This is an optimization exercise on Yosys and OpenROAD, whose aim is small area, not a production implementation. Function was checked by simulation only, so behaviour that the tests miss may differ from the original. Some runs may be left out. An edit can pass the tests and still lose a function that they never use.

===== flow/design.v =====
module cic_integrator( clock, strobe, in_data,  out_data );
parameter WIDTH = 64;
input clock;
input strobe;
input signed [WIDTH-1:0] in_data;
output reg signed [WIDTH-1:0] out_data;
always @(posedge clock)
  if (strobe) out_data <= out_data + in_data;
endmodule
module cic_comb( clock, strobe,  in_data,  out_data );
parameter WIDTH = 64;
input clock;
input strobe;
input signed [WIDTH-1:0] in_data;
output reg signed [WIDTH-1:0] out_data;
reg signed [WIDTH-1:0] prev_data;
always @(posedge clock)  
  if (strobe) 
    begin
    out_data <= in_data - prev_data;
    prev_data <= in_data;
    end
endmodule
/*verilator lint_on WIDTH*/
module cic( rst_all, clock, in_strobe, out_strobe, in_data, out_data );
parameter STAGES = 3;
parameter DECIMATION = 5;
parameter IN_WIDTH = 18;
parameter ACC_WIDTH = 25;  
parameter OUT_WIDTH = 16;  
input rst_all;
input clock;
input in_strobe;
output reg out_strobe;
input signed [IN_WIDTH-1:0] in_data;
output signed [OUT_WIDTH-1:0] out_data;
reg [15:0] sample_no;
always @(posedge clock)
  if (rst_all) begin
    sample_no <= 0;
    out_strobe <= 0;
  end else if (in_strobe) begin
    if (sample_no == (DECIMATION-1))
      begin
      sample_no <= 0;
      out_strobe <= 1;
      end
    else
      begin
      sample_no <= sample_no + 16'd1;
      out_strobe <= 0;
      end
    end
  else
    out_strobe <= 0;
wire signed [ACC_WIDTH-1:0] integrator_data [0:STAGES];
wire signed [ACC_WIDTH-1:0] comb_data [0:STAGES];
assign integrator_data[0] = in_data;
assign comb_data[0] = integrator_data[STAGES];
genvar i;
generate
  for (i=0; i<STAGES; i=i+1)
    begin : cic_stages
    cic_integrator #(ACC_WIDTH) cic_integrator_inst(
      .clock(clock),
      .strobe(in_strobe),
      .in_data(integrator_data[i]),
      .out_data(integrator_data[i+1])
      );
    cic_comb #(ACC_WIDTH) cic_comb_inst(
      .clock(clock),
      .strobe(out_strobe),
      .in_data(comb_data[i]),
      .out_data(comb_data[i+1])
      );
    end
endgenerate
assign out_data = comb_data[STAGES][ACC_WIDTH-1:ACC_WIDTH-OUT_WIDTH] +
  {{(OUT_WIDTH-1){1'b0}}, comb_data[STAGES][ACC_WIDTH-OUT_WIDTH-1]};
endmodule
/*verilator lint_on WIDTH*/
/*verilator lint_off WIDTH*/
module varcic(rst_all, decimation, clock, in_strobe,  out_strobe, in_data, out_data );
  parameter STAGES = 5;
  parameter IN_WIDTH = 18;
  parameter ACC_WIDTH = 45;
  parameter OUT_WIDTH = 18;
  parameter CICRATE = 12;
  input rst_all;
  input [5:0] decimation;
  input clock;
  input in_strobe;
  output reg out_strobe;
  input signed [IN_WIDTH-1:0] in_data;
  output reg signed [OUT_WIDTH-1:0] out_data;
reg [15:0] sample_no;
always @(posedge clock)
  if (rst_all) begin
    sample_no <= 0;
    out_strobe <= 0;
  end else if (in_strobe)
    begin
    if (sample_no == {10'b0,(decimation - 6'h1)})
      begin
      sample_no <= 0;
      out_strobe <= 1;
      end
    else
      begin
      sample_no <= sample_no + 16'd1;
      out_strobe <= 0;
      end
    end
  else
    out_strobe <= 0;
wire signed [ACC_WIDTH-1:0] integrator_data [0:STAGES];
wire signed [ACC_WIDTH-1:0] comb_data [0:STAGES];
assign integrator_data[0] = in_data;
assign comb_data[0] = integrator_data[STAGES];
genvar i;
generate
  for (i=0; i<STAGES; i=i+1)
    begin : cic_stages
    cic_integrator #(ACC_WIDTH) cic_integrator_inst(
      .clock(clock),
      .strobe(in_strobe),
      .in_data(integrator_data[i]),
      .out_data(integrator_data[i+1])
      );
    cic_comb #(ACC_WIDTH) cic_comb_inst(
      .clock(clock),
      .strobe(out_strobe),
      .in_data(comb_data[i]),
      .out_data(comb_data[i+1])
      );
    end
endgenerate
localparam GROWTH2  =  5;
localparam GROWTH4  = 10;
localparam GROWTH8  = 15;
localparam GROWTH16 = 20;
localparam MSB2  =  (IN_WIDTH + GROWTH2)  - 1;           
localparam LSB2  =  (IN_WIDTH + GROWTH2)  - OUT_WIDTH;   
localparam MSB4  =  (IN_WIDTH + GROWTH4)  - 1;            
localparam LSB4  =  (IN_WIDTH + GROWTH4)  - OUT_WIDTH;  
localparam MSB8  =  (IN_WIDTH + GROWTH8)  - 1;           
localparam LSB8  =  (IN_WIDTH + GROWTH8)  - OUT_WIDTH;  
localparam MSB16 =  (IN_WIDTH + GROWTH16) - 1;       
localparam LSB16 =  (IN_WIDTH + GROWTH16) - OUT_WIDTH;
localparam GROWTH3  =  8;
localparam GROWTH6  = 13;
localparam GROWTH12  = 18;
localparam GROWTH24 = 23;
localparam MSB3  =  (IN_WIDTH + GROWTH3)  - 1;           
localparam LSB3  =  (IN_WIDTH + GROWTH3)  - OUT_WIDTH;   
localparam MSB6  =  (IN_WIDTH + GROWTH6)  - 1;            
localparam LSB6  =  (IN_WIDTH + GROWTH6)  - OUT_WIDTH;  
localparam MSB12  =  (IN_WIDTH + GROWTH12)  - 1;           
localparam LSB12  =  (IN_WIDTH + GROWTH12)  - OUT_WIDTH;  
localparam MSB24 =  (IN_WIDTH + GROWTH24) - 1;       
localparam LSB24 =  (IN_WIDTH + GROWTH24) - OUT_WIDTH;
localparam GROWTH5  =  12;
localparam GROWTH10  = 17;
localparam GROWTH20  = 22;
localparam GROWTH40 = 27;
localparam MSB5  =  (IN_WIDTH + GROWTH5)  - 1;           
localparam LSB5  =  (IN_WIDTH + GROWTH5)  - OUT_WIDTH;   
localparam MSB10  =  (IN_WIDTH + GROWTH10)  - 1;            
localparam LSB10  =  (IN_WIDTH + GROWTH10)  - OUT_WIDTH;  
localparam MSB20  =  (IN_WIDTH + GROWTH20)  - 1;           
localparam LSB20  =  (IN_WIDTH + GROWTH20)  - OUT_WIDTH;  
localparam MSB40 =  (IN_WIDTH + GROWTH40) - 1;       
localparam LSB40 =  (IN_WIDTH + GROWTH40) - OUT_WIDTH;
generate
  if (CICRATE == 10)
    always @(posedge clock)
      case (decimation)
         2: out_data <= comb_data[STAGES][MSB2:LSB2]   + comb_data[STAGES][LSB2-1];
         4: out_data <= comb_data[STAGES][MSB4:LSB4]   + comb_data[STAGES][LSB4-1];
         8: out_data <= comb_data[STAGES][MSB8:LSB8]   + comb_data[STAGES][LSB8-1];
        default: out_data <= comb_data[STAGES][MSB16:LSB16] + comb_data[STAGES][LSB16-1];        
      endcase
  else if (CICRATE == 13)
    always @(posedge clock)
      case (decimation)
         2: out_data <= comb_data[STAGES][MSB2:LSB2]   + comb_data[STAGES][LSB2-1];
         4: out_data <= comb_data[STAGES][MSB4:LSB4]   + comb_data[STAGES][LSB4-1];
         8: out_data <= comb_data[STAGES][MSB8:LSB8]   + comb_data[STAGES][LSB8-1];
        default: out_data <= comb_data[STAGES][MSB16:LSB16] + comb_data[STAGES][LSB16-1];        
      endcase
  else if (CICRATE == 5)
    always @(posedge clock)
      case (decimation)
         5: out_data <= comb_data[STAGES][MSB5:LSB5]   + comb_data[STAGES][LSB5-1];
         10: out_data <= comb_data[STAGES][MSB10:LSB10]   + comb_data[STAGES][LSB10-1];
         20: out_data <= comb_data[STAGES][MSB20:LSB20]   + comb_data[STAGES][LSB20-1];
        default: out_data <= comb_data[STAGES][MSB40:LSB40] + comb_data[STAGES][LSB40-1];    
      endcase 
  else
    always @(posedge clock)
      case (decimation)
         3: out_data <= comb_data[STAGES][MSB3:LSB3]   + comb_data[STAGES][LSB3-1];
         6: out_data <= comb_data[STAGES][MSB6:LSB6]   + comb_data[STAGES][LSB6-1];
         12: out_data <= comb_data[STAGES][MSB12:LSB12]   + comb_data[STAGES][LSB12-1];
        default: out_data <= comb_data[STAGES][MSB24:LSB24] + comb_data[STAGES][LSB24-1];        
      endcase
endgenerate    
endmodule
/*verilator lint_on WIDTH*/
module cordic( clock, frequency, in_data, out_data_I, out_data_Q );
parameter IN_WIDTH   = 12;  
parameter EXTRA_BITS = 6;   
localparam WR =  IN_WIDTH + EXTRA_BITS + 1;  
localparam OUT_WIDTH = 18;                   
localparam WZ =  IN_WIDTH + EXTRA_BITS - 1;  
localparam STG = IN_WIDTH + EXTRA_BITS - 2;  
localparam WO = OUT_WIDTH;
localparam WF = 32;  
localparam WP = WF;  
input clock;
input signed [WF-1:0] frequency;
input signed [IN_WIDTH-1:0] in_data;
output signed [WO-1:0] out_data_I;
output signed [WO-1:0] out_data_Q;
localparam WT = 32;
wire signed [WT-1:0] atan_table [1:WT-1];
assign atan_table[01] = 32'b00100101110010000000101000111011;  
assign atan_table[02] = 32'b00010011111101100111000010110111;  
assign atan_table[03] = 32'b00001010001000100010001110101000;  
assign atan_table[04] = 32'b00000101000101100001101010000110;  
assign atan_table[05] = 32'b00000010100010111010111111000011;  
assign atan_table[06] = 32'b00000001010001011110110000111101;  
assign atan_table[07] = 32'b00000000101000101111100010101010;  
assign atan_table[08] = 32'b00000000010100010111110010100111;  
assign atan_table[09] = 32'b00000000001010001011111001011101;  
assign atan_table[10] = 32'b00000000000101000101111100110000;  
assign atan_table[11] = 32'b00000000000010100010111110011000;  
assign atan_table[12] = 32'b00000000000001010001011111001100;  
assign atan_table[13] = 32'b00000000000000101000101111100110;  
assign atan_table[14] = 32'b00000000000000010100010111110011;  
assign atan_table[15] = 32'b00000000000000001010001011111010;  
assign atan_table[16] = 32'b00000000000000000101000101111101;  
assign atan_table[17] = 32'b00000000000000000010100010111110;  
assign atan_table[18] = 32'b00000000000000000001010001011111;  
assign atan_table[19] = 32'b00000000000000000000101000110000;  
assign atan_table[20] = 32'b00000000000000000000010100011000;  
assign atan_table[21] = 32'b00000000000000000000001010001100;  
assign atan_table[22] = 32'b00000000000000000000000101000110;  
assign atan_table[23] = 32'b00000000000000000000000010100011;  
assign atan_table[24] = 32'b00000000000000000000000001010001;  
assign atan_table[25] = 32'b00000000000000000000000000101001;  
assign atan_table[26] = 32'b00000000000000000000000000010100;  
assign atan_table[27] = 32'b00000000000000000000000000001010;  
assign atan_table[28] = 32'b00000000000000000000000000000101;  
assign atan_table[29] = 32'b00000000000000000000000000000011;  
assign atan_table[30] = 32'b00000000000000000000000000000001;  
assign atan_table[31] = 32'b00000000000000000000000000000001;  
reg [WP-1:0] phase;
reg signed [WR-1:0] X [0:STG-1];
reg signed [WR-1:0] Y [0:STG-1];
reg signed [WZ-1:0] Z [0:STG-1];
wire signed [WR-1:0] in_data_ext = {in_data[IN_WIDTH-1], in_data, {EXTRA_BITS{1'b0}}};
wire [1:0] quadrant = phase[WP-1:WP-2];
always @(posedge clock)
  begin
  case (quadrant)
    0: begin X[0] <=  in_data_ext;   Y[0] <=  in_data_ext; end
    1: begin X[0] <= -in_data_ext;   Y[0] <=  in_data_ext; end
    2: begin X[0] <= -in_data_ext;   Y[0] <= -in_data_ext; end
    3: begin X[0] <=  in_data_ext;   Y[0] <= -in_data_ext; end
  endcase
  Z[0] <= {~phase[WP-3], ~phase[WP-3], phase[WP-4:WP-WZ-1]};
  if (frequency == 1'b0)
    phase <= 1'b0;
  else
    phase <= phase + frequency;
  end
genvar n;
generate
  for (n=0; n<=(STG-2); n=n+1)
    begin : stages
    wire signed [WR-1:0] X_shr = {{(n+1){X[n][WR-1]}}, X[n][WR-1:n+1]};
    wire signed [WR-1:0] Y_shr = {{(n+1){Y[n][WR-1]}}, Y[n][WR-1:n+1]};
    wire [WZ-2-n:0] atan = atan_table[n+1][WT-2-n:WT-WZ] + atan_table[n+1][WT-WZ-1];
    wire Z_sign = Z[n][WZ-1-n];
    always @(posedge clock)
      begin
      X[n+1] <= Z_sign ? X[n] + Y_shr + Y[n][n] : X[n] - Y_shr - Y[n][n];
      Y[n+1] <= Z_sign ? Y[n] - X_shr - X[n][n] : Y[n] + X_shr + X[n][n];
      if (n < STG-2)
        begin : angles
        Z[n+1][WZ-2-n:0] <= Z_sign ? Z[n][WZ-2-n:0] + atan : Z[n][WZ-2-n:0] - atan;
        end
      end
    end
endgenerate
generate
  if (OUT_WIDTH == WR)
    begin
    assign out_data_I = X[STG-1];
    assign out_data_Q = Y[STG-1];
    end
  else
    begin
    reg signed [WR-1:0] rounded_I;
    reg signed [WR-1:0] rounded_Q;
    always @(posedge clock)
      begin
     rounded_I <= X[STG-1][WR-1 :0]
							+ {{(WO){1'b0}},
							X[STG-1][WR-WO],
							{(WR-WO-1){!X[STG-1][WR-WO]}}};
		rounded_Q <= Y[STG-1][WR-1 :0]
							+ {{(WO){1'b0}},
							Y[STG-1][WR-WO],
							{(WR-WO-1){!Y[STG-1][WR-WO]}}};
      end
    assign out_data_I = rounded_I[WR-1:WR-WO];
    assign out_data_Q = rounded_Q[WR-1:WR-WO];
    end
endgenerate
endmodule
module rx_frontend(
  input clk,
  input rst,
  input [5:0] rate,
  input [31:0] frequency,
  input signed [11:0] in_data,
  output out_strobe,
  output signed [15:0] out_I,
  output signed [15:0] out_Q
  );
  localparam CICRATE = 5;
  localparam VARCICWIDTH = (CICRATE == 10) ? 36 : (CICRATE == 13) ? 36 : (CICRATE == 5) ? 43 : 39;
  localparam ACCWIDTH = (CICRATE == 10) ? 28 : (CICRATE == 13) ? 30 : (CICRATE == 5) ? 25 : 27;
  wire signed [17:0] cordic_outdata_I;
  wire signed [17:0] cordic_outdata_Q;
  cordic cordic_inst(
    .clock(clk),
    .in_data(in_data),
    .frequency(frequency),
    .out_data_I(cordic_outdata_I),
    .out_data_Q(cordic_outdata_Q)
    );
  wire decimA_avail;
  wire signed [15:0] decimA_real, decimA_imag;
  cic #(.STAGES(3), .DECIMATION(CICRATE), .IN_WIDTH(18), .ACC_WIDTH(ACCWIDTH), .OUT_WIDTH(16))
    cic_inst_I2(
      .rst_all(rst),
      .clock(clk),
      .in_strobe(1'b1),
      .out_strobe(decimA_avail),
      .in_data(cordic_outdata_I),
      .out_data(decimA_real)
      );
  cic #(.STAGES(3), .DECIMATION(CICRATE), .IN_WIDTH(18), .ACC_WIDTH(ACCWIDTH), .OUT_WIDTH(16))
    cic_inst_Q2(
      .rst_all(rst),
      .clock(clk),
      .in_strobe(1'b1),
      .out_strobe(),
      .in_data(cordic_outdata_Q),
      .out_data(decimA_imag)
      );
  varcic #(.STAGES(5), .IN_WIDTH(16), .ACC_WIDTH(VARCICWIDTH), .OUT_WIDTH(16), .CICRATE(CICRATE))
    varcic_inst_I1(
      .rst_all(rst),
      .clock(clk),
      .in_strobe(decimA_avail),
      .decimation(rate),
      .out_strobe(out_strobe),
      .in_data(decimA_real),
      .out_data(out_I)
      );
  varcic #(.STAGES(5), .IN_WIDTH(16), .ACC_WIDTH(VARCICWIDTH), .OUT_WIDTH(16), .CICRATE(CICRATE))
    varcic_inst_Q1(
      .rst_all(rst),
      .clock(clk),
      .in_strobe(decimA_avail),
      .decimation(rate),
      .out_strobe(),
      .in_data(decimA_imag),
      .out_data(out_Q)
      );
endmodule

===== flow/run.sh =====
#!/bin/bash
# synth_recipe.tcl (not shown) runs the flow's synth.tcl, then flattens the netlist and writes it again
# the make line also repeats each setting of config.mk as NAME=value (left out here)
make -C /OpenROAD-flow-scripts/flow DESIGN_CONFIG=/design/flow/config.mk WORK_HOME=/design/flow/orfs CLKGATE_MAP_FILE= SYNTH_SCRIPT=/design/flow/synth_recipe.tcl finish

===== flow/config.mk =====
export PLATFORM = sky130hd
export DESIGN_NAME = rx_frontend
export DESIGN_NICKNAME = rx_frontend
export VERILOG_FILES = /design/flow/design.v
export SDC_FILE = /design/flow/constraint.sdc
export NUM_CORES = 4
export LEC_CHECK = 0
export CAP_MARGIN = 20
export CORE_MARGIN = 2
export CORE_UTILIZATION = 40
export SLEW_MARGIN = 20

===== flow/constraint.sdc =====
create_clock -name core_clock -period 6.0 [get_ports {clk}]
set_input_delay 1.2000 -clock core_clock [delete_from_list [all_inputs] [get_ports {clk}]]
set_output_delay 1.2000 -clock core_clock [all_outputs]
set_load 0.01 [all_outputs]

Run 1, cells colored by class:
(1 px per um)
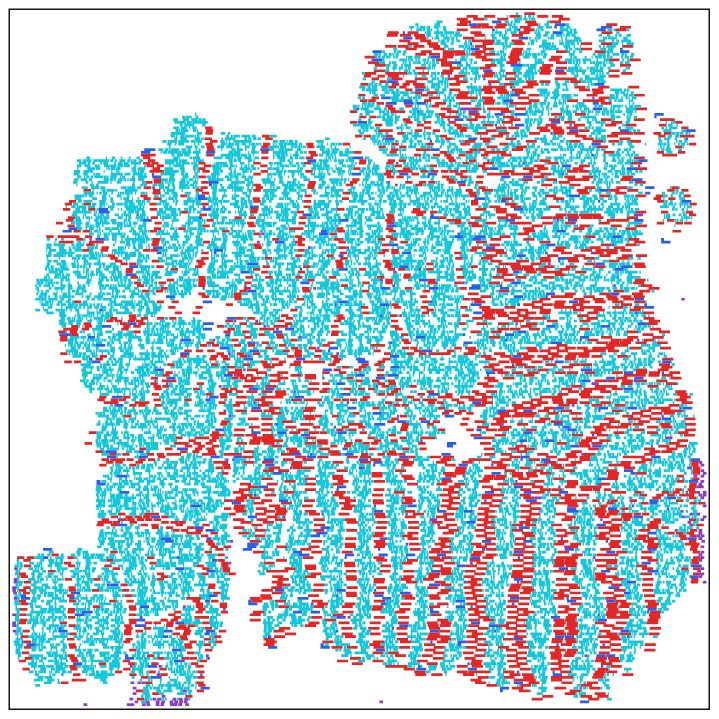
Key: red = flops [cells 2593, share of their area 33%]; blue = clock drivers and dummy loads [cells 583, share of their area 5.3%]; cyan = all other logic [cells 17986, share of their area 61%]; purple = other buffers and delay cells [cells 144, share of their area 0.68%]

Run 1, routing congestion:
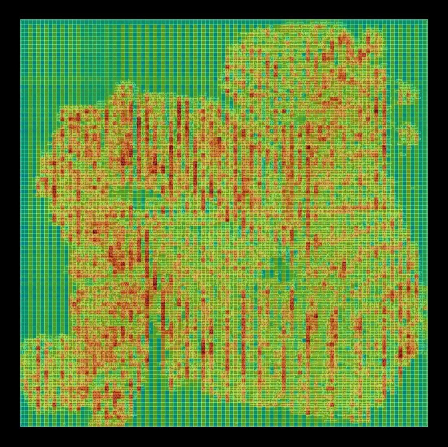
GR Util met3: 1.60%
global routing's busiest layer: met2
final core utilization: 44.1%
Tot GR Track Use: 16.4%
Global Route met1 Usage: 20.9%

==> impl_metrics.toml, run 1 <==
[worst_hold_path]
min_delay_worst_endpoint = "cordic_inst.Z[1][0]$_DFF_P_"
whs_path_depth = 0

[drt]
routed-wl-met3_um = 11600
wirelength_um = 412000
drc_errors = 0
wl_per_cell_um = 14.8
vias_per_cell = 5.13
dr.pass1.iters = 6
highest_layer = "met4"

[sta]
tightest_slew_ps = 1150
rsz0062_at_grt = "no"
final_hold_viol_count = 0
setup_ws_ps = 1320
slew_viol_final = 0
skew_ps = 59.8

[global_route]
grt_pass1_wl_um = 685000
antenna_found_initial = 1
grt_max_degree = 171
overflow = 0
grt_pass1_vias = 140036

[clock_network]
cts.sinks = 2593
cts_root_buf = "clkbuf_16"
clock_path_buffers = 4
cts_resized = 0
cts_hold_buffers = 0
cts_tree = "yes"
clkLatencyLatePin_ps = 960

[setup_path]
crit_arrival_ps = 5370
startpoint_type = "flip-flop"
crit_type = "reg -> reg"
worstSetupEndpointType = "flip-flop"
crit_family = "compound AO/OA/AOI/OAI gates"
worst-r2r-setup-slack_ps = 1320
reg2regPathDepth = 17
critical_path.max_fanout = 28
worstPathRequired_ps = 6690

[logic_synthesis]
synth_nets = 23820
yosys.area_share.simple_pct = 11.5
yosys_warnings = 10
synth_xor_area_share_pct = 10.0
synth_edf_count = 1552
synth_ff_type = "edfxtp_1"
synthMuxAreaShare_pct = 0.536
synth_fa_ha_area_share_pct = 19.1
synth.ff_latch_count = 2593
syn-mean-instance-area_um2 = 9.23
synth_commonest_cells = "ha_1, inv_1, a21oi_1"
synth-seq-area-share_pct = 34.9
ys_types = 85
async_flop_share_pct = 0
synthCells = 20907

[final_layout]
fin_area_mm2 = 0.212
nets = 23955
final_layout_size_suffix_gt1_share_pct = 3.40
nonClkBufAreaFrac_pct = 0.654
multi_input_cells = 15379
nFlopsAndLatches = 2593
nFillCells = 46350
multi_input_area_share_pct = 54.0
diodes = 2
n_clock_buffer = 405
final_cell_mix = "ha_1, inv_1, a21oi_1, edfxtp_1, xnor2_1"
dominant_cells = "multi-input gates"
clockNetworkAreaShare_pct = 5.13
largest_reg_flops = 290

[die]
die_x_um = 699
dieArea_mm2 = 0.488
fp.dieH_um = 699
start_util_pct = 40.1
taps = 6425

[run]
cap_violations = 0

[place]
placed_cells = 27147
preCtsSetupSlack_ps = 1290

[status]
outcome = "finished clean"
Run 1, port wiring:
(1 px per um)
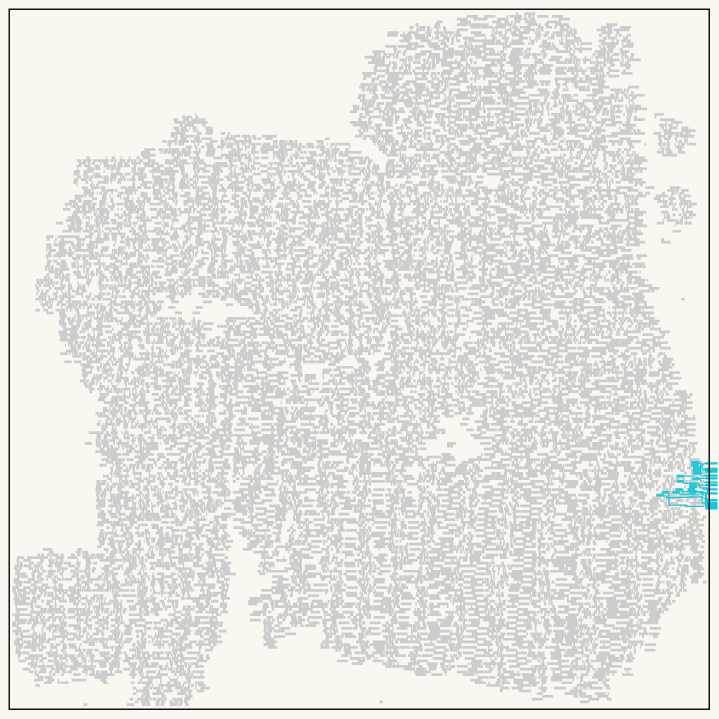
Key: cyan = out_Q [bits 16, direction output, edge right, end cells 16, wire 359 um]
port bufs: 84
num ports: 85

Run 1, metal layers overlaid:
(1 px per um)
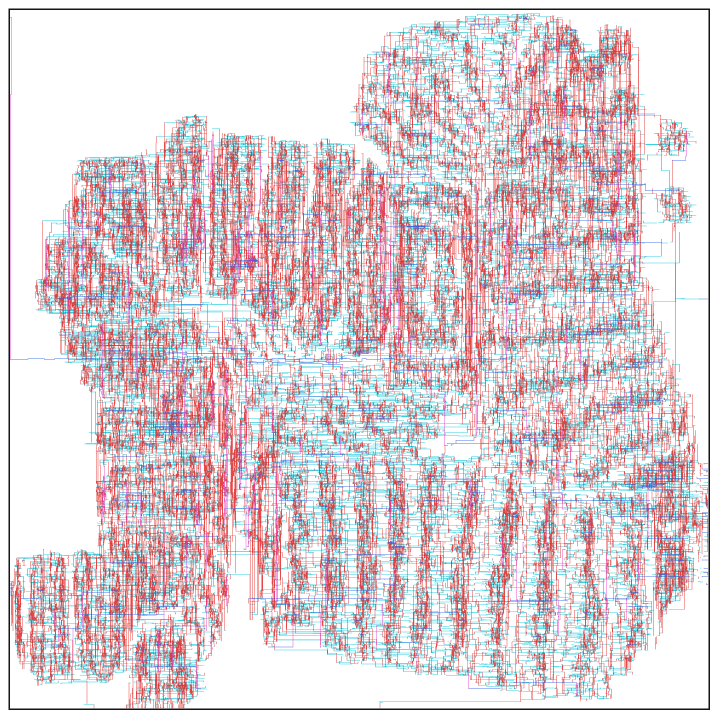

## Run 2: files that changed since run 1, shown whole
==> flow/design.v <==
module cic_integrator( clock, strobe, in_data,  out_data );
parameter WIDTH = 64;
input clock;
input strobe;
input signed [WIDTH-1:0] in_data;
output reg signed [WIDTH-1:0] out_data;
always @(posedge clock)
  if (strobe) out_data <= out_data + in_data;
endmodule
module cic_comb( clock, strobe,  in_data,  out_data );
parameter WIDTH = 64;
input clock;
input strobe;
input signed [WIDTH-1:0] in_data;
output reg signed [WIDTH-1:0] out_data;
reg signed [WIDTH-1:0] prev_data;
always @(posedge clock)  
  if (strobe) 
    begin
    out_data <= in_data - prev_data;
    prev_data <= in_data;
    end
endmodule
module cic( clock, take, in_data, out_data, out_round );
input clock;
input take;
input signed [17:0] in_data;
output reg [15:0] out_data;
output reg out_round;
reg [24:0] i1, i2, i3;
reg [24:0] p1, p2, p3;
always @(posedge clock) begin
  i1 <= i1 + {{7{in_data[17]}}, in_data};
  i2 <= i2 + i1;
  i3 <= i3 + i2;
end
wire [24:0] d1 = i3 - p1;
wire [24:0] d2 = d1 - p2;
wire [24:0] d3 = d2 - p3;
always @(posedge clock) begin
  if (take) begin
    p1 <= i3;
    p2 <= d1;
    p3 <= d2;
  end
  out_data <= d3[24:9];
  out_round <= d3[8];
end
endmodule
module varcic( clock, inject, in_data, in_round, load, act, shift, rsel, out_data );
input clock;
input inject;
input signed [15:0] in_data;
input in_round;
input load;
input act;
input shift;
input [1:0] rsel;
output [15:0] out_data;
reg [42:0] w0, w1, w2, w3, w4;
wire [42:0] opb = inject ? {{27{in_data[15]}}, in_data} : w1;
wire ci = inject & in_round;
wire [43:0] sumw = {w0, ci} + {opb, ci};
always @(posedge clock) begin
  w0 <= w1; w1 <= w2; w2 <= w3; w3 <= w4; w4 <= sumw[43:1];
end
reg [42:0] q0, q1, q2, q3, q4;
reg [42:0] t;
always @(posedge clock) begin
  q0 <= q1; q1 <= q2; q2 <= q3; q3 <= q4; q4 <= act ? t : q0;
  t <= load ? w4 : t - (q0 & {43{act}});
end
reg [16:0] sl;
always @(*)
  case (rsel)
    2'd0: sl = t[27:11];
    2'd1: sl = t[32:16];
    2'd2: sl = t[37:21];
    default: sl = t[42:26];
  endcase
wire [15:0] rnd = sl[16:1] + {15'b0, sl[0]};
reg [15:0] d0, d1, d2, d3, d4;
always @(posedge clock)
  if (shift) begin
    d0 <= rnd; d1 <= d0; d2 <= d1; d3 <= d2; d4 <= d3;
  end
assign out_data = d4;
endmodule
module cordic( clock, frequency, in_data, out_data_I, out_data_Q );
parameter [16:0] REGMASK = 17'h1ffff;
input clock;
input [31:0] frequency;
input signed [11:0] in_data;
output signed [17:0] out_data_I;
output signed [17:0] out_data_Q;
function [15:0] atan_r;
  input integer n;
  reg [31:0] a;
  reg [31:0] t;
  begin
    case (n)
      0:  a = 32'd633866811;
      1:  a = 32'd334917815;
      2:  a = 32'd170009512;
      3:  a = 32'd85334662;
      4:  a = 32'd42708931;
      5:  a = 32'd21359677;
      6:  a = 32'd10680490;
      7:  a = 32'd5340327;
      8:  a = 32'd2670173;
      9:  a = 32'd1335088;
      10: a = 32'd667544;
      11: a = 32'd333772;
      12: a = 32'd166886;
      13: a = 32'd83443;
      default: a = 32'd41722;
    endcase
    t = (a >> 15) + ((a >> 14) & 32'd1);
    atan_r = t[15:0];
  end
endfunction
reg [31:0] phase;
always @(posedge clock)
  if (frequency == 32'd0) phase <= 32'd0;
  else phase <= phase + frequency;
wire signed [18:0] in_ext = {in_data[11], in_data, 6'b0};
wire [1:0] quadrant = phase[31:30];
wire signed [18:0] x0 = (quadrant == 2'd1 || quadrant == 2'd2) ? -in_ext : in_ext;
wire signed [18:0] y0 = quadrant[1] ? -in_ext : in_ext;
wire [16:0] z0 = {~phase[29], ~phase[29], phase[28:14]};
wire [18:0] xs [0:15];
wire [18:0] ys [0:15];
wire [16:0] zs [0:15];
generate
  if (REGMASK[0]) begin : r0
    reg [18:0] xr, yr; reg [16:0] zr;
    always @(posedge clock) begin xr <= x0; yr <= y0; zr <= z0; end
    assign xs[0] = xr; assign ys[0] = yr; assign zs[0] = zr;
  end else begin : c0
    assign xs[0] = x0; assign ys[0] = y0; assign zs[0] = z0;
  end
endgenerate
genvar n;
generate
  for (n = 0; n <= 14; n = n + 1) begin : stages
    wire [18:0] x = xs[n];
    wire [18:0] y = ys[n];
    wire [16-n:0] z = zs[n][16-n:0];
    wire s = z[16-n];
    wire [18:0] x_shr = {{(n+1){x[18]}}, x[18:n+1]};
    wire [18:0] y_shr = {{(n+1){y[18]}}, y[18:n+1]};
    wire cx = y[n] ^ ~s;
    wire cy = x[n] ^ s;
    wire [19:0] xw = {x, cx} + {y_shr ^ {19{~s}}, cx};
    wire [19:0] yw = {y, cy} + {x_shr ^ {19{s}}, cy};
    wire [18:0] xn = xw[19:1];
    wire [18:0] yn = yw[19:1];
    wire [16:0] zn;
    if (n < 14) begin : zu
      localparam [15:0] AT = atan_r(n);
      wire [15-n:0] at = AT[15-n:0];
      wire [15-n:0] atn = -at;
      assign zn[15-n:0] = z[15-n:0] + (s ? at : atn);
      if (n > 0) begin : zpad
        assign zn[16:16-n] = {(n+1){1'b0}};
      end else begin : zpad0
        assign zn[16] = 1'b0;
      end
    end else begin : zl
      assign zn = 17'b0;
    end
    if (REGMASK[n+1]) begin : r
      reg [18:0] xr, yr; reg [15-n:0] zr;
      always @(posedge clock) begin xr <= xn; yr <= yn; zr <= zn[15-n:0]; end
      assign xs[n+1] = xr; assign ys[n+1] = yr;
      if (n > 0) begin : zp
        assign zs[n+1] = {{(n+1){1'b0}}, zr};
      end else begin : zp0
        assign zs[n+1] = {1'b0, zr};
      end
    end else begin : c
      assign xs[n+1] = xn; assign ys[n+1] = yn; assign zs[n+1] = zn;
    end
  end
endgenerate
wire [17:0] ri = xs[15][18:1] + {17'b0, xs[15][1] & xs[15][0]};
wire [17:0] rq = ys[15][18:1] + {17'b0, ys[15][1] & ys[15][0]};
generate
  if (REGMASK[16]) begin : rr
    reg [17:0] oi, oq;
    always @(posedge clock) begin oi <= ri; oq <= rq; end
    assign out_data_I = oi; assign out_data_Q = oq;
  end else begin : rc
    assign out_data_I = ri; assign out_data_Q = rq;
  end
endgenerate
endmodule
module rx_frontend(
  input clk,
  input rst,
  input [5:0] rate,
  input [31:0] frequency,
  input signed [11:0] in_data,
  output reg out_strobe,
  output signed [15:0] out_I,
  output signed [15:0] out_Q
  );
  localparam [16:0] REGMASK = 17'h1ffff;
  function integer popc;
    input [16:0] m;
    integer i;
    begin
      popc = 0;
      for (i = 0; i < 17; i = i + 1) popc = popc + m[i];
    end
  endfunction
  localparam integer LC = popc(REGMASK) - 1;
  localparam integer PH_TAKE = (LC - 16 + 50) % 5;    
  localparam integer PH_INJ  = (LC - 30 + 50) % 5;    
  localparam integer LD_OFF  = 33 - LC;               
  localparam integer PH_LD   = (5 - (LD_OFF % 5)) % 5;
  localparam integer K_LD    = (LD_OFF + 4) / 5;      
  localparam integer PH_ACT  = (PH_LD + 1) % 5;
  localparam integer K_ACT   = (PH_LD == 4) ? K_LD - 1 : K_LD;
  reg [2:0] ph;
  reg [5:0] kr;
  wire [2:0] phe = (ph == 3'd5) ? 3'd0 : ph;
  always @(posedge clk)
    if (rst) begin
      ph <= 3'd5;
      kr <= 6'd0;
      out_strobe <= 1'b0;
    end else begin
      ph <= (phe == 3'd4) ? 3'd0 : phe + 3'd1;
      if (phe == 3'd4) kr <= (kr == rate - 6'd1) ? 6'd0 : kr + 6'd1;
      out_strobe <= (ph == 3'd0) && (kr == 6'd0);
    end
  wire take = (phe == PH_TAKE);
  wire inject = (phe == PH_INJ);
  wire load = (phe == PH_LD) && (kr == rate - K_LD);
  wire act = (phe >= PH_ACT) ? (kr == rate - K_ACT) : (kr == rate - K_ACT + 6'd1) || (K_ACT == 1 && kr == 6'd0);
  reg [1:0] rsel;
  always @(*)
    case (rate)
      6'd5: rsel = 2'd0;
      6'd10: rsel = 2'd1;
      6'd20: rsel = 2'd2;
      default: rsel = 2'd3;
    endcase
  wire signed [17:0] cordic_outdata_I;
  wire signed [17:0] cordic_outdata_Q;
  cordic #(.REGMASK(REGMASK)) cordic_inst(
    .clock(clk),
    .in_data(in_data),
    .frequency(frequency),
    .out_data_I(cordic_outdata_I),
    .out_data_Q(cordic_outdata_Q)
    );
  wire [15:0] a_i, a_q;
  wire r_i, r_q;
  cic cic_inst_I2(.clock(clk), .take(take), .in_data(cordic_outdata_I), .out_data(a_i), .out_round(r_i));
  cic cic_inst_Q2(.clock(clk), .take(take), .in_data(cordic_outdata_Q), .out_data(a_q), .out_round(r_q));
  varcic varcic_inst_I1(.clock(clk), .inject(inject), .in_data(a_i), .in_round(r_i),
    .load(load), .act(act), .shift(out_strobe), .rsel(rsel), .out_data(out_I));
  varcic varcic_inst_Q1(.clock(clk), .inject(inject), .in_data(a_q), .in_round(r_q),
    .load(load), .act(act), .shift(out_strobe), .rsel(rsel), .out_data(out_Q));
endmodule
Run 2, metal layers overlaid:
(1 px per um)
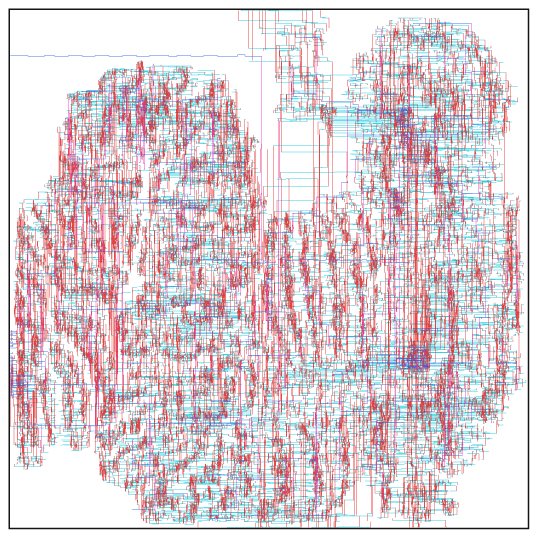
Key: blue = met3 [wire length 7000 um]; cyan = met1 [wire length 108 mm]; red = met2 [wire length 115 mm]; magenta = met4 [wire length 7320 um]
routed via count: 73581
Tot GR Track Use: 17.1%
WL final: 237000 um
WL per Instance: 15.9 um

Run 2, routing congestion:
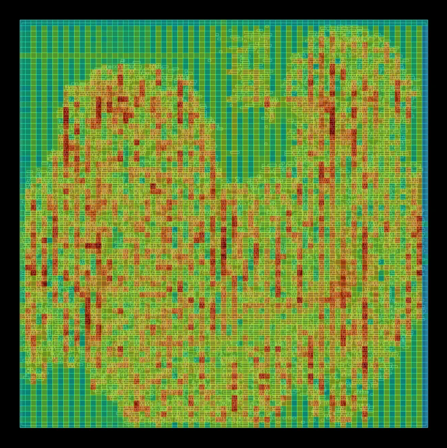
final core utilization: 47.1%
GR Util met2: 30.3%
Global Route met1 Usage: 21.5%
GR Util met3: 1.94%

==> run 2 against run 1 <==
- still clean on timing, DRC and antenna
- sequential share of layout area up 7.1 points
- utilization up 3.0 points
- clock skew down 9.5 ps
- die area down 45%
- highest routed layer unchanged
==> impl_metrics.toml, run 2 <==
[status]
outcome = "finished clean"

[setup_path]
worst-r2r-setup-slack_ps = 250
critical_path.max_fanout = 8
crit_type = "in -> reg"
crit_arrival_ps = 6670
startpoint_type = "input pin"
worstPathRequired_ps = 6770
crit_family = "simple AND/OR/NAND/NOR gates"
reg2regPathDepth = 34

[final_layout]
nets = 12357
final_layout_size_suffix_gt1_share_pct = 10.9
multi_input_area_share_pct = 45.0
dominant_cells = "multi-input gates"
seq_area_mm2 = 0.0480
nFlopsAndLatches = 2244
diodes = 0
final_cell_mix = "dfxtp_1, ha_1, xnor2_1, a21oi_1, nor2_1"
n_clock_buffer = 314
clockNetworkAreaShare_pct = 6.78
nonClkBufAreaFrac_pct = 3.87
nFillCells = 24261

[place]
portBuffers = 84
placed_cells = 14345

[clock_network]
clkLatencyLatePin_ps = 890
cts.sinks = 2244
cts_root_buf = "clkbuf_16"
cts_tree = "yes"
cts_hold_buffers = 0
clock_path_buffers = 4
cts_resized = 72

[worst_hold_path]
whs_path_depth = 0
holdCritPathClass = "reg -> reg"

[logic_synthesis]
synth_commonest_cells = "dfxtp_1, ha_1, xnor2_1"
syn-mean-instance-area_um2 = 10.1
synth_edf_count = 310
synth_nets = 11684
synth_fa_ha_area_share_pct = 14.4
synthCells = 10452
yosys.area_share.simple_pct = 10.1
synth-seq-area-share_pct = 45.5
ys_types = 79
synthMuxAreaShare_pct = 0.937
async_flop_share_pct = 0
synth_xor_area_share_pct = 11.8
synth.ff_latch_count = 2244
yosys_warnings = 4

[drt]
dr.pass1.iters = 6
highest_layer = "met4"
drc_errors = 0
routed-wl-met3_um = 7000
vias_per_cell = 4.96

[die]
dieArea_mm2 = 0.268
io_pins = 85
taps = 3515

[global_route]
overflow = 0
grt_pass1_wl_um = 380000
antenna_found_initial = 3
grt_max_degree = 151
grt_pass1_vias = 74179

[sta]
setup_ws_ps = 108
tightest_slew_ps = 1020
skew_ps = 50.3
rsz0062_at_grt = "yes"

[run]
cap_violations = 0
Run 2, final layout:
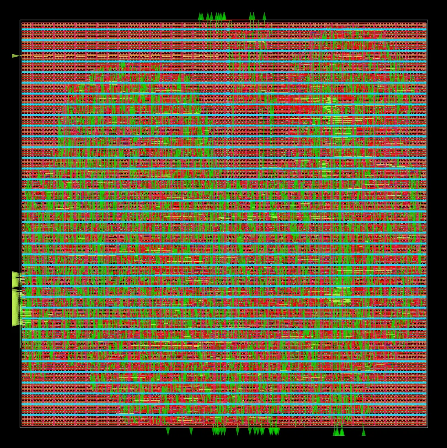
non-filler instance count after layout: 14842
chip height: 518 um
Finished Cell Area: 0.124 mm^2
DIE WIDTH: 518 um

Run 2, cells colored by class:
(1 px per um)
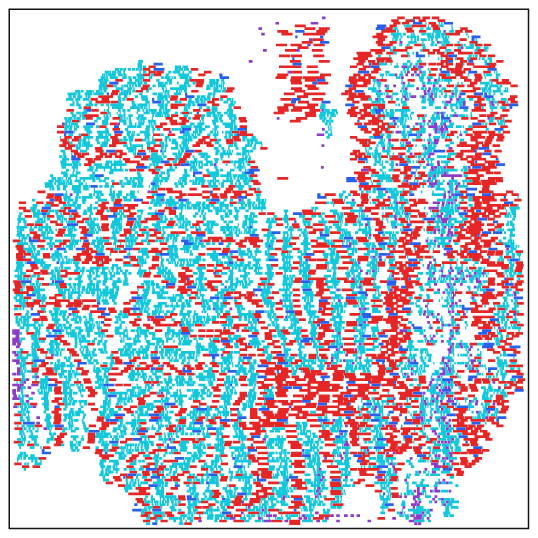
Rows: 188
fraction of area in registers: 38.9%
CORE AREA: 0.263 mm^2

Run 2, hierarchy map of the flops:
(1 px per um)
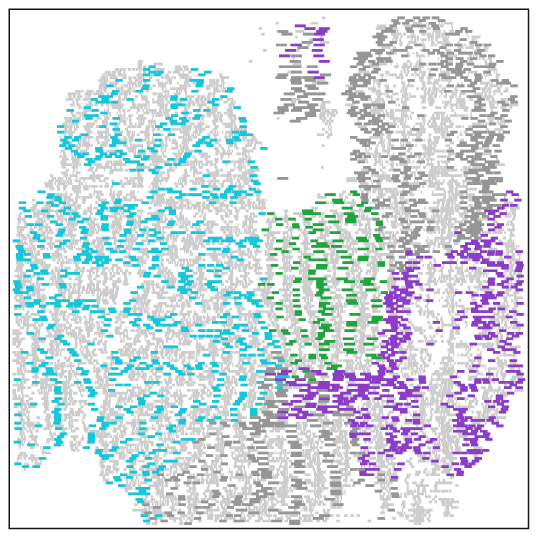

## Run 3: files that changed since run 2, shown whole
==> flow/design.v <==
module cic_integrator( clock, strobe, in_data,  out_data );
parameter WIDTH = 64;
input clock;
input strobe;
input signed [WIDTH-1:0] in_data;
output reg signed [WIDTH-1:0] out_data;
always @(posedge clock)
  if (strobe) out_data <= out_data + in_data;
endmodule
module cic_comb( clock, strobe,  in_data,  out_data );
parameter WIDTH = 64;
input clock;
input strobe;
input signed [WIDTH-1:0] in_data;
output reg signed [WIDTH-1:0] out_data;
reg signed [WIDTH-1:0] prev_data;
always @(posedge clock)  
  if (strobe) 
    begin
    out_data <= in_data - prev_data;
    prev_data <= in_data;
    end
endmodule
module cic( clock, take, in_data, out_data, out_round );
input clock;
input take;
input signed [17:0] in_data;
output reg [15:0] out_data;
output reg out_round;
reg [24:0] i1, i2, i3;
reg [24:0] p1, p2, p3;
always @(posedge clock) begin
  i1 <= i1 + {{7{in_data[17]}}, in_data};
  i2 <= i2 + i1;
  i3 <= i3 + i2;
end
wire [24:0] d1 = i3 - p1;
wire [24:0] d2 = d1 - p2;
wire [24:0] d3 = d2 - p3;
always @(posedge clock) begin
  if (take) begin
    p1 <= i3;
    p2 <= d1;
    p3 <= d2;
  end
  out_data <= d3[24:9];
  out_round <= d3[8];
end
endmodule
module varcic #(parameter integer DLY = 0) ( clock, inject, in_data, in_round, load, act, shift, rsel, out_data );
input clock;
input inject;
input signed [15:0] in_data;
input in_round;
input load;
input act;
input shift;
input [1:0] rsel;
output [15:0] out_data;
reg [42:0] w0, w1, w2, w3, w4;
wire [42:0] opb = inject ? {{27{in_data[15]}}, in_data} : w1;
wire ci = inject & in_round;
wire [43:0] sumw = {w0, ci} + {opb, ci};
always @(posedge clock) begin
  w0 <= w1; w1 <= w2; w2 <= w3; w3 <= w4; w4 <= sumw[43:1];
end
wire [42:0] xsrc = (DLY == 0) ? w4 : (DLY == 1) ? w3 : (DLY == 2) ? w2 : (DLY == 3) ? w1 : w0;
reg [42:0] q0, q1, q2, q3, q4;
reg [42:0] t;
always @(posedge clock) begin
  q0 <= q1; q1 <= q2; q2 <= q3; q3 <= q4; q4 <= act ? t : q0;
  t <= load ? xsrc : t - (q0 & {43{act}});
end
reg [16:0] sl;
always @(*)
  case (rsel)
    2'd0: sl = t[27:11];
    2'd1: sl = t[32:16];
    2'd2: sl = t[37:21];
    default: sl = t[42:26];
  endcase
wire [15:0] rnd = sl[16:1] + {15'b0, sl[0]};
reg [15:0] d0, d1, d2, d3, d4;
always @(posedge clock)
  if (shift) begin
    d0 <= rnd; d1 <= d0; d2 <= d1; d3 <= d2; d4 <= d3;
  end
assign out_data = d4;
endmodule
module cordic( clock, frequency, in_data, out_data_I, out_data_Q );
parameter [16:0] REGMASK = 17'h1ffff;
input clock;
input [31:0] frequency;
input signed [11:0] in_data;
output signed [17:0] out_data_I;
output signed [17:0] out_data_Q;
function [15:0] atan_r;
  input integer n;
  reg [31:0] a;
  reg [31:0] t;
  begin
    case (n)
      0:  a = 32'd633866811;
      1:  a = 32'd334917815;
      2:  a = 32'd170009512;
      3:  a = 32'd85334662;
      4:  a = 32'd42708931;
      5:  a = 32'd21359677;
      6:  a = 32'd10680490;
      7:  a = 32'd5340327;
      8:  a = 32'd2670173;
      9:  a = 32'd1335088;
      10: a = 32'd667544;
      11: a = 32'd333772;
      12: a = 32'd166886;
      13: a = 32'd83443;
      default: a = 32'd41722;
    endcase
    t = (a >> 15) + ((a >> 14) & 32'd1);
    atan_r = t[15:0];
  end
endfunction
reg [31:0] phase;
always @(posedge clock)
  if (frequency == 32'd0) phase <= 32'd0;
  else phase <= phase + frequency;
wire signed [18:0] in_ext = {in_data[11], in_data, 6'b0};
wire [1:0] quadrant = phase[31:30];
wire signed [18:0] x0 = (quadrant == 2'd1 || quadrant == 2'd2) ? -in_ext : in_ext;
wire signed [18:0] y0 = quadrant[1] ? -in_ext : in_ext;
wire [16:0] z0 = {~phase[29], ~phase[29], phase[28:14]};
wire [18:0] xs [0:15];
wire [18:0] ys [0:15];
wire [16:0] zin [0:15];
wire [14:0] dd;
assign zin[0] = z0;
generate
  if (REGMASK[0]) begin : r0
    reg [18:0] xr, yr;
    always @(posedge clock) begin xr <= x0; yr <= y0; end
    assign xs[0] = xr; assign ys[0] = yr;
  end else begin : c0
    assign xs[0] = x0; assign ys[0] = y0;
  end
endgenerate
genvar n;
generate
  for (n = 0; n <= 14; n = n + 1) begin : stages
    wire [16-n:0] z = zin[n][16-n:0];
    wire zs = z[16-n];
    if (n < 14) begin : zu
      localparam [15:0] AT = atan_r(n);
      wire [15-n:0] at = AT[15-n:0];
      wire [15-n:0] atn = -at;
      wire [15-n:0] zo = z[15-n:0] + (zs ? at : atn);
      if (REGMASK[n]) begin : zr
        reg [15-n:0] zreg;
        reg dreg;
        always @(posedge clock) begin zreg <= zo; dreg <= zs; end
        assign zin[n+1] = {{(n+1){1'b0}}, zreg};
        assign dd[n] = dreg;
      end else begin : zc
        assign zin[n+1] = {{(n+1){1'b0}}, zo};
        assign dd[n] = zs;
      end
    end else begin : zl
      if (REGMASK[n]) begin : zr
        reg dreg;
        always @(posedge clock) dreg <= zs;
        assign dd[n] = dreg;
      end else begin : zc
        assign dd[n] = zs;
      end
    end
    wire [18:0] x = xs[n];
    wire [18:0] y = ys[n];
    wire s = dd[n];
    wire [18:0] x_shr = {{(n+1){x[18]}}, x[18:n+1]};
    wire [18:0] y_shr = {{(n+1){y[18]}}, y[18:n+1]};
    wire cx = y[n] ^ ~s;
    wire cy = x[n] ^ s;
    wire [19:0] xw = {x, cx} + {y_shr ^ {19{~s}}, cx};
    wire [19:0] yw = {y, cy} + {x_shr ^ {19{s}}, cy};
    wire [18:0] xn = xw[19:1];
    wire [18:0] yn = yw[19:1];
    if (REGMASK[n+1]) begin : r
      reg [18:0] xr, yr;
      always @(posedge clock) begin xr <= xn; yr <= yn; end
      assign xs[n+1] = xr; assign ys[n+1] = yr;
    end else begin : c
      assign xs[n+1] = xn; assign ys[n+1] = yn;
    end
  end
endgenerate
wire [17:0] ri = xs[15][18:1] + {17'b0, xs[15][1] & xs[15][0]};
wire [17:0] rq = ys[15][18:1] + {17'b0, ys[15][1] & ys[15][0]};
generate
  if (REGMASK[16]) begin : rr
    reg [17:0] oi, oq;
    always @(posedge clock) begin oi <= ri; oq <= rq; end
    assign out_data_I = oi; assign out_data_Q = oq;
  end else begin : rc
    assign out_data_I = ri; assign out_data_Q = rq;
  end
endgenerate
endmodule
module rx_frontend(
  input clk,
  input rst,
  input [5:0] rate,
  input [31:0] frequency,
  input signed [11:0] in_data,
  output reg out_strobe,
  output signed [15:0] out_I,
  output signed [15:0] out_Q
  );
  localparam [16:0] REGMASK = 17'b0_1010_1010_1010_1010;
  function integer popc;
    input [16:0] m;
    integer i;
    begin
      popc = 0;
      for (i = 0; i < 17; i = i + 1) popc = popc + m[i];
    end
  endfunction
  localparam integer LC = popc(REGMASK) - 1;
  localparam integer PH_TAKE = (LC - 16 + 50) % 5;    
  localparam integer PH_INJ  = (LC - 30 + 50) % 5;    
  localparam integer DLY     = (LC >= 9) ? 0 : 9 - LC;   
  localparam integer LD_OFF  = 33 - LC - DLY;               
  localparam integer PH_LD   = (5 - (LD_OFF % 5)) % 5;
  localparam integer K_LD    = (LD_OFF + 4) / 5;      
  localparam integer PH_ACT  = (PH_LD + 1) % 5;
  localparam integer K_ACT   = (PH_LD == 4) ? K_LD - 1 : K_LD;
  reg [2:0] ph;
  reg [5:0] kr;
  wire [2:0] phe = (ph == 3'd5) ? 3'd0 : ph;
  wire wrap = (kr == rate - 6'd1);
  wire [2:0] ph_n = rst ? 3'd5 : (phe == 3'd4) ? 3'd0 : phe + 3'd1;
  wire [5:0] kr_n = rst ? 6'd0 : (phe == 3'd4) ? (wrap ? 6'd0 : kr + 6'd1) : kr;
  wire [2:0] phe_n = (ph_n == 3'd5) ? 3'd0 : ph_n;
  reg take, inject, load, act;
  reg [1:0] rsel;
  always @(posedge clk) begin
    ph <= ph_n;
    kr <= kr_n;
    out_strobe <= !rst && (ph == 3'd0) && (kr == 6'd0);
    take <= (phe_n == PH_TAKE);
    inject <= (phe_n == PH_INJ);
    load <= (phe_n == PH_LD) && (kr_n == rate - K_LD);
    act <= (phe_n >= PH_ACT) ? (kr_n == rate - K_ACT) : ((kr_n == rate - K_ACT + 6'd1) || (K_ACT == 1 && kr_n == 6'd0));
    case (rate)
      6'd5: rsel <= 2'd0;
      6'd10: rsel <= 2'd1;
      6'd20: rsel <= 2'd2;
      default: rsel <= 2'd3;
    endcase
  end
  wire signed [17:0] cordic_outdata_I;
  wire signed [17:0] cordic_outdata_Q;
  cordic #(.REGMASK(REGMASK)) cordic_inst(
    .clock(clk),
    .in_data(in_data),
    .frequency(frequency),
    .out_data_I(cordic_outdata_I),
    .out_data_Q(cordic_outdata_Q)
    );
  wire [15:0] a_i, a_q;
  wire r_i, r_q;
  cic cic_inst_I2(.clock(clk), .take(take), .in_data(cordic_outdata_I), .out_data(a_i), .out_round(r_i));
  cic cic_inst_Q2(.clock(clk), .take(take), .in_data(cordic_outdata_Q), .out_data(a_q), .out_round(r_q));
  varcic #(.DLY(DLY)) varcic_inst_I1(.clock(clk), .inject(inject), .in_data(a_i), .in_round(r_i),
    .load(load), .act(act), .shift(out_strobe), .rsel(rsel), .out_data(out_I));
  varcic #(.DLY(DLY)) varcic_inst_Q1(.clock(clk), .inject(inject), .in_data(a_q), .in_round(r_q),
    .load(load), .act(act), .shift(out_strobe), .rsel(rsel), .out_data(out_Q));
endmodule
Run 3, hierarchy map of the flops:
(1 px per um)
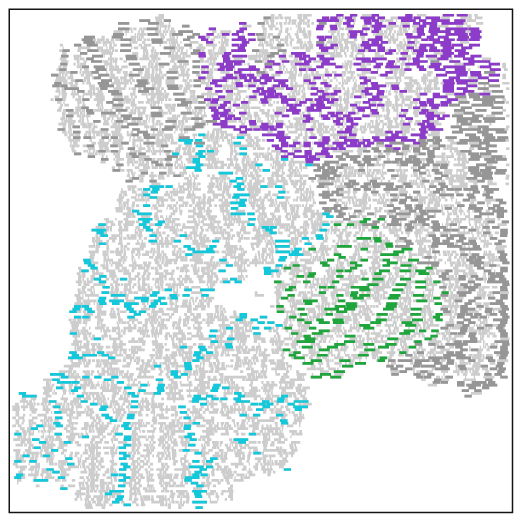
Key: purple = varcic_inst_I1 [sequential cells 553]; green = cic_inst_Q2 [sequential cells 167]; cyan = cordic_inst [sequential cells 394]
Another 736 sequential cells are not colored.

Run 3, routing congestion:
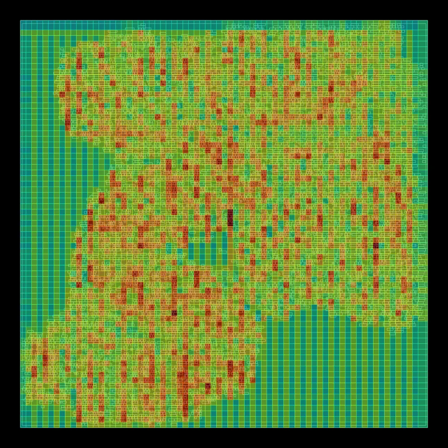
final core utilization: 45.8%
Global Route met1 Usage: 23.0%
GR Util met3: 2.13%

Run 3, cells colored by class:
(1 px per um)
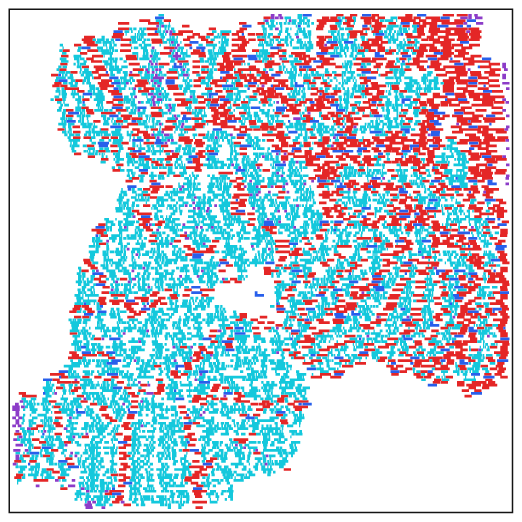
Key: blue = clock drivers and dummy loads [cells 368, share of their area 6.6%]; red = flops [cells 1850, share of their area 37%]; cyan = all other logic [cells 8007, share of their area 54%]; purple = other buffers and delay cells [cells 293, share of their area 2.3%]

Run 3, final layout:
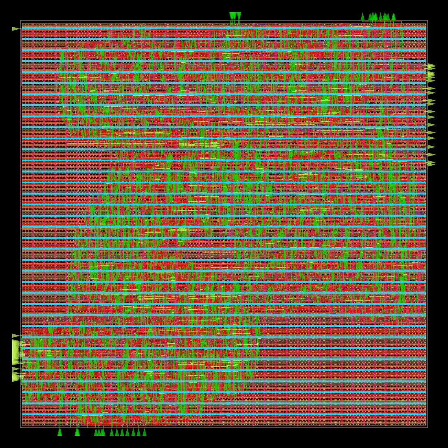
chip height: 502 um
die area: 0.252 mm^2
DIE WIDTH: 502 um
Rows: 182
non-filler instance count after layout: 13831

==> run 3 against run 2 <==
- still clean on timing, DRC and antenna
- final area fell by 8.7%
- via count shrank 4.0%
- synthesized cell count down 4.3%
- setup slack improved by 140 ps
- hold slack worse by 26 ps
- fmax grew 2.5%
- critical path depth is 2 lower
- synthesized area is 6.2% lower
- largest cell class unchanged
==> impl_metrics.toml, run 3 <==
[status]
outcome = "finished clean"

[logic_synthesis]
async_flop_share_pct = 0
synth_edf_count = 310
synth_xor_area_share_pct = 12.8
synthCells = 10003
synth_nets = 11226
synth_commonest_cells = "dfxtp_1, ha_1, xnor2_1"
synth_ff_type = "dfxtp_1"
yosys.area_share.simple_pct = 10.6
yosys_warnings = 4
synth_fa_ha_area_share_pct = 15.2
synth.ff_latch_count = 1850

[drt]
wirelength_um = 212000
wl_per_cell_um = 15.3
dr.pass1.iters = 7
drc_errors = 0
vias = 70647
vias_per_cell = 5.11

[die]
coreArea_mm2 = 0.246
taps = 3312
io_pins = 85
start_util_pct = 40.2

[global_route]
top_usage_layer = "met2"
grt_usage_pct = 16.6
grt_max_degree = 76
overflow = 0
grt_use_met2_pct = 27.5

[place]
preCtsSetupSlack_ps = -195
portBuffers = 84
placed_cells = 13449

[final_layout]
n_clock_buffer = 263
diodes = 1
multi_input_cells = 7424
nFlopsAndLatches = 1850
seq_area_mm2 = 0.0402
nFillCells = 23061
sh_seq_area_pct = 35.6
clockNetworkAreaShare_pct = 6.36
dominant_cells = "multi-input gates"
final_cell_mix = "dfxtp_1, ha_1, xnor2_1, a21oi_1, inv_1"
final_layout_size_suffix_gt1_share_pct = 8.55
multi_input_area_share_pct = 50.3
fin_area_mm2 = 0.113

[worst_hold_path]
min_delay_worst_endpoint = "varcic_inst_I1.q1[6]$_DFF_P_"
whs_path_depth = 0

[clock_network]
cts_tree = "yes"
clkLatencyLatePin_ps = 860
cts_hold_buffers = 0

[setup_path]
critical_path.max_fanout = 7
crit_type = "reg -> reg"
worstPathRequired_ps = 6680
worstSetupEndpointType = "flip-flop"
reg2regPathDepth = 27
worst-r2r-setup-slack_ps = 250
startpoint_type = "flip-flop"

[sta]
skew_ps = 84.1
final_hold_viol_count = 0
setup_ws_ps = 253
rsz0062_at_grt = "yes"
slew_viol_final = 0

[run]
cap_violations = 0
Run 3, metal layers overlaid:
(1 px per um)
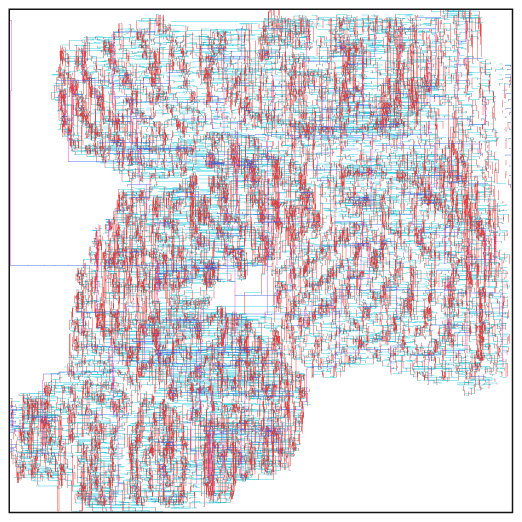

==> run 4, diff against run 3 <==
--- a/flow/config.mk
+++ b/flow/config.mk
@@ -8,4 +8,6 @@
 export CAP_MARGIN = 20
 export CORE_MARGIN = 2
-export CORE_UTILIZATION = 40
+export CORE_UTILIZATION = 55
+export CTS_BUF_LIST = sky130_fd_sc_hd__clkbuf_8
+export CTS_CLUSTER_SIZE = 24
 export SLEW_MARGIN = 20
Run 4, metal layers overlaid:
(1 px per um)
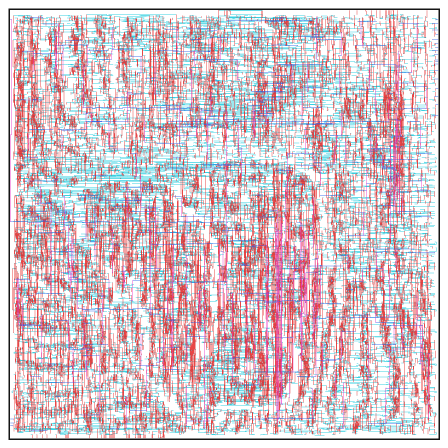
Key: magenta = met4 [wire length 7840 um]; blue = met3 [wire length 5870 um]; red = met2 [wire length 103 mm]; cyan = met1 [wire length 97.2 mm]

Run 4, cells colored by class:
(1 px per um)
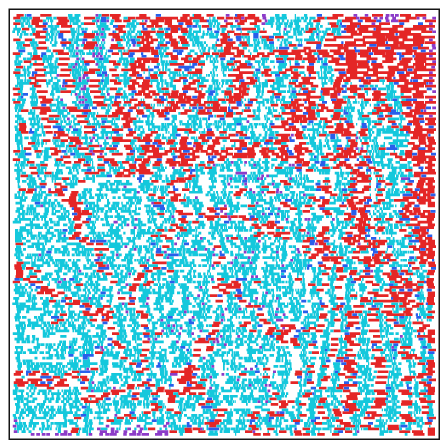
Key: red = flops [cells 1850, share of their area 37%]; blue = clock drivers and dummy loads [cells 550, share of their area 6.0%]; purple = other buffers and delay cells [cells 322, share of their area 2.5%]; cyan = all other logic [cells 8007, share of their area 54%]

==> run 4 against run 3 <==
- still clean on timing, DRC and antenna
- final area decreased by 1.4%
- critical path depth increased by 2
- synthesized cell count unchanged
- utilization increased by 16 points
- first-iteration DRC count decreased by 12%
- sequential share of layout area increased by 0.50 points
- fmax increased by 0.44%
- via count increased by 0.13%
- synthesized area unchanged
- global-route usage increased by 6.4 points
- largest cell class unchanged
- highest routed layer unchanged
==> impl_metrics.toml, run 4 <==
[die]
coreArea_mm2 = 0.179
io_pins = 85
fp.dieH_um = 428
die_x_um = 428
start_util_pct = 55.5

[drt]
routed-wl-met3_um = 5870
vias_per_cell = 5.40
wirelength_um = 214000
drc_errors = 0
first_iter_violations = 3309
highest_layer = "met4"
wl_per_cell_um = 16.4
dr.pass1.iters = 5
vias = 70736

[final_layout]
sh_seq_area_pct = 36.1
diodes = 5
nFillCells = 15130
multi_input_cells = 7424
dominant_cells = "multi-input gates"
final_cell_mix = "dfxtp_1, ha_1, xnor2_1, a21oi_1, inv_1"
nFlopsAndLatches = 1850
n_clock_buffer = 397
nets = 11725
final_layout_size_suffix_gt1_share_pct = 9.78
multi_input_area_share_pct = 51.0
nonClkBufAreaFrac_pct = 2.42
clockNetworkAreaShare_pct = 5.87

[logic_synthesis]
synth-seq-area-share_pct = 40.5
synth.ff_latch_count = 1850
synth_xor_area_share_pct = 12.8
synth_edf_count = 310
async_flop_share_pct = 0
synth_fa_ha_area_share_pct = 15.2
ys_types = 96
yosys.area_share.simple_pct = 10.6
synthMuxAreaShare_pct = 2.16
synth_ff_type = "dfxtp_1"
syn-mean-instance-area_um2 = 9.90
synth_commonest_cells = "dfxtp_1, ha_1, xnor2_1"
synth_nets = 11226
synthCells = 10003

[run]
cap_violations = 0

[place]
preCtsSetupSlack_ps = -228
placed_cells = 12505
place_area_mm2 = 0.104
portBuffers = 84

[setup_path]
worstPathRequired_ps = 6880
worstSetupEndpointType = "flip-flop"
crit_type = "reg -> reg"
crit_arrival_ps = 6600
startpoint_type = "flip-flop"

[global_route]
grt_use_met2_pct = 40.3
overflow = 0
grt_pass1_wl_um = 351000
grt_pass1_vias = 70551
grt_usage_pct = 23.0
grt_max_degree = 75
antenna_found_initial = 5
use_met1_pct = 28.5
top_usage_layer = "met2"
met3_usage_pct = 3.10

[sta]
rsz0062_at_grt = "yes"
tightest_slew_ps = 1250
setup-tns-final_ps = 0
skew_ps = 73.2

[clock_network]
clkLatencyLatePin_ps = 1040
clock_path_buffers = 4
cts.sinks = 1850
cts_hold_buffers = 0
cts_tree = "yes"
cts_resized = 14
cts_root_buf = "clkbuf_8"

[worst_hold_path]
whs_path_depth = 0
min_delay_worst_endpoint = "varcic_inst_Q1.w2[10]$_DFF_P_"
holdCritPathClass = "reg -> reg"

[status]
outcome = "finished clean"
Run 4, final layout:
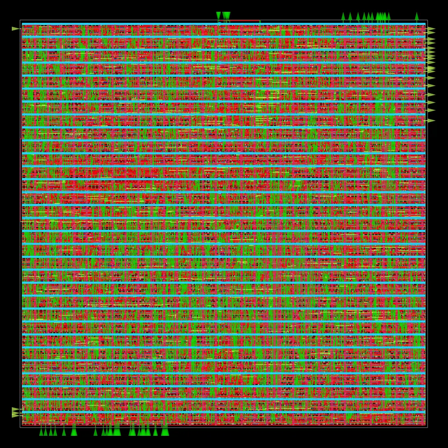
Rows: 155
final core utilization: 62.3%

Run 4, hierarchy map of the flops:
(1 px per um)
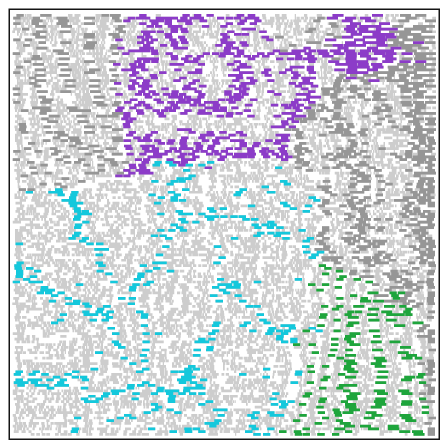
die area: 0.184 mm^2
non-filler instance count after layout: 13089

Run 4, port wiring:
(1 px per um)
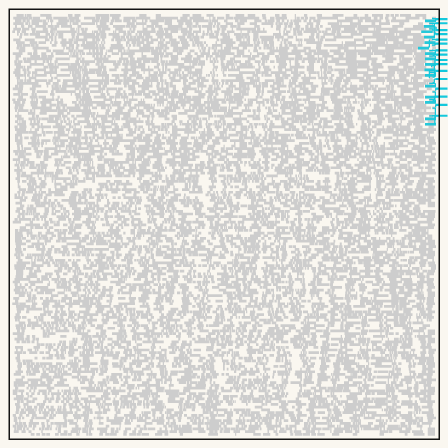

==> run 5, diff against run 4 <==
--- a/flow/design.v
+++ b/flow/design.v
@@ -1,10 +1,23 @@
-module cic_integrator( clock, strobe, in_data,  out_data );
-parameter WIDTH = 64;
-input clock;
-input strobe;
-input signed [WIDTH-1:0] in_data;
-output reg signed [WIDTH-1:0] out_data;
-always @(posedge clock)
-  if (strobe) out_data <= out_data + in_data;
+module padd #(parameter integer W = 8) (
+  input [W-1:0] a, input [W-1:0] b, input ci, output [W-1:0] s);
+  reg [W-1:0] g, p, pp;
+  reg [W:0] c;
+  integer i, j, l;
+  always @(*) begin
+    pp = a ^ b;
+    g = a & b;
+    p = pp;
+    g[0] = g[0] | (p[0] & ci);
+    for (l = 0; l < 7; l = l + 1)
+      for (i = 0; i < W; i = i + 1)
+        if (((i >> l) & 1) == 1) begin
+          j = ((i >> l) << l) - 1;
+          g[i] = g[i] | (p[i] & g[j]);
+          p[i] = p[i] & p[j];
+        end
+    c[0] = ci;
+    for (i = 0; i < W; i = i + 1) c[i + 1] = g[i];
+  end
+  assign s = pp ^ c[W-1:0];
 endmodule
 module cic_comb( clock, strobe,  in_data,  out_data );
@@ -30,8 +43,12 @@
 reg [24:0] i1, i2, i3;
 reg [24:0] p1, p2, p3;
-always @(posedge clock) begin
-  i1 <= i1 + {{7{in_data[17]}}, in_data};
-  i2 <= i2 + i1;
-  i3 <= i3 + i2;
+wire [24:0] s1, s2, s3;
+padd #(.W(25)) add1(.a(i1), .b({{7{in_data[17]}}, in_data}), .ci(1'b0), .s(s1));
+padd #(.W(25)) add2(.a(i2), .b(i1), .ci(1'b0), .s(s2));
+padd #(.W(25)) add3(.a(i3), .b(i2), .ci(1'b0), .s(s3));
+always @(posedge clock) begin
+  i1 <= s1;
+  i2 <= s2;
+  i3 <= s3;
 end
 wire [24:0] d1 = i3 - p1;
@@ -61,14 +78,17 @@
 wire [42:0] opb = inject ? {{27{in_data[15]}}, in_data} : w1;
 wire ci = inject & in_round;
-wire [43:0] sumw = {w0, ci} + {opb, ci};
-always @(posedge clock) begin
-  w0 <= w1; w1 <= w2; w2 <= w3; w3 <= w4; w4 <= sumw[43:1];
+wire [42:0] sumw;
+padd #(.W(43)) iadd(.a(w0), .b(opb), .ci(ci), .s(sumw));
+always @(posedge clock) begin
+  w0 <= w1; w1 <= w2; w2 <= w3; w3 <= w4; w4 <= sumw;
 end
 wire [42:0] xsrc = (DLY == 0) ? w4 : (DLY == 1) ? w3 : (DLY == 2) ? w2 : (DLY == 3) ? w1 : w0;
 reg [42:0] q0, q1, q2, q3, q4;
 reg [42:0] t;
+wire [42:0] diff;
+padd #(.W(43)) csub(.a(t), .b(~(q0 & {43{act}})), .ci(1'b1), .s(diff));
 always @(posedge clock) begin
   q0 <= q1; q1 <= q2; q2 <= q3; q3 <= q4; q4 <= act ? t : q0;
-  t <= load ? xsrc : t - (q0 & {43{act}});
+  t <= load ? xsrc : diff;
 end
 reg [16:0] sl;
@@ -122,7 +142,9 @@
 endfunction
 reg [31:0] phase;
+wire [31:0] phase_sum;
+padd #(.W(32)) phase_add(.a(phase), .b(frequency), .ci(1'b0), .s(phase_sum));
 always @(posedge clock)
   if (frequency == 32'd0) phase <= 32'd0;
-  else phase <= phase + frequency;
+  else phase <= phase_sum;
 wire signed [18:0] in_ext = {in_data[11], in_data, 6'b0};
 wire [1:0] quadrant = phase[31:30];
--- a/flow/config.mk
+++ b/flow/config.mk
@@ -8,6 +8,4 @@
 export CAP_MARGIN = 20
 export CORE_MARGIN = 2
-export CORE_UTILIZATION = 55
-export CTS_BUF_LIST = sky130_fd_sc_hd__clkbuf_8
-export CTS_CLUSTER_SIZE = 24
+export CORE_UTILIZATION = 40
 export SLEW_MARGIN = 20
Run 5, port wiring:
(1 px per um)
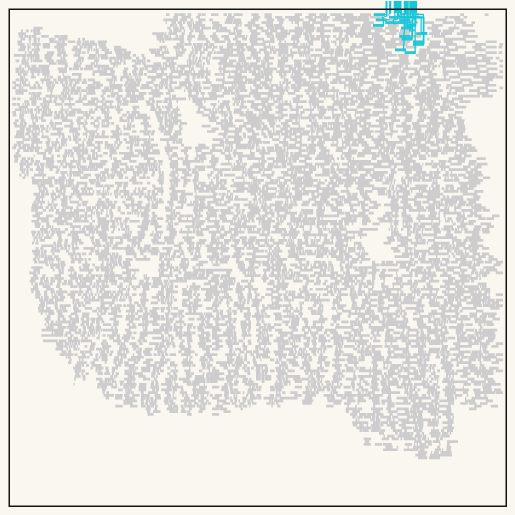

Run 5, hierarchy map of the flops:
(1 px per um)
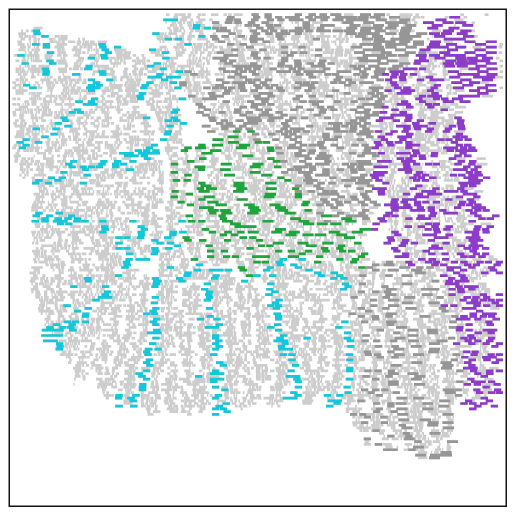
Key: cyan = cordic_inst [sequential cells 394]; green = cic_inst_Q2 [sequential cells 167, where center]; purple = varcic_inst_I1 [sequential cells 553]

Run 5, metal layers overlaid:
(1 px per um)
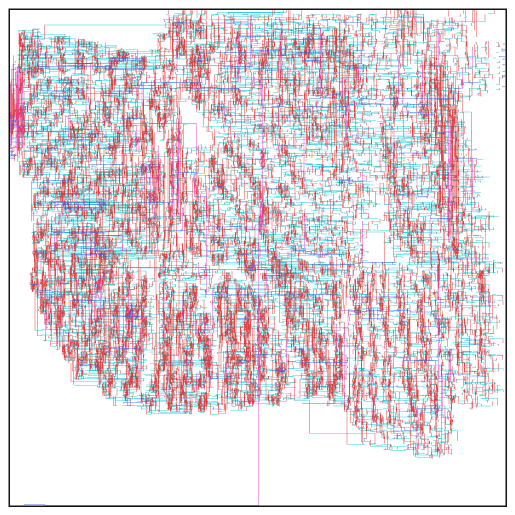
Key: red = met2 [wire length 92.5 mm]; cyan = met1 [wire length 92.4 mm]; blue = met3 [wire length 6350 um]; magenta = met4 [wire length 5180 um]; green = met5 [wire length 12.0 um]

Run 5, final layout:
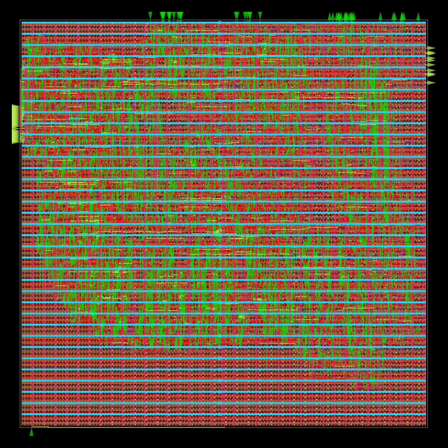
non-filler instance count after layout: 13319
Rows: 180

==> run 5 against run 4 <==
- via count is 5.7% lower
- register-to-register slack worse by 190 ps
- clock-buffer cell count down 140
- critical path depth increased by 1
- synthesized cell count fell by 4.3%
- clock skew is 29 ps lower
- final cell count increased by 1.8%
==> impl_metrics.toml, run 5 <==
[die]
coreArea_mm2 = 0.240
dieArea_mm2 = 0.246

[final_layout]
seq_area_mm2 = 0.0402
clockNetworkAreaShare_pct = 6.06
multi_input_cells = 6941
final_layout_size_suffix_gt1_share_pct = 9.32
nFlopsAndLatches = 1850
nFillCells = 22286

[sta]
slew_viol_final = 0
setup_ws_ps = 85.7
skew_ps = 44.5

[drt]
highest_layer = "met5"
routed-wl-met3_um = 6350
vias = 66708

[clock_network]
cts_tree = "yes"
cts_hold_buffers = 0
cts_root_buf = "clkbuf_16"

[global_route]
grt_usage_pct = 15.7
top_usage_layer = "met2"
met3_usage_pct = 2.36
grt_max_degree = 170
grt_pass1_wl_um = 324000
grt_pass1_vias = 66915

[run]
cap_violations = 0

[logic_synthesis]
synth.ff_latch_count = 1850
synth_nets = 10828
synthCells = 9571
syn-mean-instance-area_um2 = 10.1
ys_types = 93
synth_commonest_cells = "dfxtp_1, ha_1, xnor2_1"
yosys_warnings = 7
synth_ff_type = "dfxtp_1"

[setup_path]
worstSetupEndpointType = "flip-flop"
worst-r2r-setup-slack_ps = 90
critical_path.max_fanout = 4

[status]
outcome = "finished clean"

[place]
preCtsSetupSlack_ps = -412

[worst_hold_path]
whs_path_depth = 0
Run 5, cells colored by class:
(1 px per um)
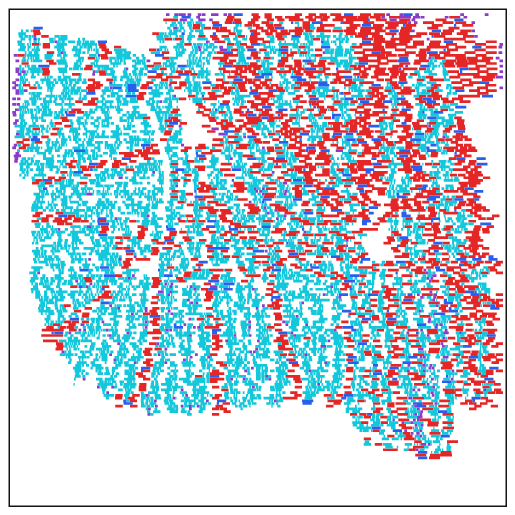

==> run 6, diff against run 5 <==
--- a/flow/design.v
+++ b/flow/design.v
@@ -41,22 +41,20 @@
 output reg [15:0] out_data;
 output reg out_round;
-reg [24:0] i1, i2, i3;
-reg [24:0] p1, p2, p3;
+reg [24:0] i1, i2, j;
+reg [24:0] p2, p3;
 wire [24:0] s1, s2, s3;
 padd #(.W(25)) add1(.a(i1), .b({{7{in_data[17]}}, in_data}), .ci(1'b0), .s(s1));
 padd #(.W(25)) add2(.a(i2), .b(i1), .ci(1'b0), .s(s2));
-padd #(.W(25)) add3(.a(i3), .b(i2), .ci(1'b0), .s(s3));
+padd #(.W(25)) add3(.a(j & {25{~take}}), .b(i2), .ci(1'b0), .s(s3));
 always @(posedge clock) begin
   i1 <= s1;
   i2 <= s2;
-  i3 <= s3;
-end
-wire [24:0] d1 = i3 - p1;
-wire [24:0] d2 = d1 - p2;
+  j <= s3;
+end
+wire [24:0] d2 = j - p2;
 wire [24:0] d3 = d2 - p3;
 always @(posedge clock) begin
   if (take) begin
-    p1 <= i3;
-    p2 <= d1;
+    p2 <= j;
     p3 <= d2;
   end
@@ -175,5 +173,6 @@
       wire [15-n:0] at = AT[15-n:0];
       wire [15-n:0] atn = -at;
-      wire [15-n:0] zo = z[15-n:0] + (zs ? at : atn);
+      wire [15-n:0] zo;
+      padd #(.W(16-n)) zadd(.a(z[15-n:0]), .b(zs ? at : atn), .ci(1'b0), .s(zo));
       if (REGMASK[n]) begin : zr
         reg [15-n:0] zreg;
--- a/flow/config.mk
+++ b/flow/config.mk
@@ -8,4 +8,7 @@
 export CAP_MARGIN = 20
 export CORE_MARGIN = 2
-export CORE_UTILIZATION = 40
+export CORE_UTILIZATION = 55
+export CTS_BUF_LIST = sky130_fd_sc_hd__clkbuf_8
+export CTS_CLUSTER_DIAMETER = 80
+export CTS_CLUSTER_SIZE = 16
 export SLEW_MARGIN = 20
Run 6, cells colored by class:
(1 px per um)
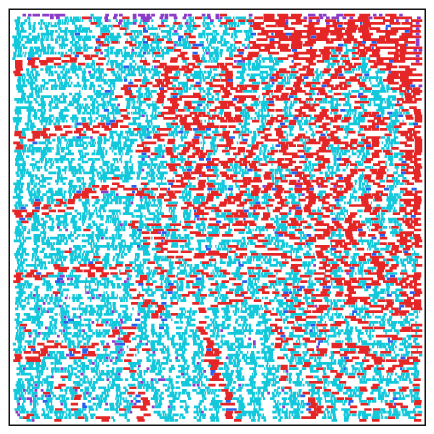
Key: purple = other buffers and delay cells [cells 231, share of their area 2.1%]; red = flops [cells 1800, share of their area 40%]; blue = clock drivers and dummy loads [cells 219, share of their area 2.7%]; cyan = all other logic [cells 7189, share of their area 55%]

Run 6, metal layers overlaid:
(1 px per um)
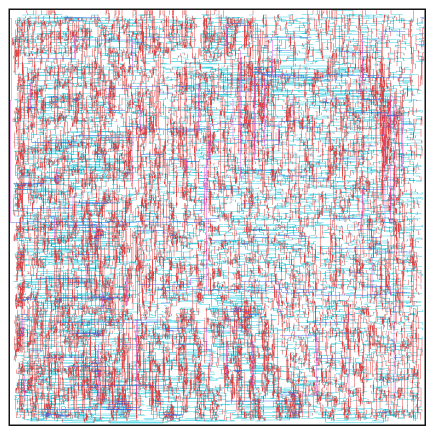
Key: red = met2 [wire length 83.7 mm]; blue = met3 [wire length 4940 um]; magenta = met4 [wire length 3550 um]; cyan = met1 [wire length 87.2 mm]
routed via count: 62376
WL per Instance: 15.4 um
Tot GR Track Use: 20.6%

==> run 6 against run 5 <==
- final cell count is 13% lower
- largest cell class unchanged
- critical path type unchanged
- die area is 30% lower
- clock-buffer cell count is 109 lower
- utilization is 14 points higher
- synthesized cell count is 4.7% lower
- hold slack worse by 24 ps
==> impl_metrics.toml, run 6 <==
[logic_synthesis]
synthCells = 9123
synthMuxAreaShare_pct = 2.36
yosys.area_share.simple_pct = 11.0
ys_types = 106
synth_nets = 10332
synth.ff_latch_count = 1800
synth_ff_type = "dfxtp_1"
synth-seq-area-share_pct = 41.7
synth_commonest_cells = "dfxtp_1, ha_1, xnor2_1"
yosys_warnings = 21
async_flop_share_pct = 0
synth_fa_ha_area_share_pct = 16.6

[clock_network]
clkLatencyLatePin_ps = 930
clock_path_buffers = 3
cts_resized = 10
cts_hold_buffers = 0

[worst_hold_path]
min_delay_worst_endpoint = "varcic_inst_Q1.w3[21]$_DFF_P_"
holdCritPathClass = "reg -> reg"

[drt]
dr.pass1.iters = 7
highest_layer = "met4"
vias_per_cell = 5.36
drc_errors = 0
wirelength_um = 179000

[die]
fp.dieH_um = 414
start_util_pct = 55.4
taps = 2204
die_x_um = 414
io_pins = 85
dieArea_mm2 = 0.172

[place]
portBuffers = 84
placed_cells = 11422

[sta]
setup-tns-final_ps = 0
setup_ws_ps = 384
final_hold_viol_count = 0
skew_ps = 61.6
tightest_slew_ps = 1040

[setup_path]
crit_family = "compound AO/OA/AOI/OAI gates"
worstPathRequired_ps = 6780
worst-r2r-setup-slack_ps = 380
startpoint_type = "flip-flop"

[final_layout]
nets = 10572
final_layout_size_suffix_gt1_share_pct = 7.06
multi_input_area_share_pct = 51.8
diodes = 1
nFillCells = 14364
nonClkBufAreaFrac_pct = 2.00
multi_input_cells = 6626
fin_area_mm2 = 0.0999
nFlopsAndLatches = 1800
dominant_cells = "multi-input gates"
final_cell_mix = "dfxtp_1, ha_1, xnor2_1, nor2_1, inv_1"
sh_seq_area_pct = 38.7

[global_route]
top_usage_layer = "met2"
overflow = 0
grt_pass1_wl_um = 298000
grt_max_degree = 96
antenna_found_initial = 1

[status]
outcome = "finished clean"

[run]
cap_violations = 0
Run 6, final layout:
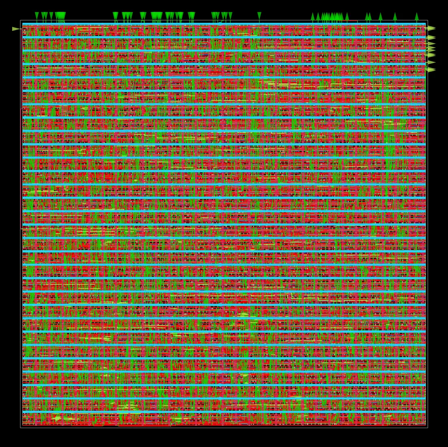
final core utilization: 59.7%
non-filler instance count after layout: 11644

Run 6, routing congestion:
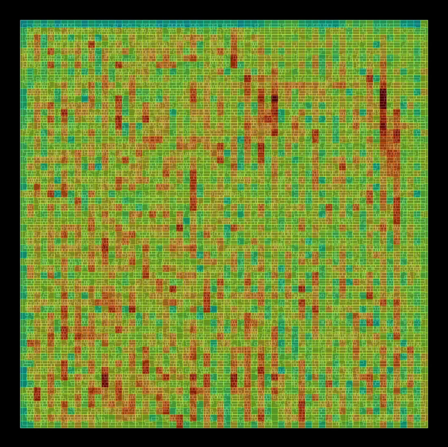
GR Util met3: 2.63%
Global Route met1 Usage: 27.9%
GR Util met2: 34.9%

Run 6, hierarchy map of the flops:
(1 px per um)
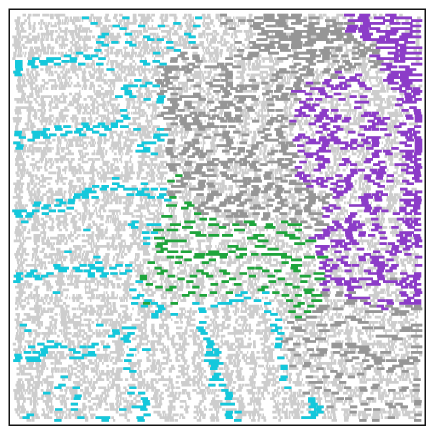

==> run 7, diff against run 6 <==
--- a/flow/config.mk
+++ b/flow/config.mk
@@ -8,5 +8,5 @@
 export CAP_MARGIN = 20
 export CORE_MARGIN = 2
-export CORE_UTILIZATION = 55
+export CORE_UTILIZATION = 65
 export CTS_BUF_LIST = sky130_fd_sc_hd__clkbuf_8
 export CTS_CLUSTER_DIAMETER = 80
Run 7, hierarchy map of the flops:
(1 px per um)
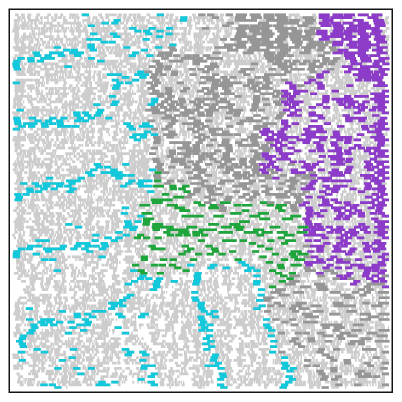
non-filler instance count after layout: 11287
final core utilization: 69.9%
die area: 0.146 mm^2

Run 7, port wiring:
(1 px per um)
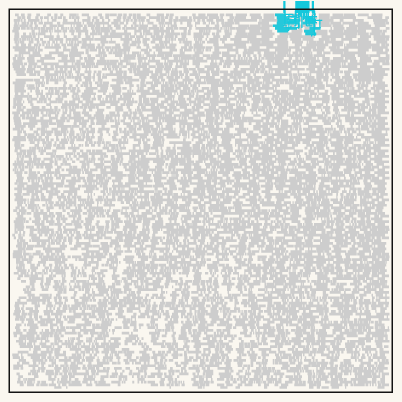
Key: cyan = out_Q [bits 16, direction output, edge top, end cells 16, wire 370 um]

Run 7, metal layers overlaid:
(1 px per um)
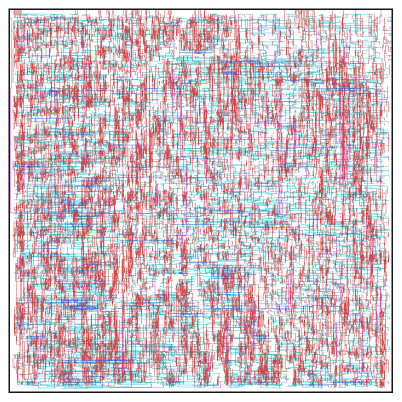
Key: magenta = met4 [wire length 2920 um]; blue = met3 [wire length 5520 um]; red = met2 [wire length 86.1 mm]; cyan = met1 [wire length 83.8 mm]

Run 7, cells colored by class:
(1 px per um)
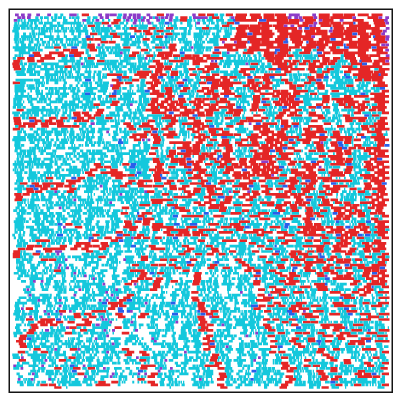
Key: purple = other buffers and delay cells [cells 209, share of their area 1.9%]; cyan = all other logic [cells 7189, share of their area 56%]; red = flops [cells 1800, share of their area 40%]; blue = clock drivers and dummy loads [cells 198, share of their area 2.4%]

==> run 7 against run 6 <==
- still clean
- hold slack improved by 49 ps
- synthesized area unchanged
- register-to-register slack got worse by 90 ps
- critical path type unchanged
- largest cell class unchanged
==> impl_metrics.toml, run 7 <==
[global_route]
grt_use_met2_pct = 42.2
grt_pass1_vias = 62308
grt_pass1_wl_um = 298000
top_usage_layer = "met2"
grt_max_degree = 90
grt_usage_pct = 24.3
overflow = 0
use_met1_pct = 32.4
antenna_found_initial = 1

[sta]
tightest_slew_ps = 943
slew_viol_final = 0
skew_ps = 42.5
rsz0062_at_grt = "yes"
setup_ws_ps = 297
relSlewSlack_pct = 37.1

[logic_synthesis]
synth_nets = 10332
synth_fa_ha_area_share_pct = 16.6
synth.ff_latch_count = 1800
synth_edf_count = 260
synthCells = 9123
synth_commonest_cells = "dfxtp_1, ha_1, xnor2_1"
syn-mean-instance-area_um2 = 10.2
synthMuxAreaShare_pct = 2.36
async_flop_share_pct = 0
ys_types = 106
yosys.area_share.simple_pct = 11.0
synth-seq-area-share_pct = 41.7

[clock_network]
cts_hold_buffers = 0
cts_resized = 6
cts_root_buf = "clkbuf_8"
cts.sinks = 1800
clkLatencyLatePin_ps = 900

[setup_path]
worstPathRequired_ps = 6850
reg2regPathDepth = 29
worstSetupEndpointType = "flip-flop"
crit_arrival_ps = 6550
critical_path.max_fanout = 7
startpoint_type = "flip-flop"
crit_family = "compound AO/OA/AOI/OAI gates"
worst-r2r-setup-slack_ps = 300
crit_type = "reg -> reg"

[die]
io_pins = 85
fp.dieH_um = 382
die_x_um = 382
coreArea_mm2 = 0.142
rows = 138
start_util_pct = 65.4
taps = 1890

[final_layout]
clockNetworkAreaShare_pct = 2.33
nFlopsAndLatches = 1800
n_clock_buffer = 138
nonClkBufAreaFrac_pct = 1.82
nets = 10544
final_layout_size_suffix_gt1_share_pct = 6.60
multi_input_cells = 6626
sh_seq_area_pct = 39.1
multi_input_area_share_pct = 52.3
seq_area_mm2 = 0.0387
synthToLayoutAreaGrowth_pct = 6.87
nFillCells = 10983
fin_area_mm2 = 0.0990
diodes = 1
dominant_cells = "multi-input gates"
final_cell_mix = "dfxtp_1, ha_1, xnor2_1, nor2_1, inv_1"

[place]
routabilityCongestion = 0.893
placed_cells = 11085
place_area_mm2 = 0.0963
preCtsSetupSlack_ps = -40.1

[drt]
vias_per_cell = 5.57
dr.pass1.iters = 6
wirelength_um = 178000
routed-wl-met3_um = 5520
drc_errors = 0
vias = 62909
highest_layer = "met4"
first_iter_violations = 3047
wl_per_cell_um = 15.8

[run]
cap_violations = 0

[worst_hold_path]
min_delay_worst_endpoint = "varcic_inst_Q1.q1[19]$_DFF_P_"
whs_path_depth = 0
holdCritPathClass = "reg -> reg"

[status]
outcome = "finished clean"
Run 7, routing congestion:
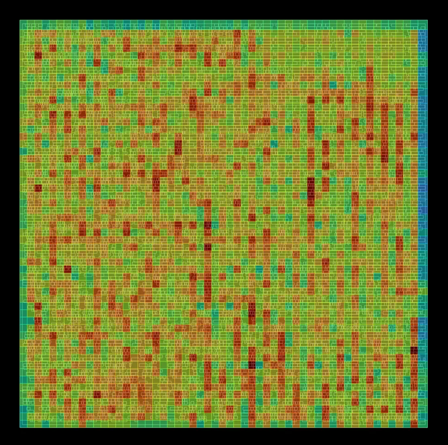

==> run 8, diff against run 7 <==
--- a/flow/config.mk
+++ b/flow/config.mk
@@ -12,3 +12,4 @@
 export CTS_CLUSTER_DIAMETER = 80
 export CTS_CLUSTER_SIZE = 16
+export GPL_TIMING_DRIVEN = 0
 export SLEW_MARGIN = 20
Run 8, routing congestion:
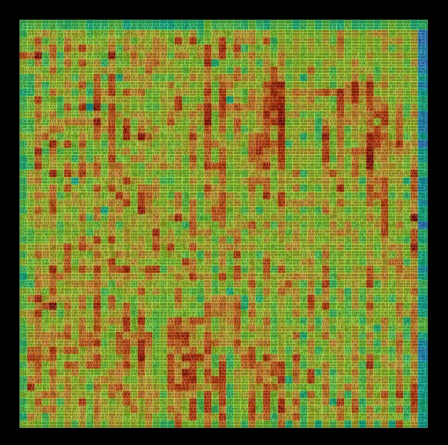
Tot GR Track Use: 24.5%
GR Util met2: 43.1%
final core utilization: 70.5%
Global Route met1 Usage: 31.9%
WL per Instance: 16.0 um

Run 8, metal layers overlaid:
(1 px per um)
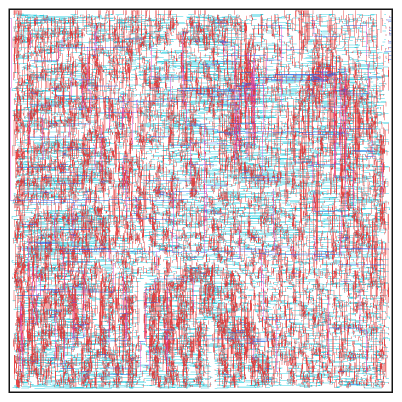
Key: cyan = met1 [wire length 83.9 mm]; red = met2 [wire length 88.6 mm]; magenta = met4 [wire length 3990 um]; blue = met3 [wire length 4930 um]
WL final: 181000 um
routed via count: 63297

Run 8, hierarchy map of the flops:
(1 px per um)
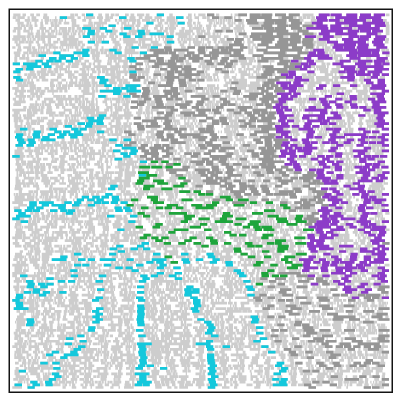
Key: cyan = cordic_inst [sequential cells 394]; purple = varcic_inst_I1 [sequential cells 553]; green = cic_inst_Q2 [sequential cells 142, where center]

Run 8, final layout:
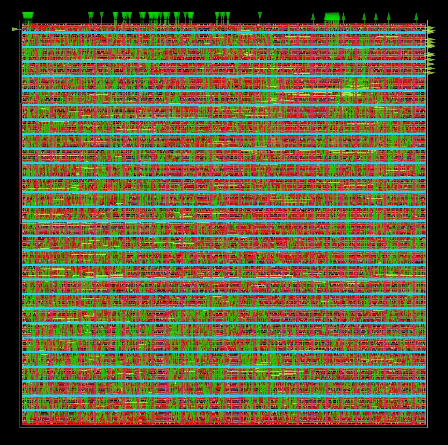
non-filler instance count after layout: 11347
Rows: 138
Finished Cell Area: 0.0999 mm^2

==> run 8 against run 7 <==
- synthesized cell count stayed put
- final area is 0.83% higher
- global-route usage is 0.19 points higher
- die area stayed put
- setup slack worse by 70 ps
- register-to-register slack worse by 70 ps
- non-clock buffer count is 44 higher
- synthesized area stayed put
- highest routed layer unchanged
==> impl_metrics.toml, run 8 <==
[sta]
tightest_slew_ps = 1120
relSlewSlack_pct = 25.1
rsz0062_at_grt = "yes"
setup-tns-final_ps = 0
slew_viol_final = 0

[global_route]
grt_max_degree = 59
met3_usage_pct = 2.80
overflow = 0
top_usage_layer = "met2"

[worst_hold_path]
min_delay_worst_endpoint = "varcic_inst_Q1.q1[28]$_DFF_P_"
holdCritPathClass = "reg -> reg"
whs_path_depth = 0

[logic_synthesis]
yosys.area_share.simple_pct = 11.0
ys_types = 106
synth_xor_area_share_pct = 11.9
async_flop_share_pct = 0
synthMuxAreaShare_pct = 2.36
yosys_warnings = 21
syn-mean-instance-area_um2 = 10.2
synth_nets = 10332
synth_fa_ha_area_share_pct = 16.6
synth-seq-area-share_pct = 41.7
synth_ff_type = "dfxtp_1"
synth_commonest_cells = "dfxtp_1, ha_1, xnor2_1"
synthCells = 9123
synth.ff_latch_count = 1800

[place]
placed_cells = 11097
place_area_mm2 = 0.0960
routabilityCongestion = 0.869
portBuffers = 81
preCtsSetupSlack_ps = -1420

[clock_network]
cts_root_buf = "clkbuf_8"
clock_path_buffers = 3
cts_tree = "yes"
cts_hold_buffers = 0
cts.sinks = 1800
clkLatencyLatePin_ps = 900
cts_resized = 136

[setup_path]
worstPathRequired_ps = 6780
startpoint_type = "flip-flop"
crit_type = "reg -> reg"
critical_path.max_fanout = 10
worst-r2r-setup-slack_ps = 230
worstSetupEndpointType = "flip-flop"
crit_arrival_ps = 6560

[run]
cap_violations = 0

[final_layout]
final_layout_size_suffix_gt1_share_pct = 7.00
seq_area_mm2 = 0.0387
nFillCells = 10799
nets = 10591
diodes = 3
clockNetworkAreaShare_pct = 2.46
multi_input_cells = 6626
multi_input_area_share_pct = 52.5
n_clock_buffer = 139
dominant_cells = "multi-input gates"

[drt]
routed-wl-met3_um = 4930
highest_layer = "met4"
dr.pass1.iters = 6

[status]
outcome = "finished clean"

[die]
io_pins = 85
start_util_pct = 65.4
dieArea_mm2 = 0.146
Run 8, cells colored by class:
(1 px per um)
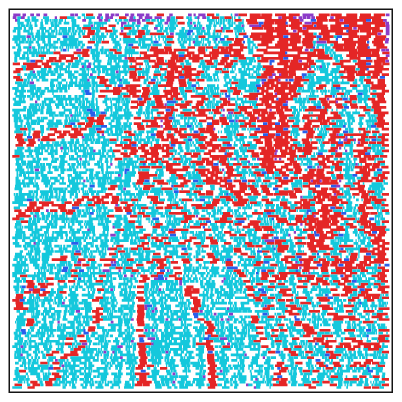

==> run 9, diff against run 8 <==
==> flow/config.mk (replaced) <==
export PLATFORM = sky130hd
export DESIGN_NAME = rx_frontend
export DESIGN_NICKNAME = rx_frontend
export VERILOG_FILES = /design/flow/design.v
export SDC_FILE = /design/flow/constraint.sdc
export NUM_CORES = 4
export LEC_CHECK = 0
export CAP_MARGIN = 20
export CORE_MARGIN = 2
export CORE_UTILIZATION = 55
export CTS_BUF_LIST = sky130_fd_sc_hd__clkbuf_16
export CTS_CLUSTER_DIAMETER = 100
export CTS_CLUSTER_SIZE = 24
export SLEW_MARGIN = 20
Run 9, cells colored by class:
(1 px per um)
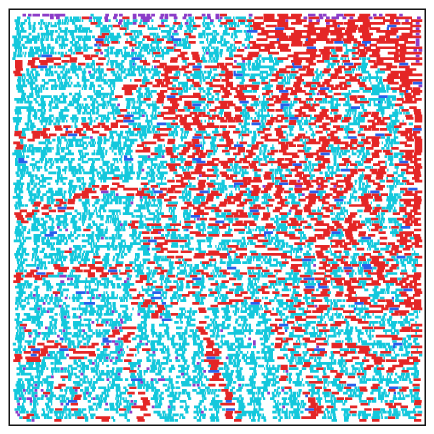
Key: cyan = all other logic [cells 7189, share of their area 55%]; purple = other buffers and delay cells [cells 231, share of their area 2.0%]; blue = clock drivers and dummy loads [cells 141, share of their area 2.8%]; red = flops [cells 1800, share of their area 40%]

Run 9, final layout:
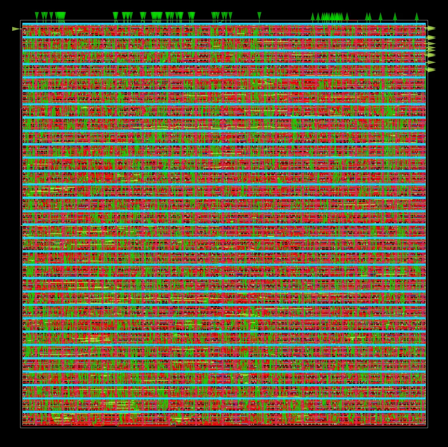
non-filler instance count after layout: 11565
final core utilization: 59.8%
DIE WIDTH: 414 um

Run 9, port wiring:
(1 px per um)
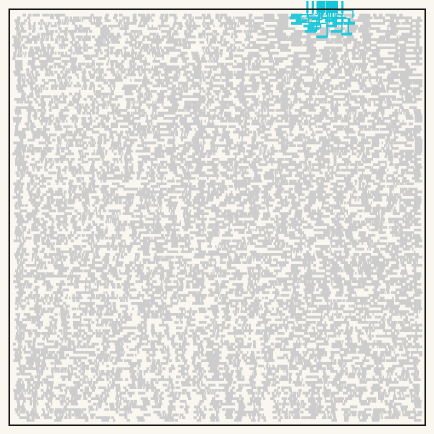
Key: cyan = out_Q [bits 16, direction output, edge top, end cells 16, wire 372 um]

Run 9, metal layers overlaid:
(1 px per um)
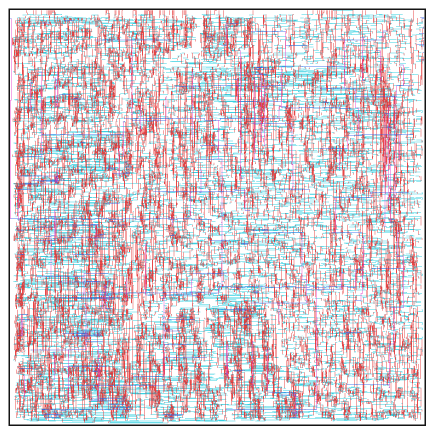
routed via count: 62017
WL final: 178000 um
Tot GR Track Use: 20.4%
WL per Instance: 15.4 um

==> run 9 against run 8 <==
- still clean
- synthesized area unchanged
- synthesized cell count unchanged
- via count down 2.0%
- sequential share of layout area about the same
- critical path depth up 2
- fmax up 1.8%
- sequential cell count unchanged
- utilization down 11 points
- first-iteration DRC count down 9.0%
==> impl_metrics.toml, run 9 <==
[sta]
rsz0062_at_grt = "yes"
final_hold_viol_count = 0
setup_ws_ps = 330
tightest_slew_ps = 1040
skew_ps = 53.3
slew_viol_final = 0
relSlewSlack_pct = 30.1
setup-tns-final_ps = 0

[final_layout]
nonClkBufAreaFrac_pct = 1.99
synthToLayoutAreaGrowth_pct = 7.92
final_layout_size_suffix_gt1_share_pct = 6.32
seq_area_mm2 = 0.0387
n_clock_buffer = 91
clockNetworkAreaShare_pct = 2.75
diodes = 0
dominant_cells = "multi-input gates"
fin_area_mm2 = 0.100
multi_input_area_share_pct = 51.7
nFlopsAndLatches = 1800
nFillCells = 14260
sh_seq_area_pct = 38.7
nets = 10521
final_cell_mix = "dfxtp_1, ha_1, xnor2_1, nor2_1, inv_1"

[global_route]
grt_use_met2_pct = 34.8
antenna_found_initial = 0
grt_pass1_vias = 61000
overflow = 0
grt_pass1_wl_um = 297000
use_met1_pct = 27.9
grt_max_degree = 96
met3_usage_pct = 2.18
top_usage_layer = "met2"

[drt]
dr.pass1.iters = 5
first_iter_violations = 3001
vias_per_cell = 5.36
highest_layer = "met4"
drc_errors = 0
routed-wl-met3_um = 4270

[clock_network]
cts_hold_buffers = 0
cts_root_buf = "clkbuf_16"
cts_tree = "yes"
cts_resized = 7
clock_path_buffers = 3
cts.sinks = 1800
clkLatencyLatePin_ps = 740

[worst_hold_path]
holdCritPathClass = "reg -> reg"
whs_path_depth = 0
min_delay_worst_endpoint = "varcic_inst_I1.w2[34]$_DFF_P_"

[logic_synthesis]
syn-mean-instance-area_um2 = 10.2
synthMuxAreaShare_pct = 2.36
synth_edf_count = 260
synth-seq-area-share_pct = 41.7
ys_types = 106
yosys.area_share.simple_pct = 11.0
synth_ff_type = "dfxtp_1"
synthCells = 9123
async_flop_share_pct = 0
synth_nets = 10332
synth_xor_area_share_pct = 11.9
synth_fa_ha_area_share_pct = 16.6
yosys_warnings = 21
synth.ff_latch_count = 1800
synth_commonest_cells = "dfxtp_1, ha_1, xnor2_1"

[status]
outcome = "finished clean"

[die]
io_pins = 85
start_util_pct = 55.4
dieArea_mm2 = 0.172
coreArea_mm2 = 0.167
rows = 150
taps = 2204

[place]
routabilityCongestion = 0.864
portBuffers = 84
preCtsSetupSlack_ps = -80.3
placed_cells = 11422
place_area_mm2 = 0.0969

[setup_path]
crit_arrival_ps = 6320
worstPathRequired_ps = 6650
reg2regPathDepth = 28
crit_family = "compound AO/OA/AOI/OAI gates"
worst-r2r-setup-slack_ps = 330
reg2reg_from = "cordic_inst.stages[9].zu.zr.dreg$_DFF_P_"
startpoint_type = "flip-flop"
crit_type = "reg -> reg"
critical_path.max_fanout = 10
worstSetupEndpointType = "flip-flop"

[run]
cap_violations = 0
Run 9, hierarchy map of the flops:
(1 px per um)
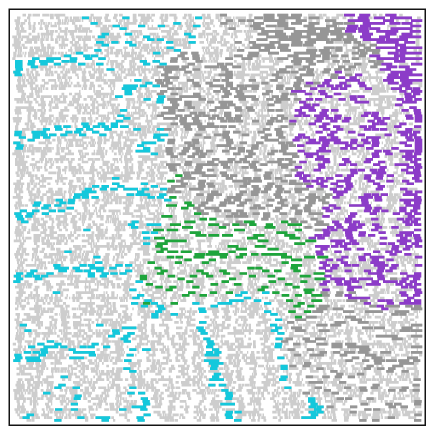

==> run 10: too many edits to list; what changed since run 9 <==
flow/design.v: 297 -> 369 lines; modules unchanged: 2
  rip: new, 13 lines
  cic: edited, 28 -> 61 lines
  varcic: edited, 43 -> 74 lines
  rx_frontend: edited, 70 -> 79 lines
  removed: cic_comb
==> module rx_frontend as of run 10 <==
module rx_frontend(
  input clk,
  input rst,
  input [5:0] rate,
  input [31:0] frequency,
  input signed [11:0] in_data,
  output reg out_strobe,
  output signed [15:0] out_I,
  output signed [15:0] out_Q
  );
  localparam [16:0] REGMASK = 17'b0_1010_1010_1010_1010;
  function integer popc;
    input [16:0] m;
    integer i;
    begin
      popc = 0;
      for (i = 0; i < 17; i = i + 1) popc = popc + m[i];
    end
  endfunction
  localparam integer LC = popc(REGMASK) - 1;
  localparam integer PH_TAKE = (LC - 16 + 50) % 5;    
  localparam integer LC2 = LC + 2;
  localparam integer PH_INJ  = (LC2 - 30 + 50) % 5;   
  localparam integer DLY     = (LC2 >= 9) ? 0 : 9 - LC2;   
  localparam integer LD_OFF  = 33 - LC2 - DLY;               
  localparam integer PH_LD   = (5 - (LD_OFF % 5)) % 5;
  localparam integer K_LD    = (LD_OFF + 4) / 5;      
  localparam integer PH_ACT  = (PH_LD + 1) % 5;
  localparam integer K_ACT   = (PH_LD == 4) ? K_LD - 1 : K_LD;
  reg [2:0] ph;
  reg [5:0] kr;
  wire [2:0] phe = (ph == 3'd5) ? 3'd0 : ph;
  wire wrap = (kr == rate - 6'd1);
  wire [2:0] ph_n = rst ? 3'd5 : (phe == 3'd4) ? 3'd0 : phe + 3'd1;
  wire [5:0] kr_n = rst ? 6'd0 : (phe == 3'd4) ? (wrap ? 6'd0 : kr + 6'd1) : kr;
  wire [2:0] phe_n = (ph_n == 3'd5) ? 3'd0 : ph_n;
  reg take, inject, load, act;
  reg [3:1] inject_d, load_d, act_d;
  reg [2:1] take_d;
  always @(posedge clk) begin
    take_d <= {take_d[1], take};
    inject_d <= {inject_d[2:1], inject};
    load_d <= {load_d[2:1], load};
    act_d <= {act_d[2:1], act};
  end
  reg [1:0] rsel;
  always @(posedge clk) begin
    ph <= ph_n;
    kr <= kr_n;
    out_strobe <= !rst && (ph == 3'd0) && (kr == 6'd0);
    take <= (phe_n == PH_TAKE);
    inject <= (phe_n == PH_INJ);
    load <= (phe_n == PH_LD) && (kr_n == rate - K_LD);
    act <= (phe_n >= PH_ACT) ? (kr_n == rate - K_ACT) : ((kr_n == rate - K_ACT + 6'd1) || (K_ACT == 1 && kr_n == 6'd0));
    case (rate)
      6'd5: rsel <= 2'd0;
      6'd10: rsel <= 2'd1;
      6'd20: rsel <= 2'd2;
      default: rsel <= 2'd3;
    endcase
  end
  wire signed [17:0] cordic_outdata_I;
  wire signed [17:0] cordic_outdata_Q;
  cordic #(.REGMASK(REGMASK)) cordic_inst(
    .clock(clk),
    .in_data(in_data),
    .frequency(frequency),
    .out_data_I(cordic_outdata_I),
    .out_data_Q(cordic_outdata_Q)
    );
  wire [15:0] a_i, a_q;
  wire r_i, r_q;
  cic cic_inst_I2(.clock(clk), .take({take_d, take}), .in_data(cordic_outdata_I), .out_data(a_i), .out_round(r_i));
  cic cic_inst_Q2(.clock(clk), .take({take_d, take}), .in_data(cordic_outdata_Q), .out_data(a_q), .out_round(r_q));
  varcic #(.DLY(DLY)) varcic_inst_I1(.clock(clk), .inject({inject_d, inject}), .in_data(a_i), .in_round(r_i),
    .load({load_d, load}), .act({act_d, act}), .shift(out_strobe), .rsel(rsel), .out_data(out_I));
  varcic #(.DLY(DLY)) varcic_inst_Q1(.clock(clk), .inject({inject_d, inject}), .in_data(a_q), .in_round(r_q),
    .load({load_d, load}), .act({act_d, act}), .shift(out_strobe), .rsel(rsel), .out_data(out_Q));
endmodule
==> module rip as of run 10 <==
module rip #(parameter integer W = 8) (
  input [W-1:0] a, input [W-1:0] b, input ci, output [W-1:0] s, output co);
  wire [W:0] c;
  assign c[0] = ci;
  genvar i;
  generate
    for (i = 0; i < W; i = i + 1) begin : bits
      assign s[i] = a[i] ^ b[i] ^ c[i];
      assign c[i + 1] = (a[i] & b[i]) | (c[i] & (a[i] ^ b[i]));
    end
  endgenerate
  assign co = c[W];
endmodule
--- a/flow/config.mk
+++ b/flow/config.mk
@@ -8,7 +8,7 @@
 export CAP_MARGIN = 20
 export CORE_MARGIN = 2
-export CORE_UTILIZATION = 55
-export CTS_BUF_LIST = sky130_fd_sc_hd__clkbuf_16
-export CTS_CLUSTER_DIAMETER = 100
-export CTS_CLUSTER_SIZE = 24
+export CORE_UTILIZATION = 75
+export CTS_BUF_LIST = sky130_fd_sc_hd__clkbuf_8
+export CTS_CLUSTER_DIAMETER = 80
+export CTS_CLUSTER_SIZE = 16
 export SLEW_MARGIN = 20
Run 10, hierarchy map of the flops:
(1 px per um)
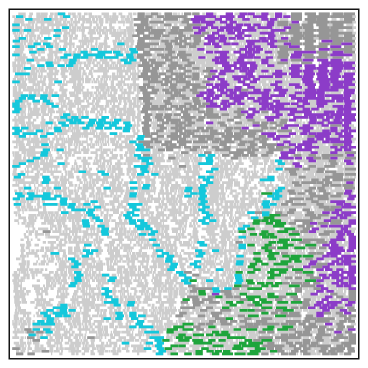
Key: cyan = cordic_inst [sequential cells 394]; green = cic_inst_Q2 [sequential cells 162]; purple = varcic_inst_I1 [sequential cells 566]
Another 755 sequential cells are not colored.

Run 10, final layout:
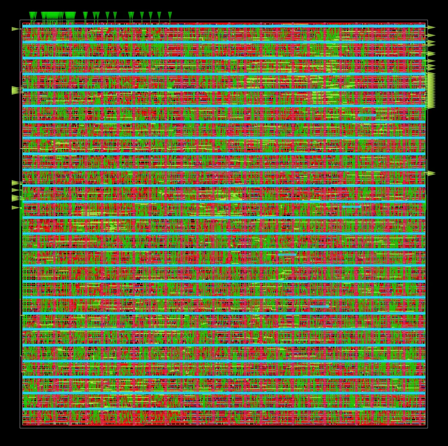
WL final: 184000 um
die area: 0.121 mm^2

==> run 10 against run 9 <==
- still clean
- utilization increased by 21 points
- clock-buffer cell count increased by 51
- fmax fell by 3.3%
- non-clock buffer count down 41
==> impl_metrics.toml, run 10 <==
[status]
outcome = "finished clean"

[final_layout]
final_layout_size_suffix_gt1_share_pct = 6.76
sh_seq_area_pct = 42.7
final_cell_mix = "dfxtp_1, inv_1, xnor2_1, ha_1, fa_1"
nFlopsAndLatches = 1877
fin_cells = 9793
nets = 9349
seq_area_mm2 = 0.0404
diodes = 5
nFillCells = 6923

[global_route]
use_met1_pct = 37.7
grt_pass1_vias = 58010
top_usage_layer = "met2"
grt_pass1_wl_um = 297000
antenna_found_initial = 11

[logic_synthesis]
synth_fa_ha_area_share_pct = 19.4
synth_xor_area_share_pct = 10.4
synth.ff_latch_count = 1877
async_flop_share_pct = 0
syn-mean-instance-area_um2 = 11.1
synth_ff_type = "dfxtp_1"
synth-seq-area-share_pct = 45.5
yosys_warnings = 19

[setup_path]
worstSetupEndpointType = "flip-flop"
worstPathRequired_ps = 6850
crit_arrival_ps = 6710
critical_path.max_fanout = 6
reg2regPathDepth = 16
crit_type = "reg -> reg"

[die]
start_util_pct = 75.4
rows = 126
taps = 1536
die_x_um = 348
coreArea_mm2 = 0.118

[drt]
highest_layer = "met5"
vias_per_cell = 5.72
dr.pass1.iters = 6
first_iter_violations = 3045
routed-wl-met3_um = 7550
vias = 56045

[clock_network]
cts_hold_buffers = 0
cts.sinks = 1877
cts_resized = 1
clkLatencyLatePin_ps = 920

[place]
preCtsSetupSlack_ps = -18.7
placed_cells = 9580

[sta]
relSlewSlack_pct = 34.9
tightest_slew_ps = 975
setup_ws_ps = 136
slew_viol_final = 0
skew_ps = 47.7

[run]
cap_violations = 0

[worst_hold_path]
holdCritPathClass = "reg -> reg"
whs_path_depth = 0
min_delay_worst_endpoint = "varcic_inst_I1.part[2].p3[8]$_DFF_P_"
Run 10, port wiring:
(1 px per um)
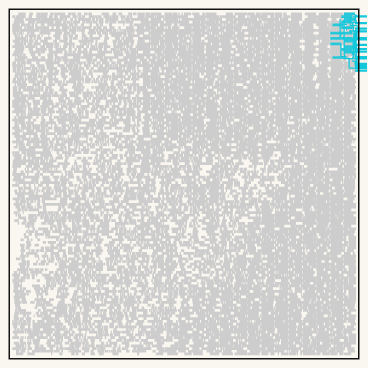
Key: cyan = out_Q [bits 16, direction output, edge right, end cells 16, wire 415 um]

Run 10, routing congestion:
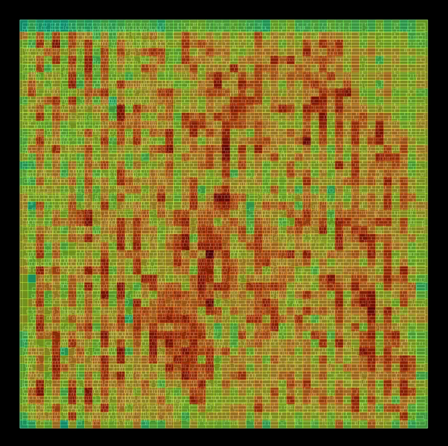
Tot GR Track Use: 30.7%
GR Util met2: 55.0%
GR Util met3: 4.11%
WL per Instance: 18.8 um
final core utilization: 80.3%

Run 10, metal layers overlaid:
(1 px per um)
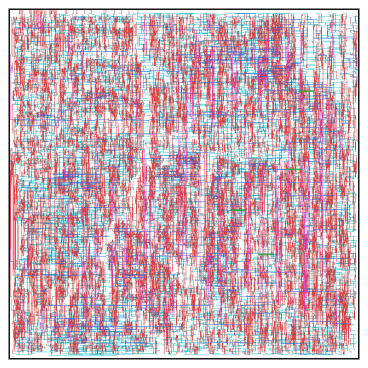

==> run 11, diff against run 10 <==
--- a/flow/config.mk
+++ b/flow/config.mk
@@ -8,5 +8,5 @@
 export CAP_MARGIN = 20
 export CORE_MARGIN = 2
-export CORE_UTILIZATION = 75
+export CORE_UTILIZATION = 65
 export CTS_BUF_LIST = sky130_fd_sc_hd__clkbuf_8
 export CTS_CLUSTER_DIAMETER = 80
Run 11, metal layers overlaid:
(1 px per um)
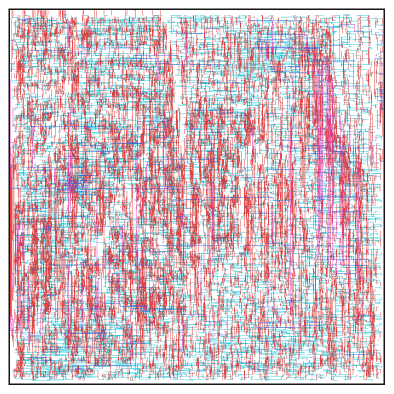
Key: blue = met3 [wire length 4770 um]; magenta = met4 [wire length 5770 um]; red = met2 [wire length 86.9 mm]; cyan = met1 [wire length 75.5 mm]

Run 11, cells colored by class:
(1 px per um)
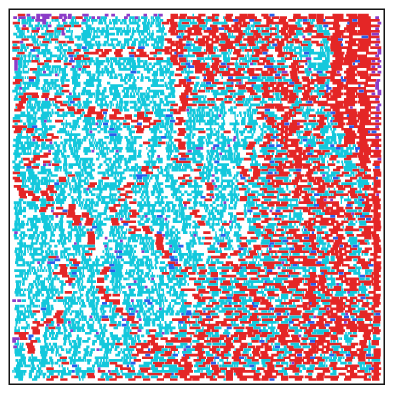
Key: cyan = all other logic [cells 5980, share of their area 52%]; blue = clock drivers and dummy loads [cells 222, share of their area 2.8%]; red = flops [cells 1877, share of their area 44%]; purple = other buffers and delay cells [cells 194, share of their area 1.8%]

==> run 11 against run 10 <==
- hold slack lost 12 ps
- critical path type unchanged
- synthesized cell count unchanged
- setup slack improved by 170 ps
- final area is 0.45% higher
- utilization is 10 points lower
- synthesized area did not move
- routed wire length fell by 6.1%
- via count shrank 2.6%
- sequential cell count did not move
- clock-buffer cell count is 2 higher
==> impl_metrics.toml, run 11 <==
[global_route]
overflow = 0
grt_pass1_vias = 55044
met3_usage_pct = 2.97
top_usage_layer = "met2"
use_met1_pct = 31.9
grt_use_met2_pct = 44.5

[drt]
highest_layer = "met4"
drc_errors = 0
first_iter_violations = 2521
routed-wl-met3_um = 4770

[final_layout]
clockNetworkAreaShare_pct = 2.72
diodes = 7
multi_input_area_share_pct = 47.7
synthToLayoutAreaGrowth_pct = 7.06
fin_area_mm2 = 0.0950
nFillCells = 10034
nets = 9358
final_layout_size_suffix_gt1_share_pct = 6.79
seq_area_mm2 = 0.0404
multi_input_cells = 5235

[setup_path]
worstSetupEndpointType = "flip-flop"
worst-r2r-setup-slack_ps = 310
reg2reg_from = "cordic_inst.stages[12].r.yr[18]$_DFF_P_"
reg2regPathDepth = 24
crit_arrival_ps = 6460
crit_type = "reg -> reg"
crit_family = "compound AO/OA/AOI/OAI gates"
startpoint_type = "flip-flop"

[status]
outcome = "finished clean"

[sta]
setup_ws_ps = 308
tightest_slew_ps = 1010
relSlewSlack_pct = 32.1
skew_ps = 68.2
slew_viol_final = 0

[place]
place_area_mm2 = 0.0922
placed_cells = 9829

[clock_network]
cts_root_buf = "clkbuf_8"
cts.sinks = 1877
clkLatencyLatePin_ps = 940
cts_hold_buffers = 0

[die]
taps = 1781
coreArea_mm2 = 0.135
dieArea_mm2 = 0.140
io_pins = 85

[worst_hold_path]
holdCritPathClass = "reg -> reg"

[logic_synthesis]
synthMuxAreaShare_pct = 2.72
async_flop_share_pct = 0
yosys.area_share.simple_pct = 8.64
synth_commonest_cells = "dfxtp_1, xnor2_1, inv_1"
synth_xor_area_share_pct = 10.4
Run 11, hierarchy map of the flops:
(1 px per um)
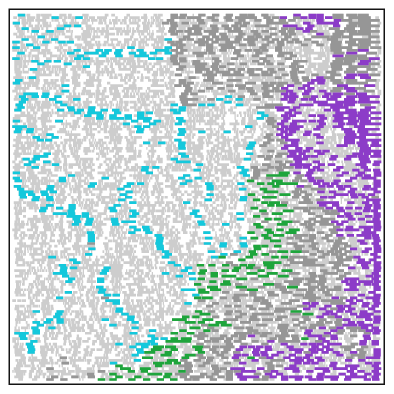
Key: green = cic_inst_Q2 [sequential cells 162]; purple = varcic_inst_I1 [sequential cells 566, where a vertical strip on the right]; cyan = cordic_inst [sequential cells 394]
Another 755 sequential cells are not colored.

Run 11, final layout:
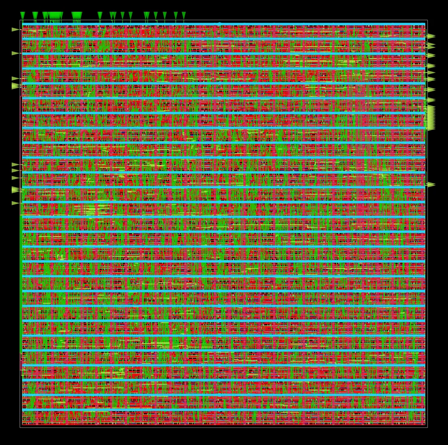
non-filler instance count after layout: 10061
WL final: 173000 um
chip height: 374 um
Rows: 135
final core utilization: 70.2%


==> notes/layouts.md <==
Pictures saved along the way, in no particular order.

Port wiring.
(1 px per um)
shot_01.png
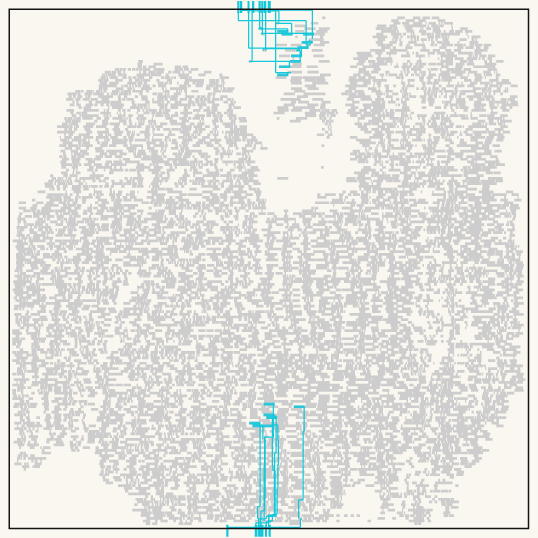
shot_02.png
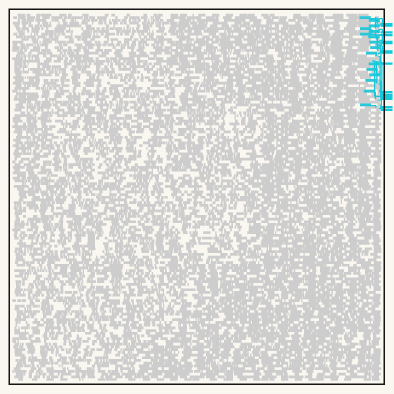
shot_03.png
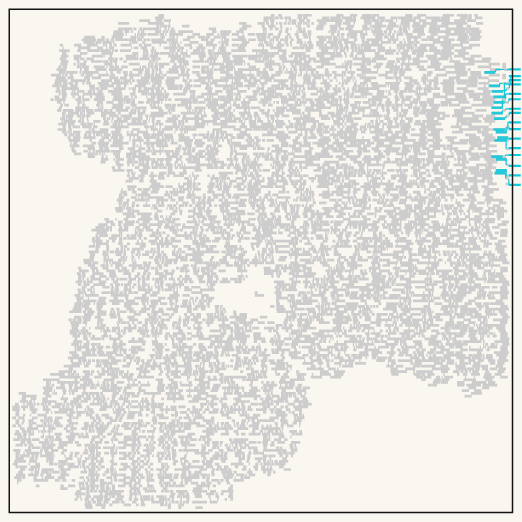
shot_04.png
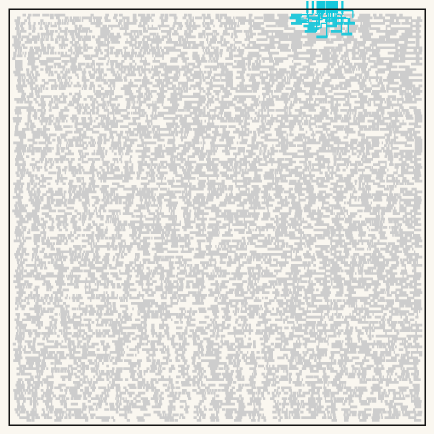
shot_01.png -> run 2
shot_04.png -> run 6
shot_02.png -> run 11
shot_03.png -> run 3
Of these, smallest die: shot_02.png
Of these, fewest cells: shot_02.png


## Gallery

Routing congestion.
(a)
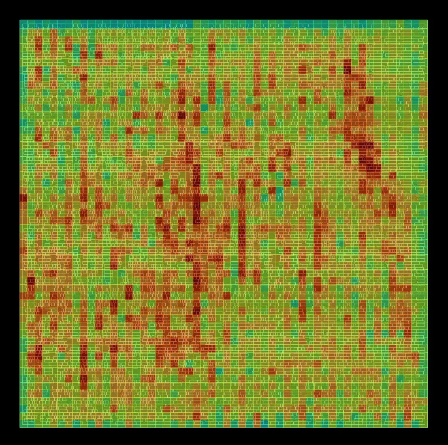
(b)
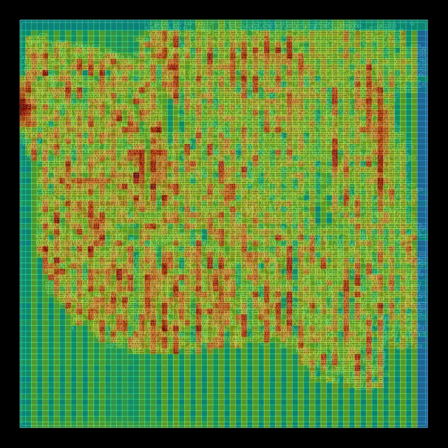
(c)
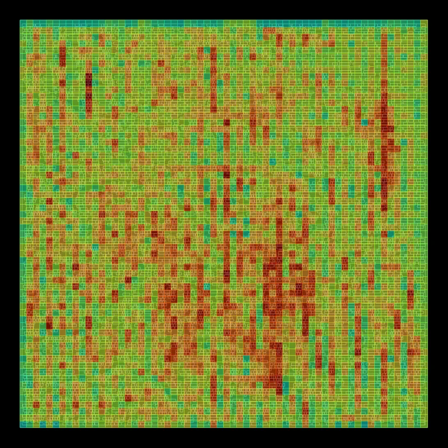
(b) is run 5.
(a) is run 11.
(c) is run 4.

==> port drivers added, routing unchanged <==
How much do the figures lean on ideal ports? The routed layouts below were timed once more, with nothing changed but the port constraints. Step 1, drivers: a clkbuf_16 drives clk and a buf_2 each remaining input, both assumed. Step 2 moves the port delays by t, midway between the first and last clock arrival at a register: inputs arrive t later, outputs are due t later. That takes back most of the time a late clock gives input paths. Slacks: ideal ports / drivers / drivers and shift; pairs: ideal ports / drivers.
run | t (ns) | slack for setup (ns) | worst hold slack (ns) | worst slew at a driven data input, ns | cell pins on the clock port's net
run 1 | 1.026 | 1.319 / 1.319 / 1.319 | 0.317 / 0.317 / 0.317 | 0.05 | 1
run 2 | 0.952 | 0.108 / 0.137 / -0.814 | 0.301 / 0.301 / 0.301 | 0.08 | 1
run 3 | 0.914 | 0.253 / 0.253 / 0.253 | 0.275 / 0.275 / 0.275 | 0.08 | 1
run 4 | 1.077 | 0.278 / 0.278 / 0.278 | 0.277 / 0.277 / 0.277 | 0.06 | 1
run 5 | 0.901 | 0.086 / 0.086 / 0.086 | 0.295 / 0.295 / 0.295 | 0.16 | 1
run 6 | 0.976 | 0.384 / 0.384 / 0.384 | 0.271 / 0.271 / 0.271 | 0.04 | 1
run 7 | 0.957 | 0.297 / 0.297 / 0.297 | 0.320 / 0.320 / 0.320 | 0.05 | 1
run 8 | 0.941 | 0.227 / 0.227 / 0.227 | 0.285 / 0.285 / 0.285 | 0.05 | 1
run 9 | 0.800 | 0.330 / 0.330 / 0.330 | 0.307 / 0.307 / 0.307 | 0.04 | 1
run 10 | 0.965 | 0.136 / 0.136 / 0.136 | 0.303 / 0.303 / 0.303 | 0.11 | 1
run 11 | 0.988 | 0.308 / 0.308 / 0.308 | 0.291 / 0.291 / 0.291 | 0.17 | 1
Met with ideal ports but missed after step 2: setup timing in run 2. For run 2, which loses most, drivers alone change the setup slack by +0.029 ns; drivers and shift together by -0.922 ns.
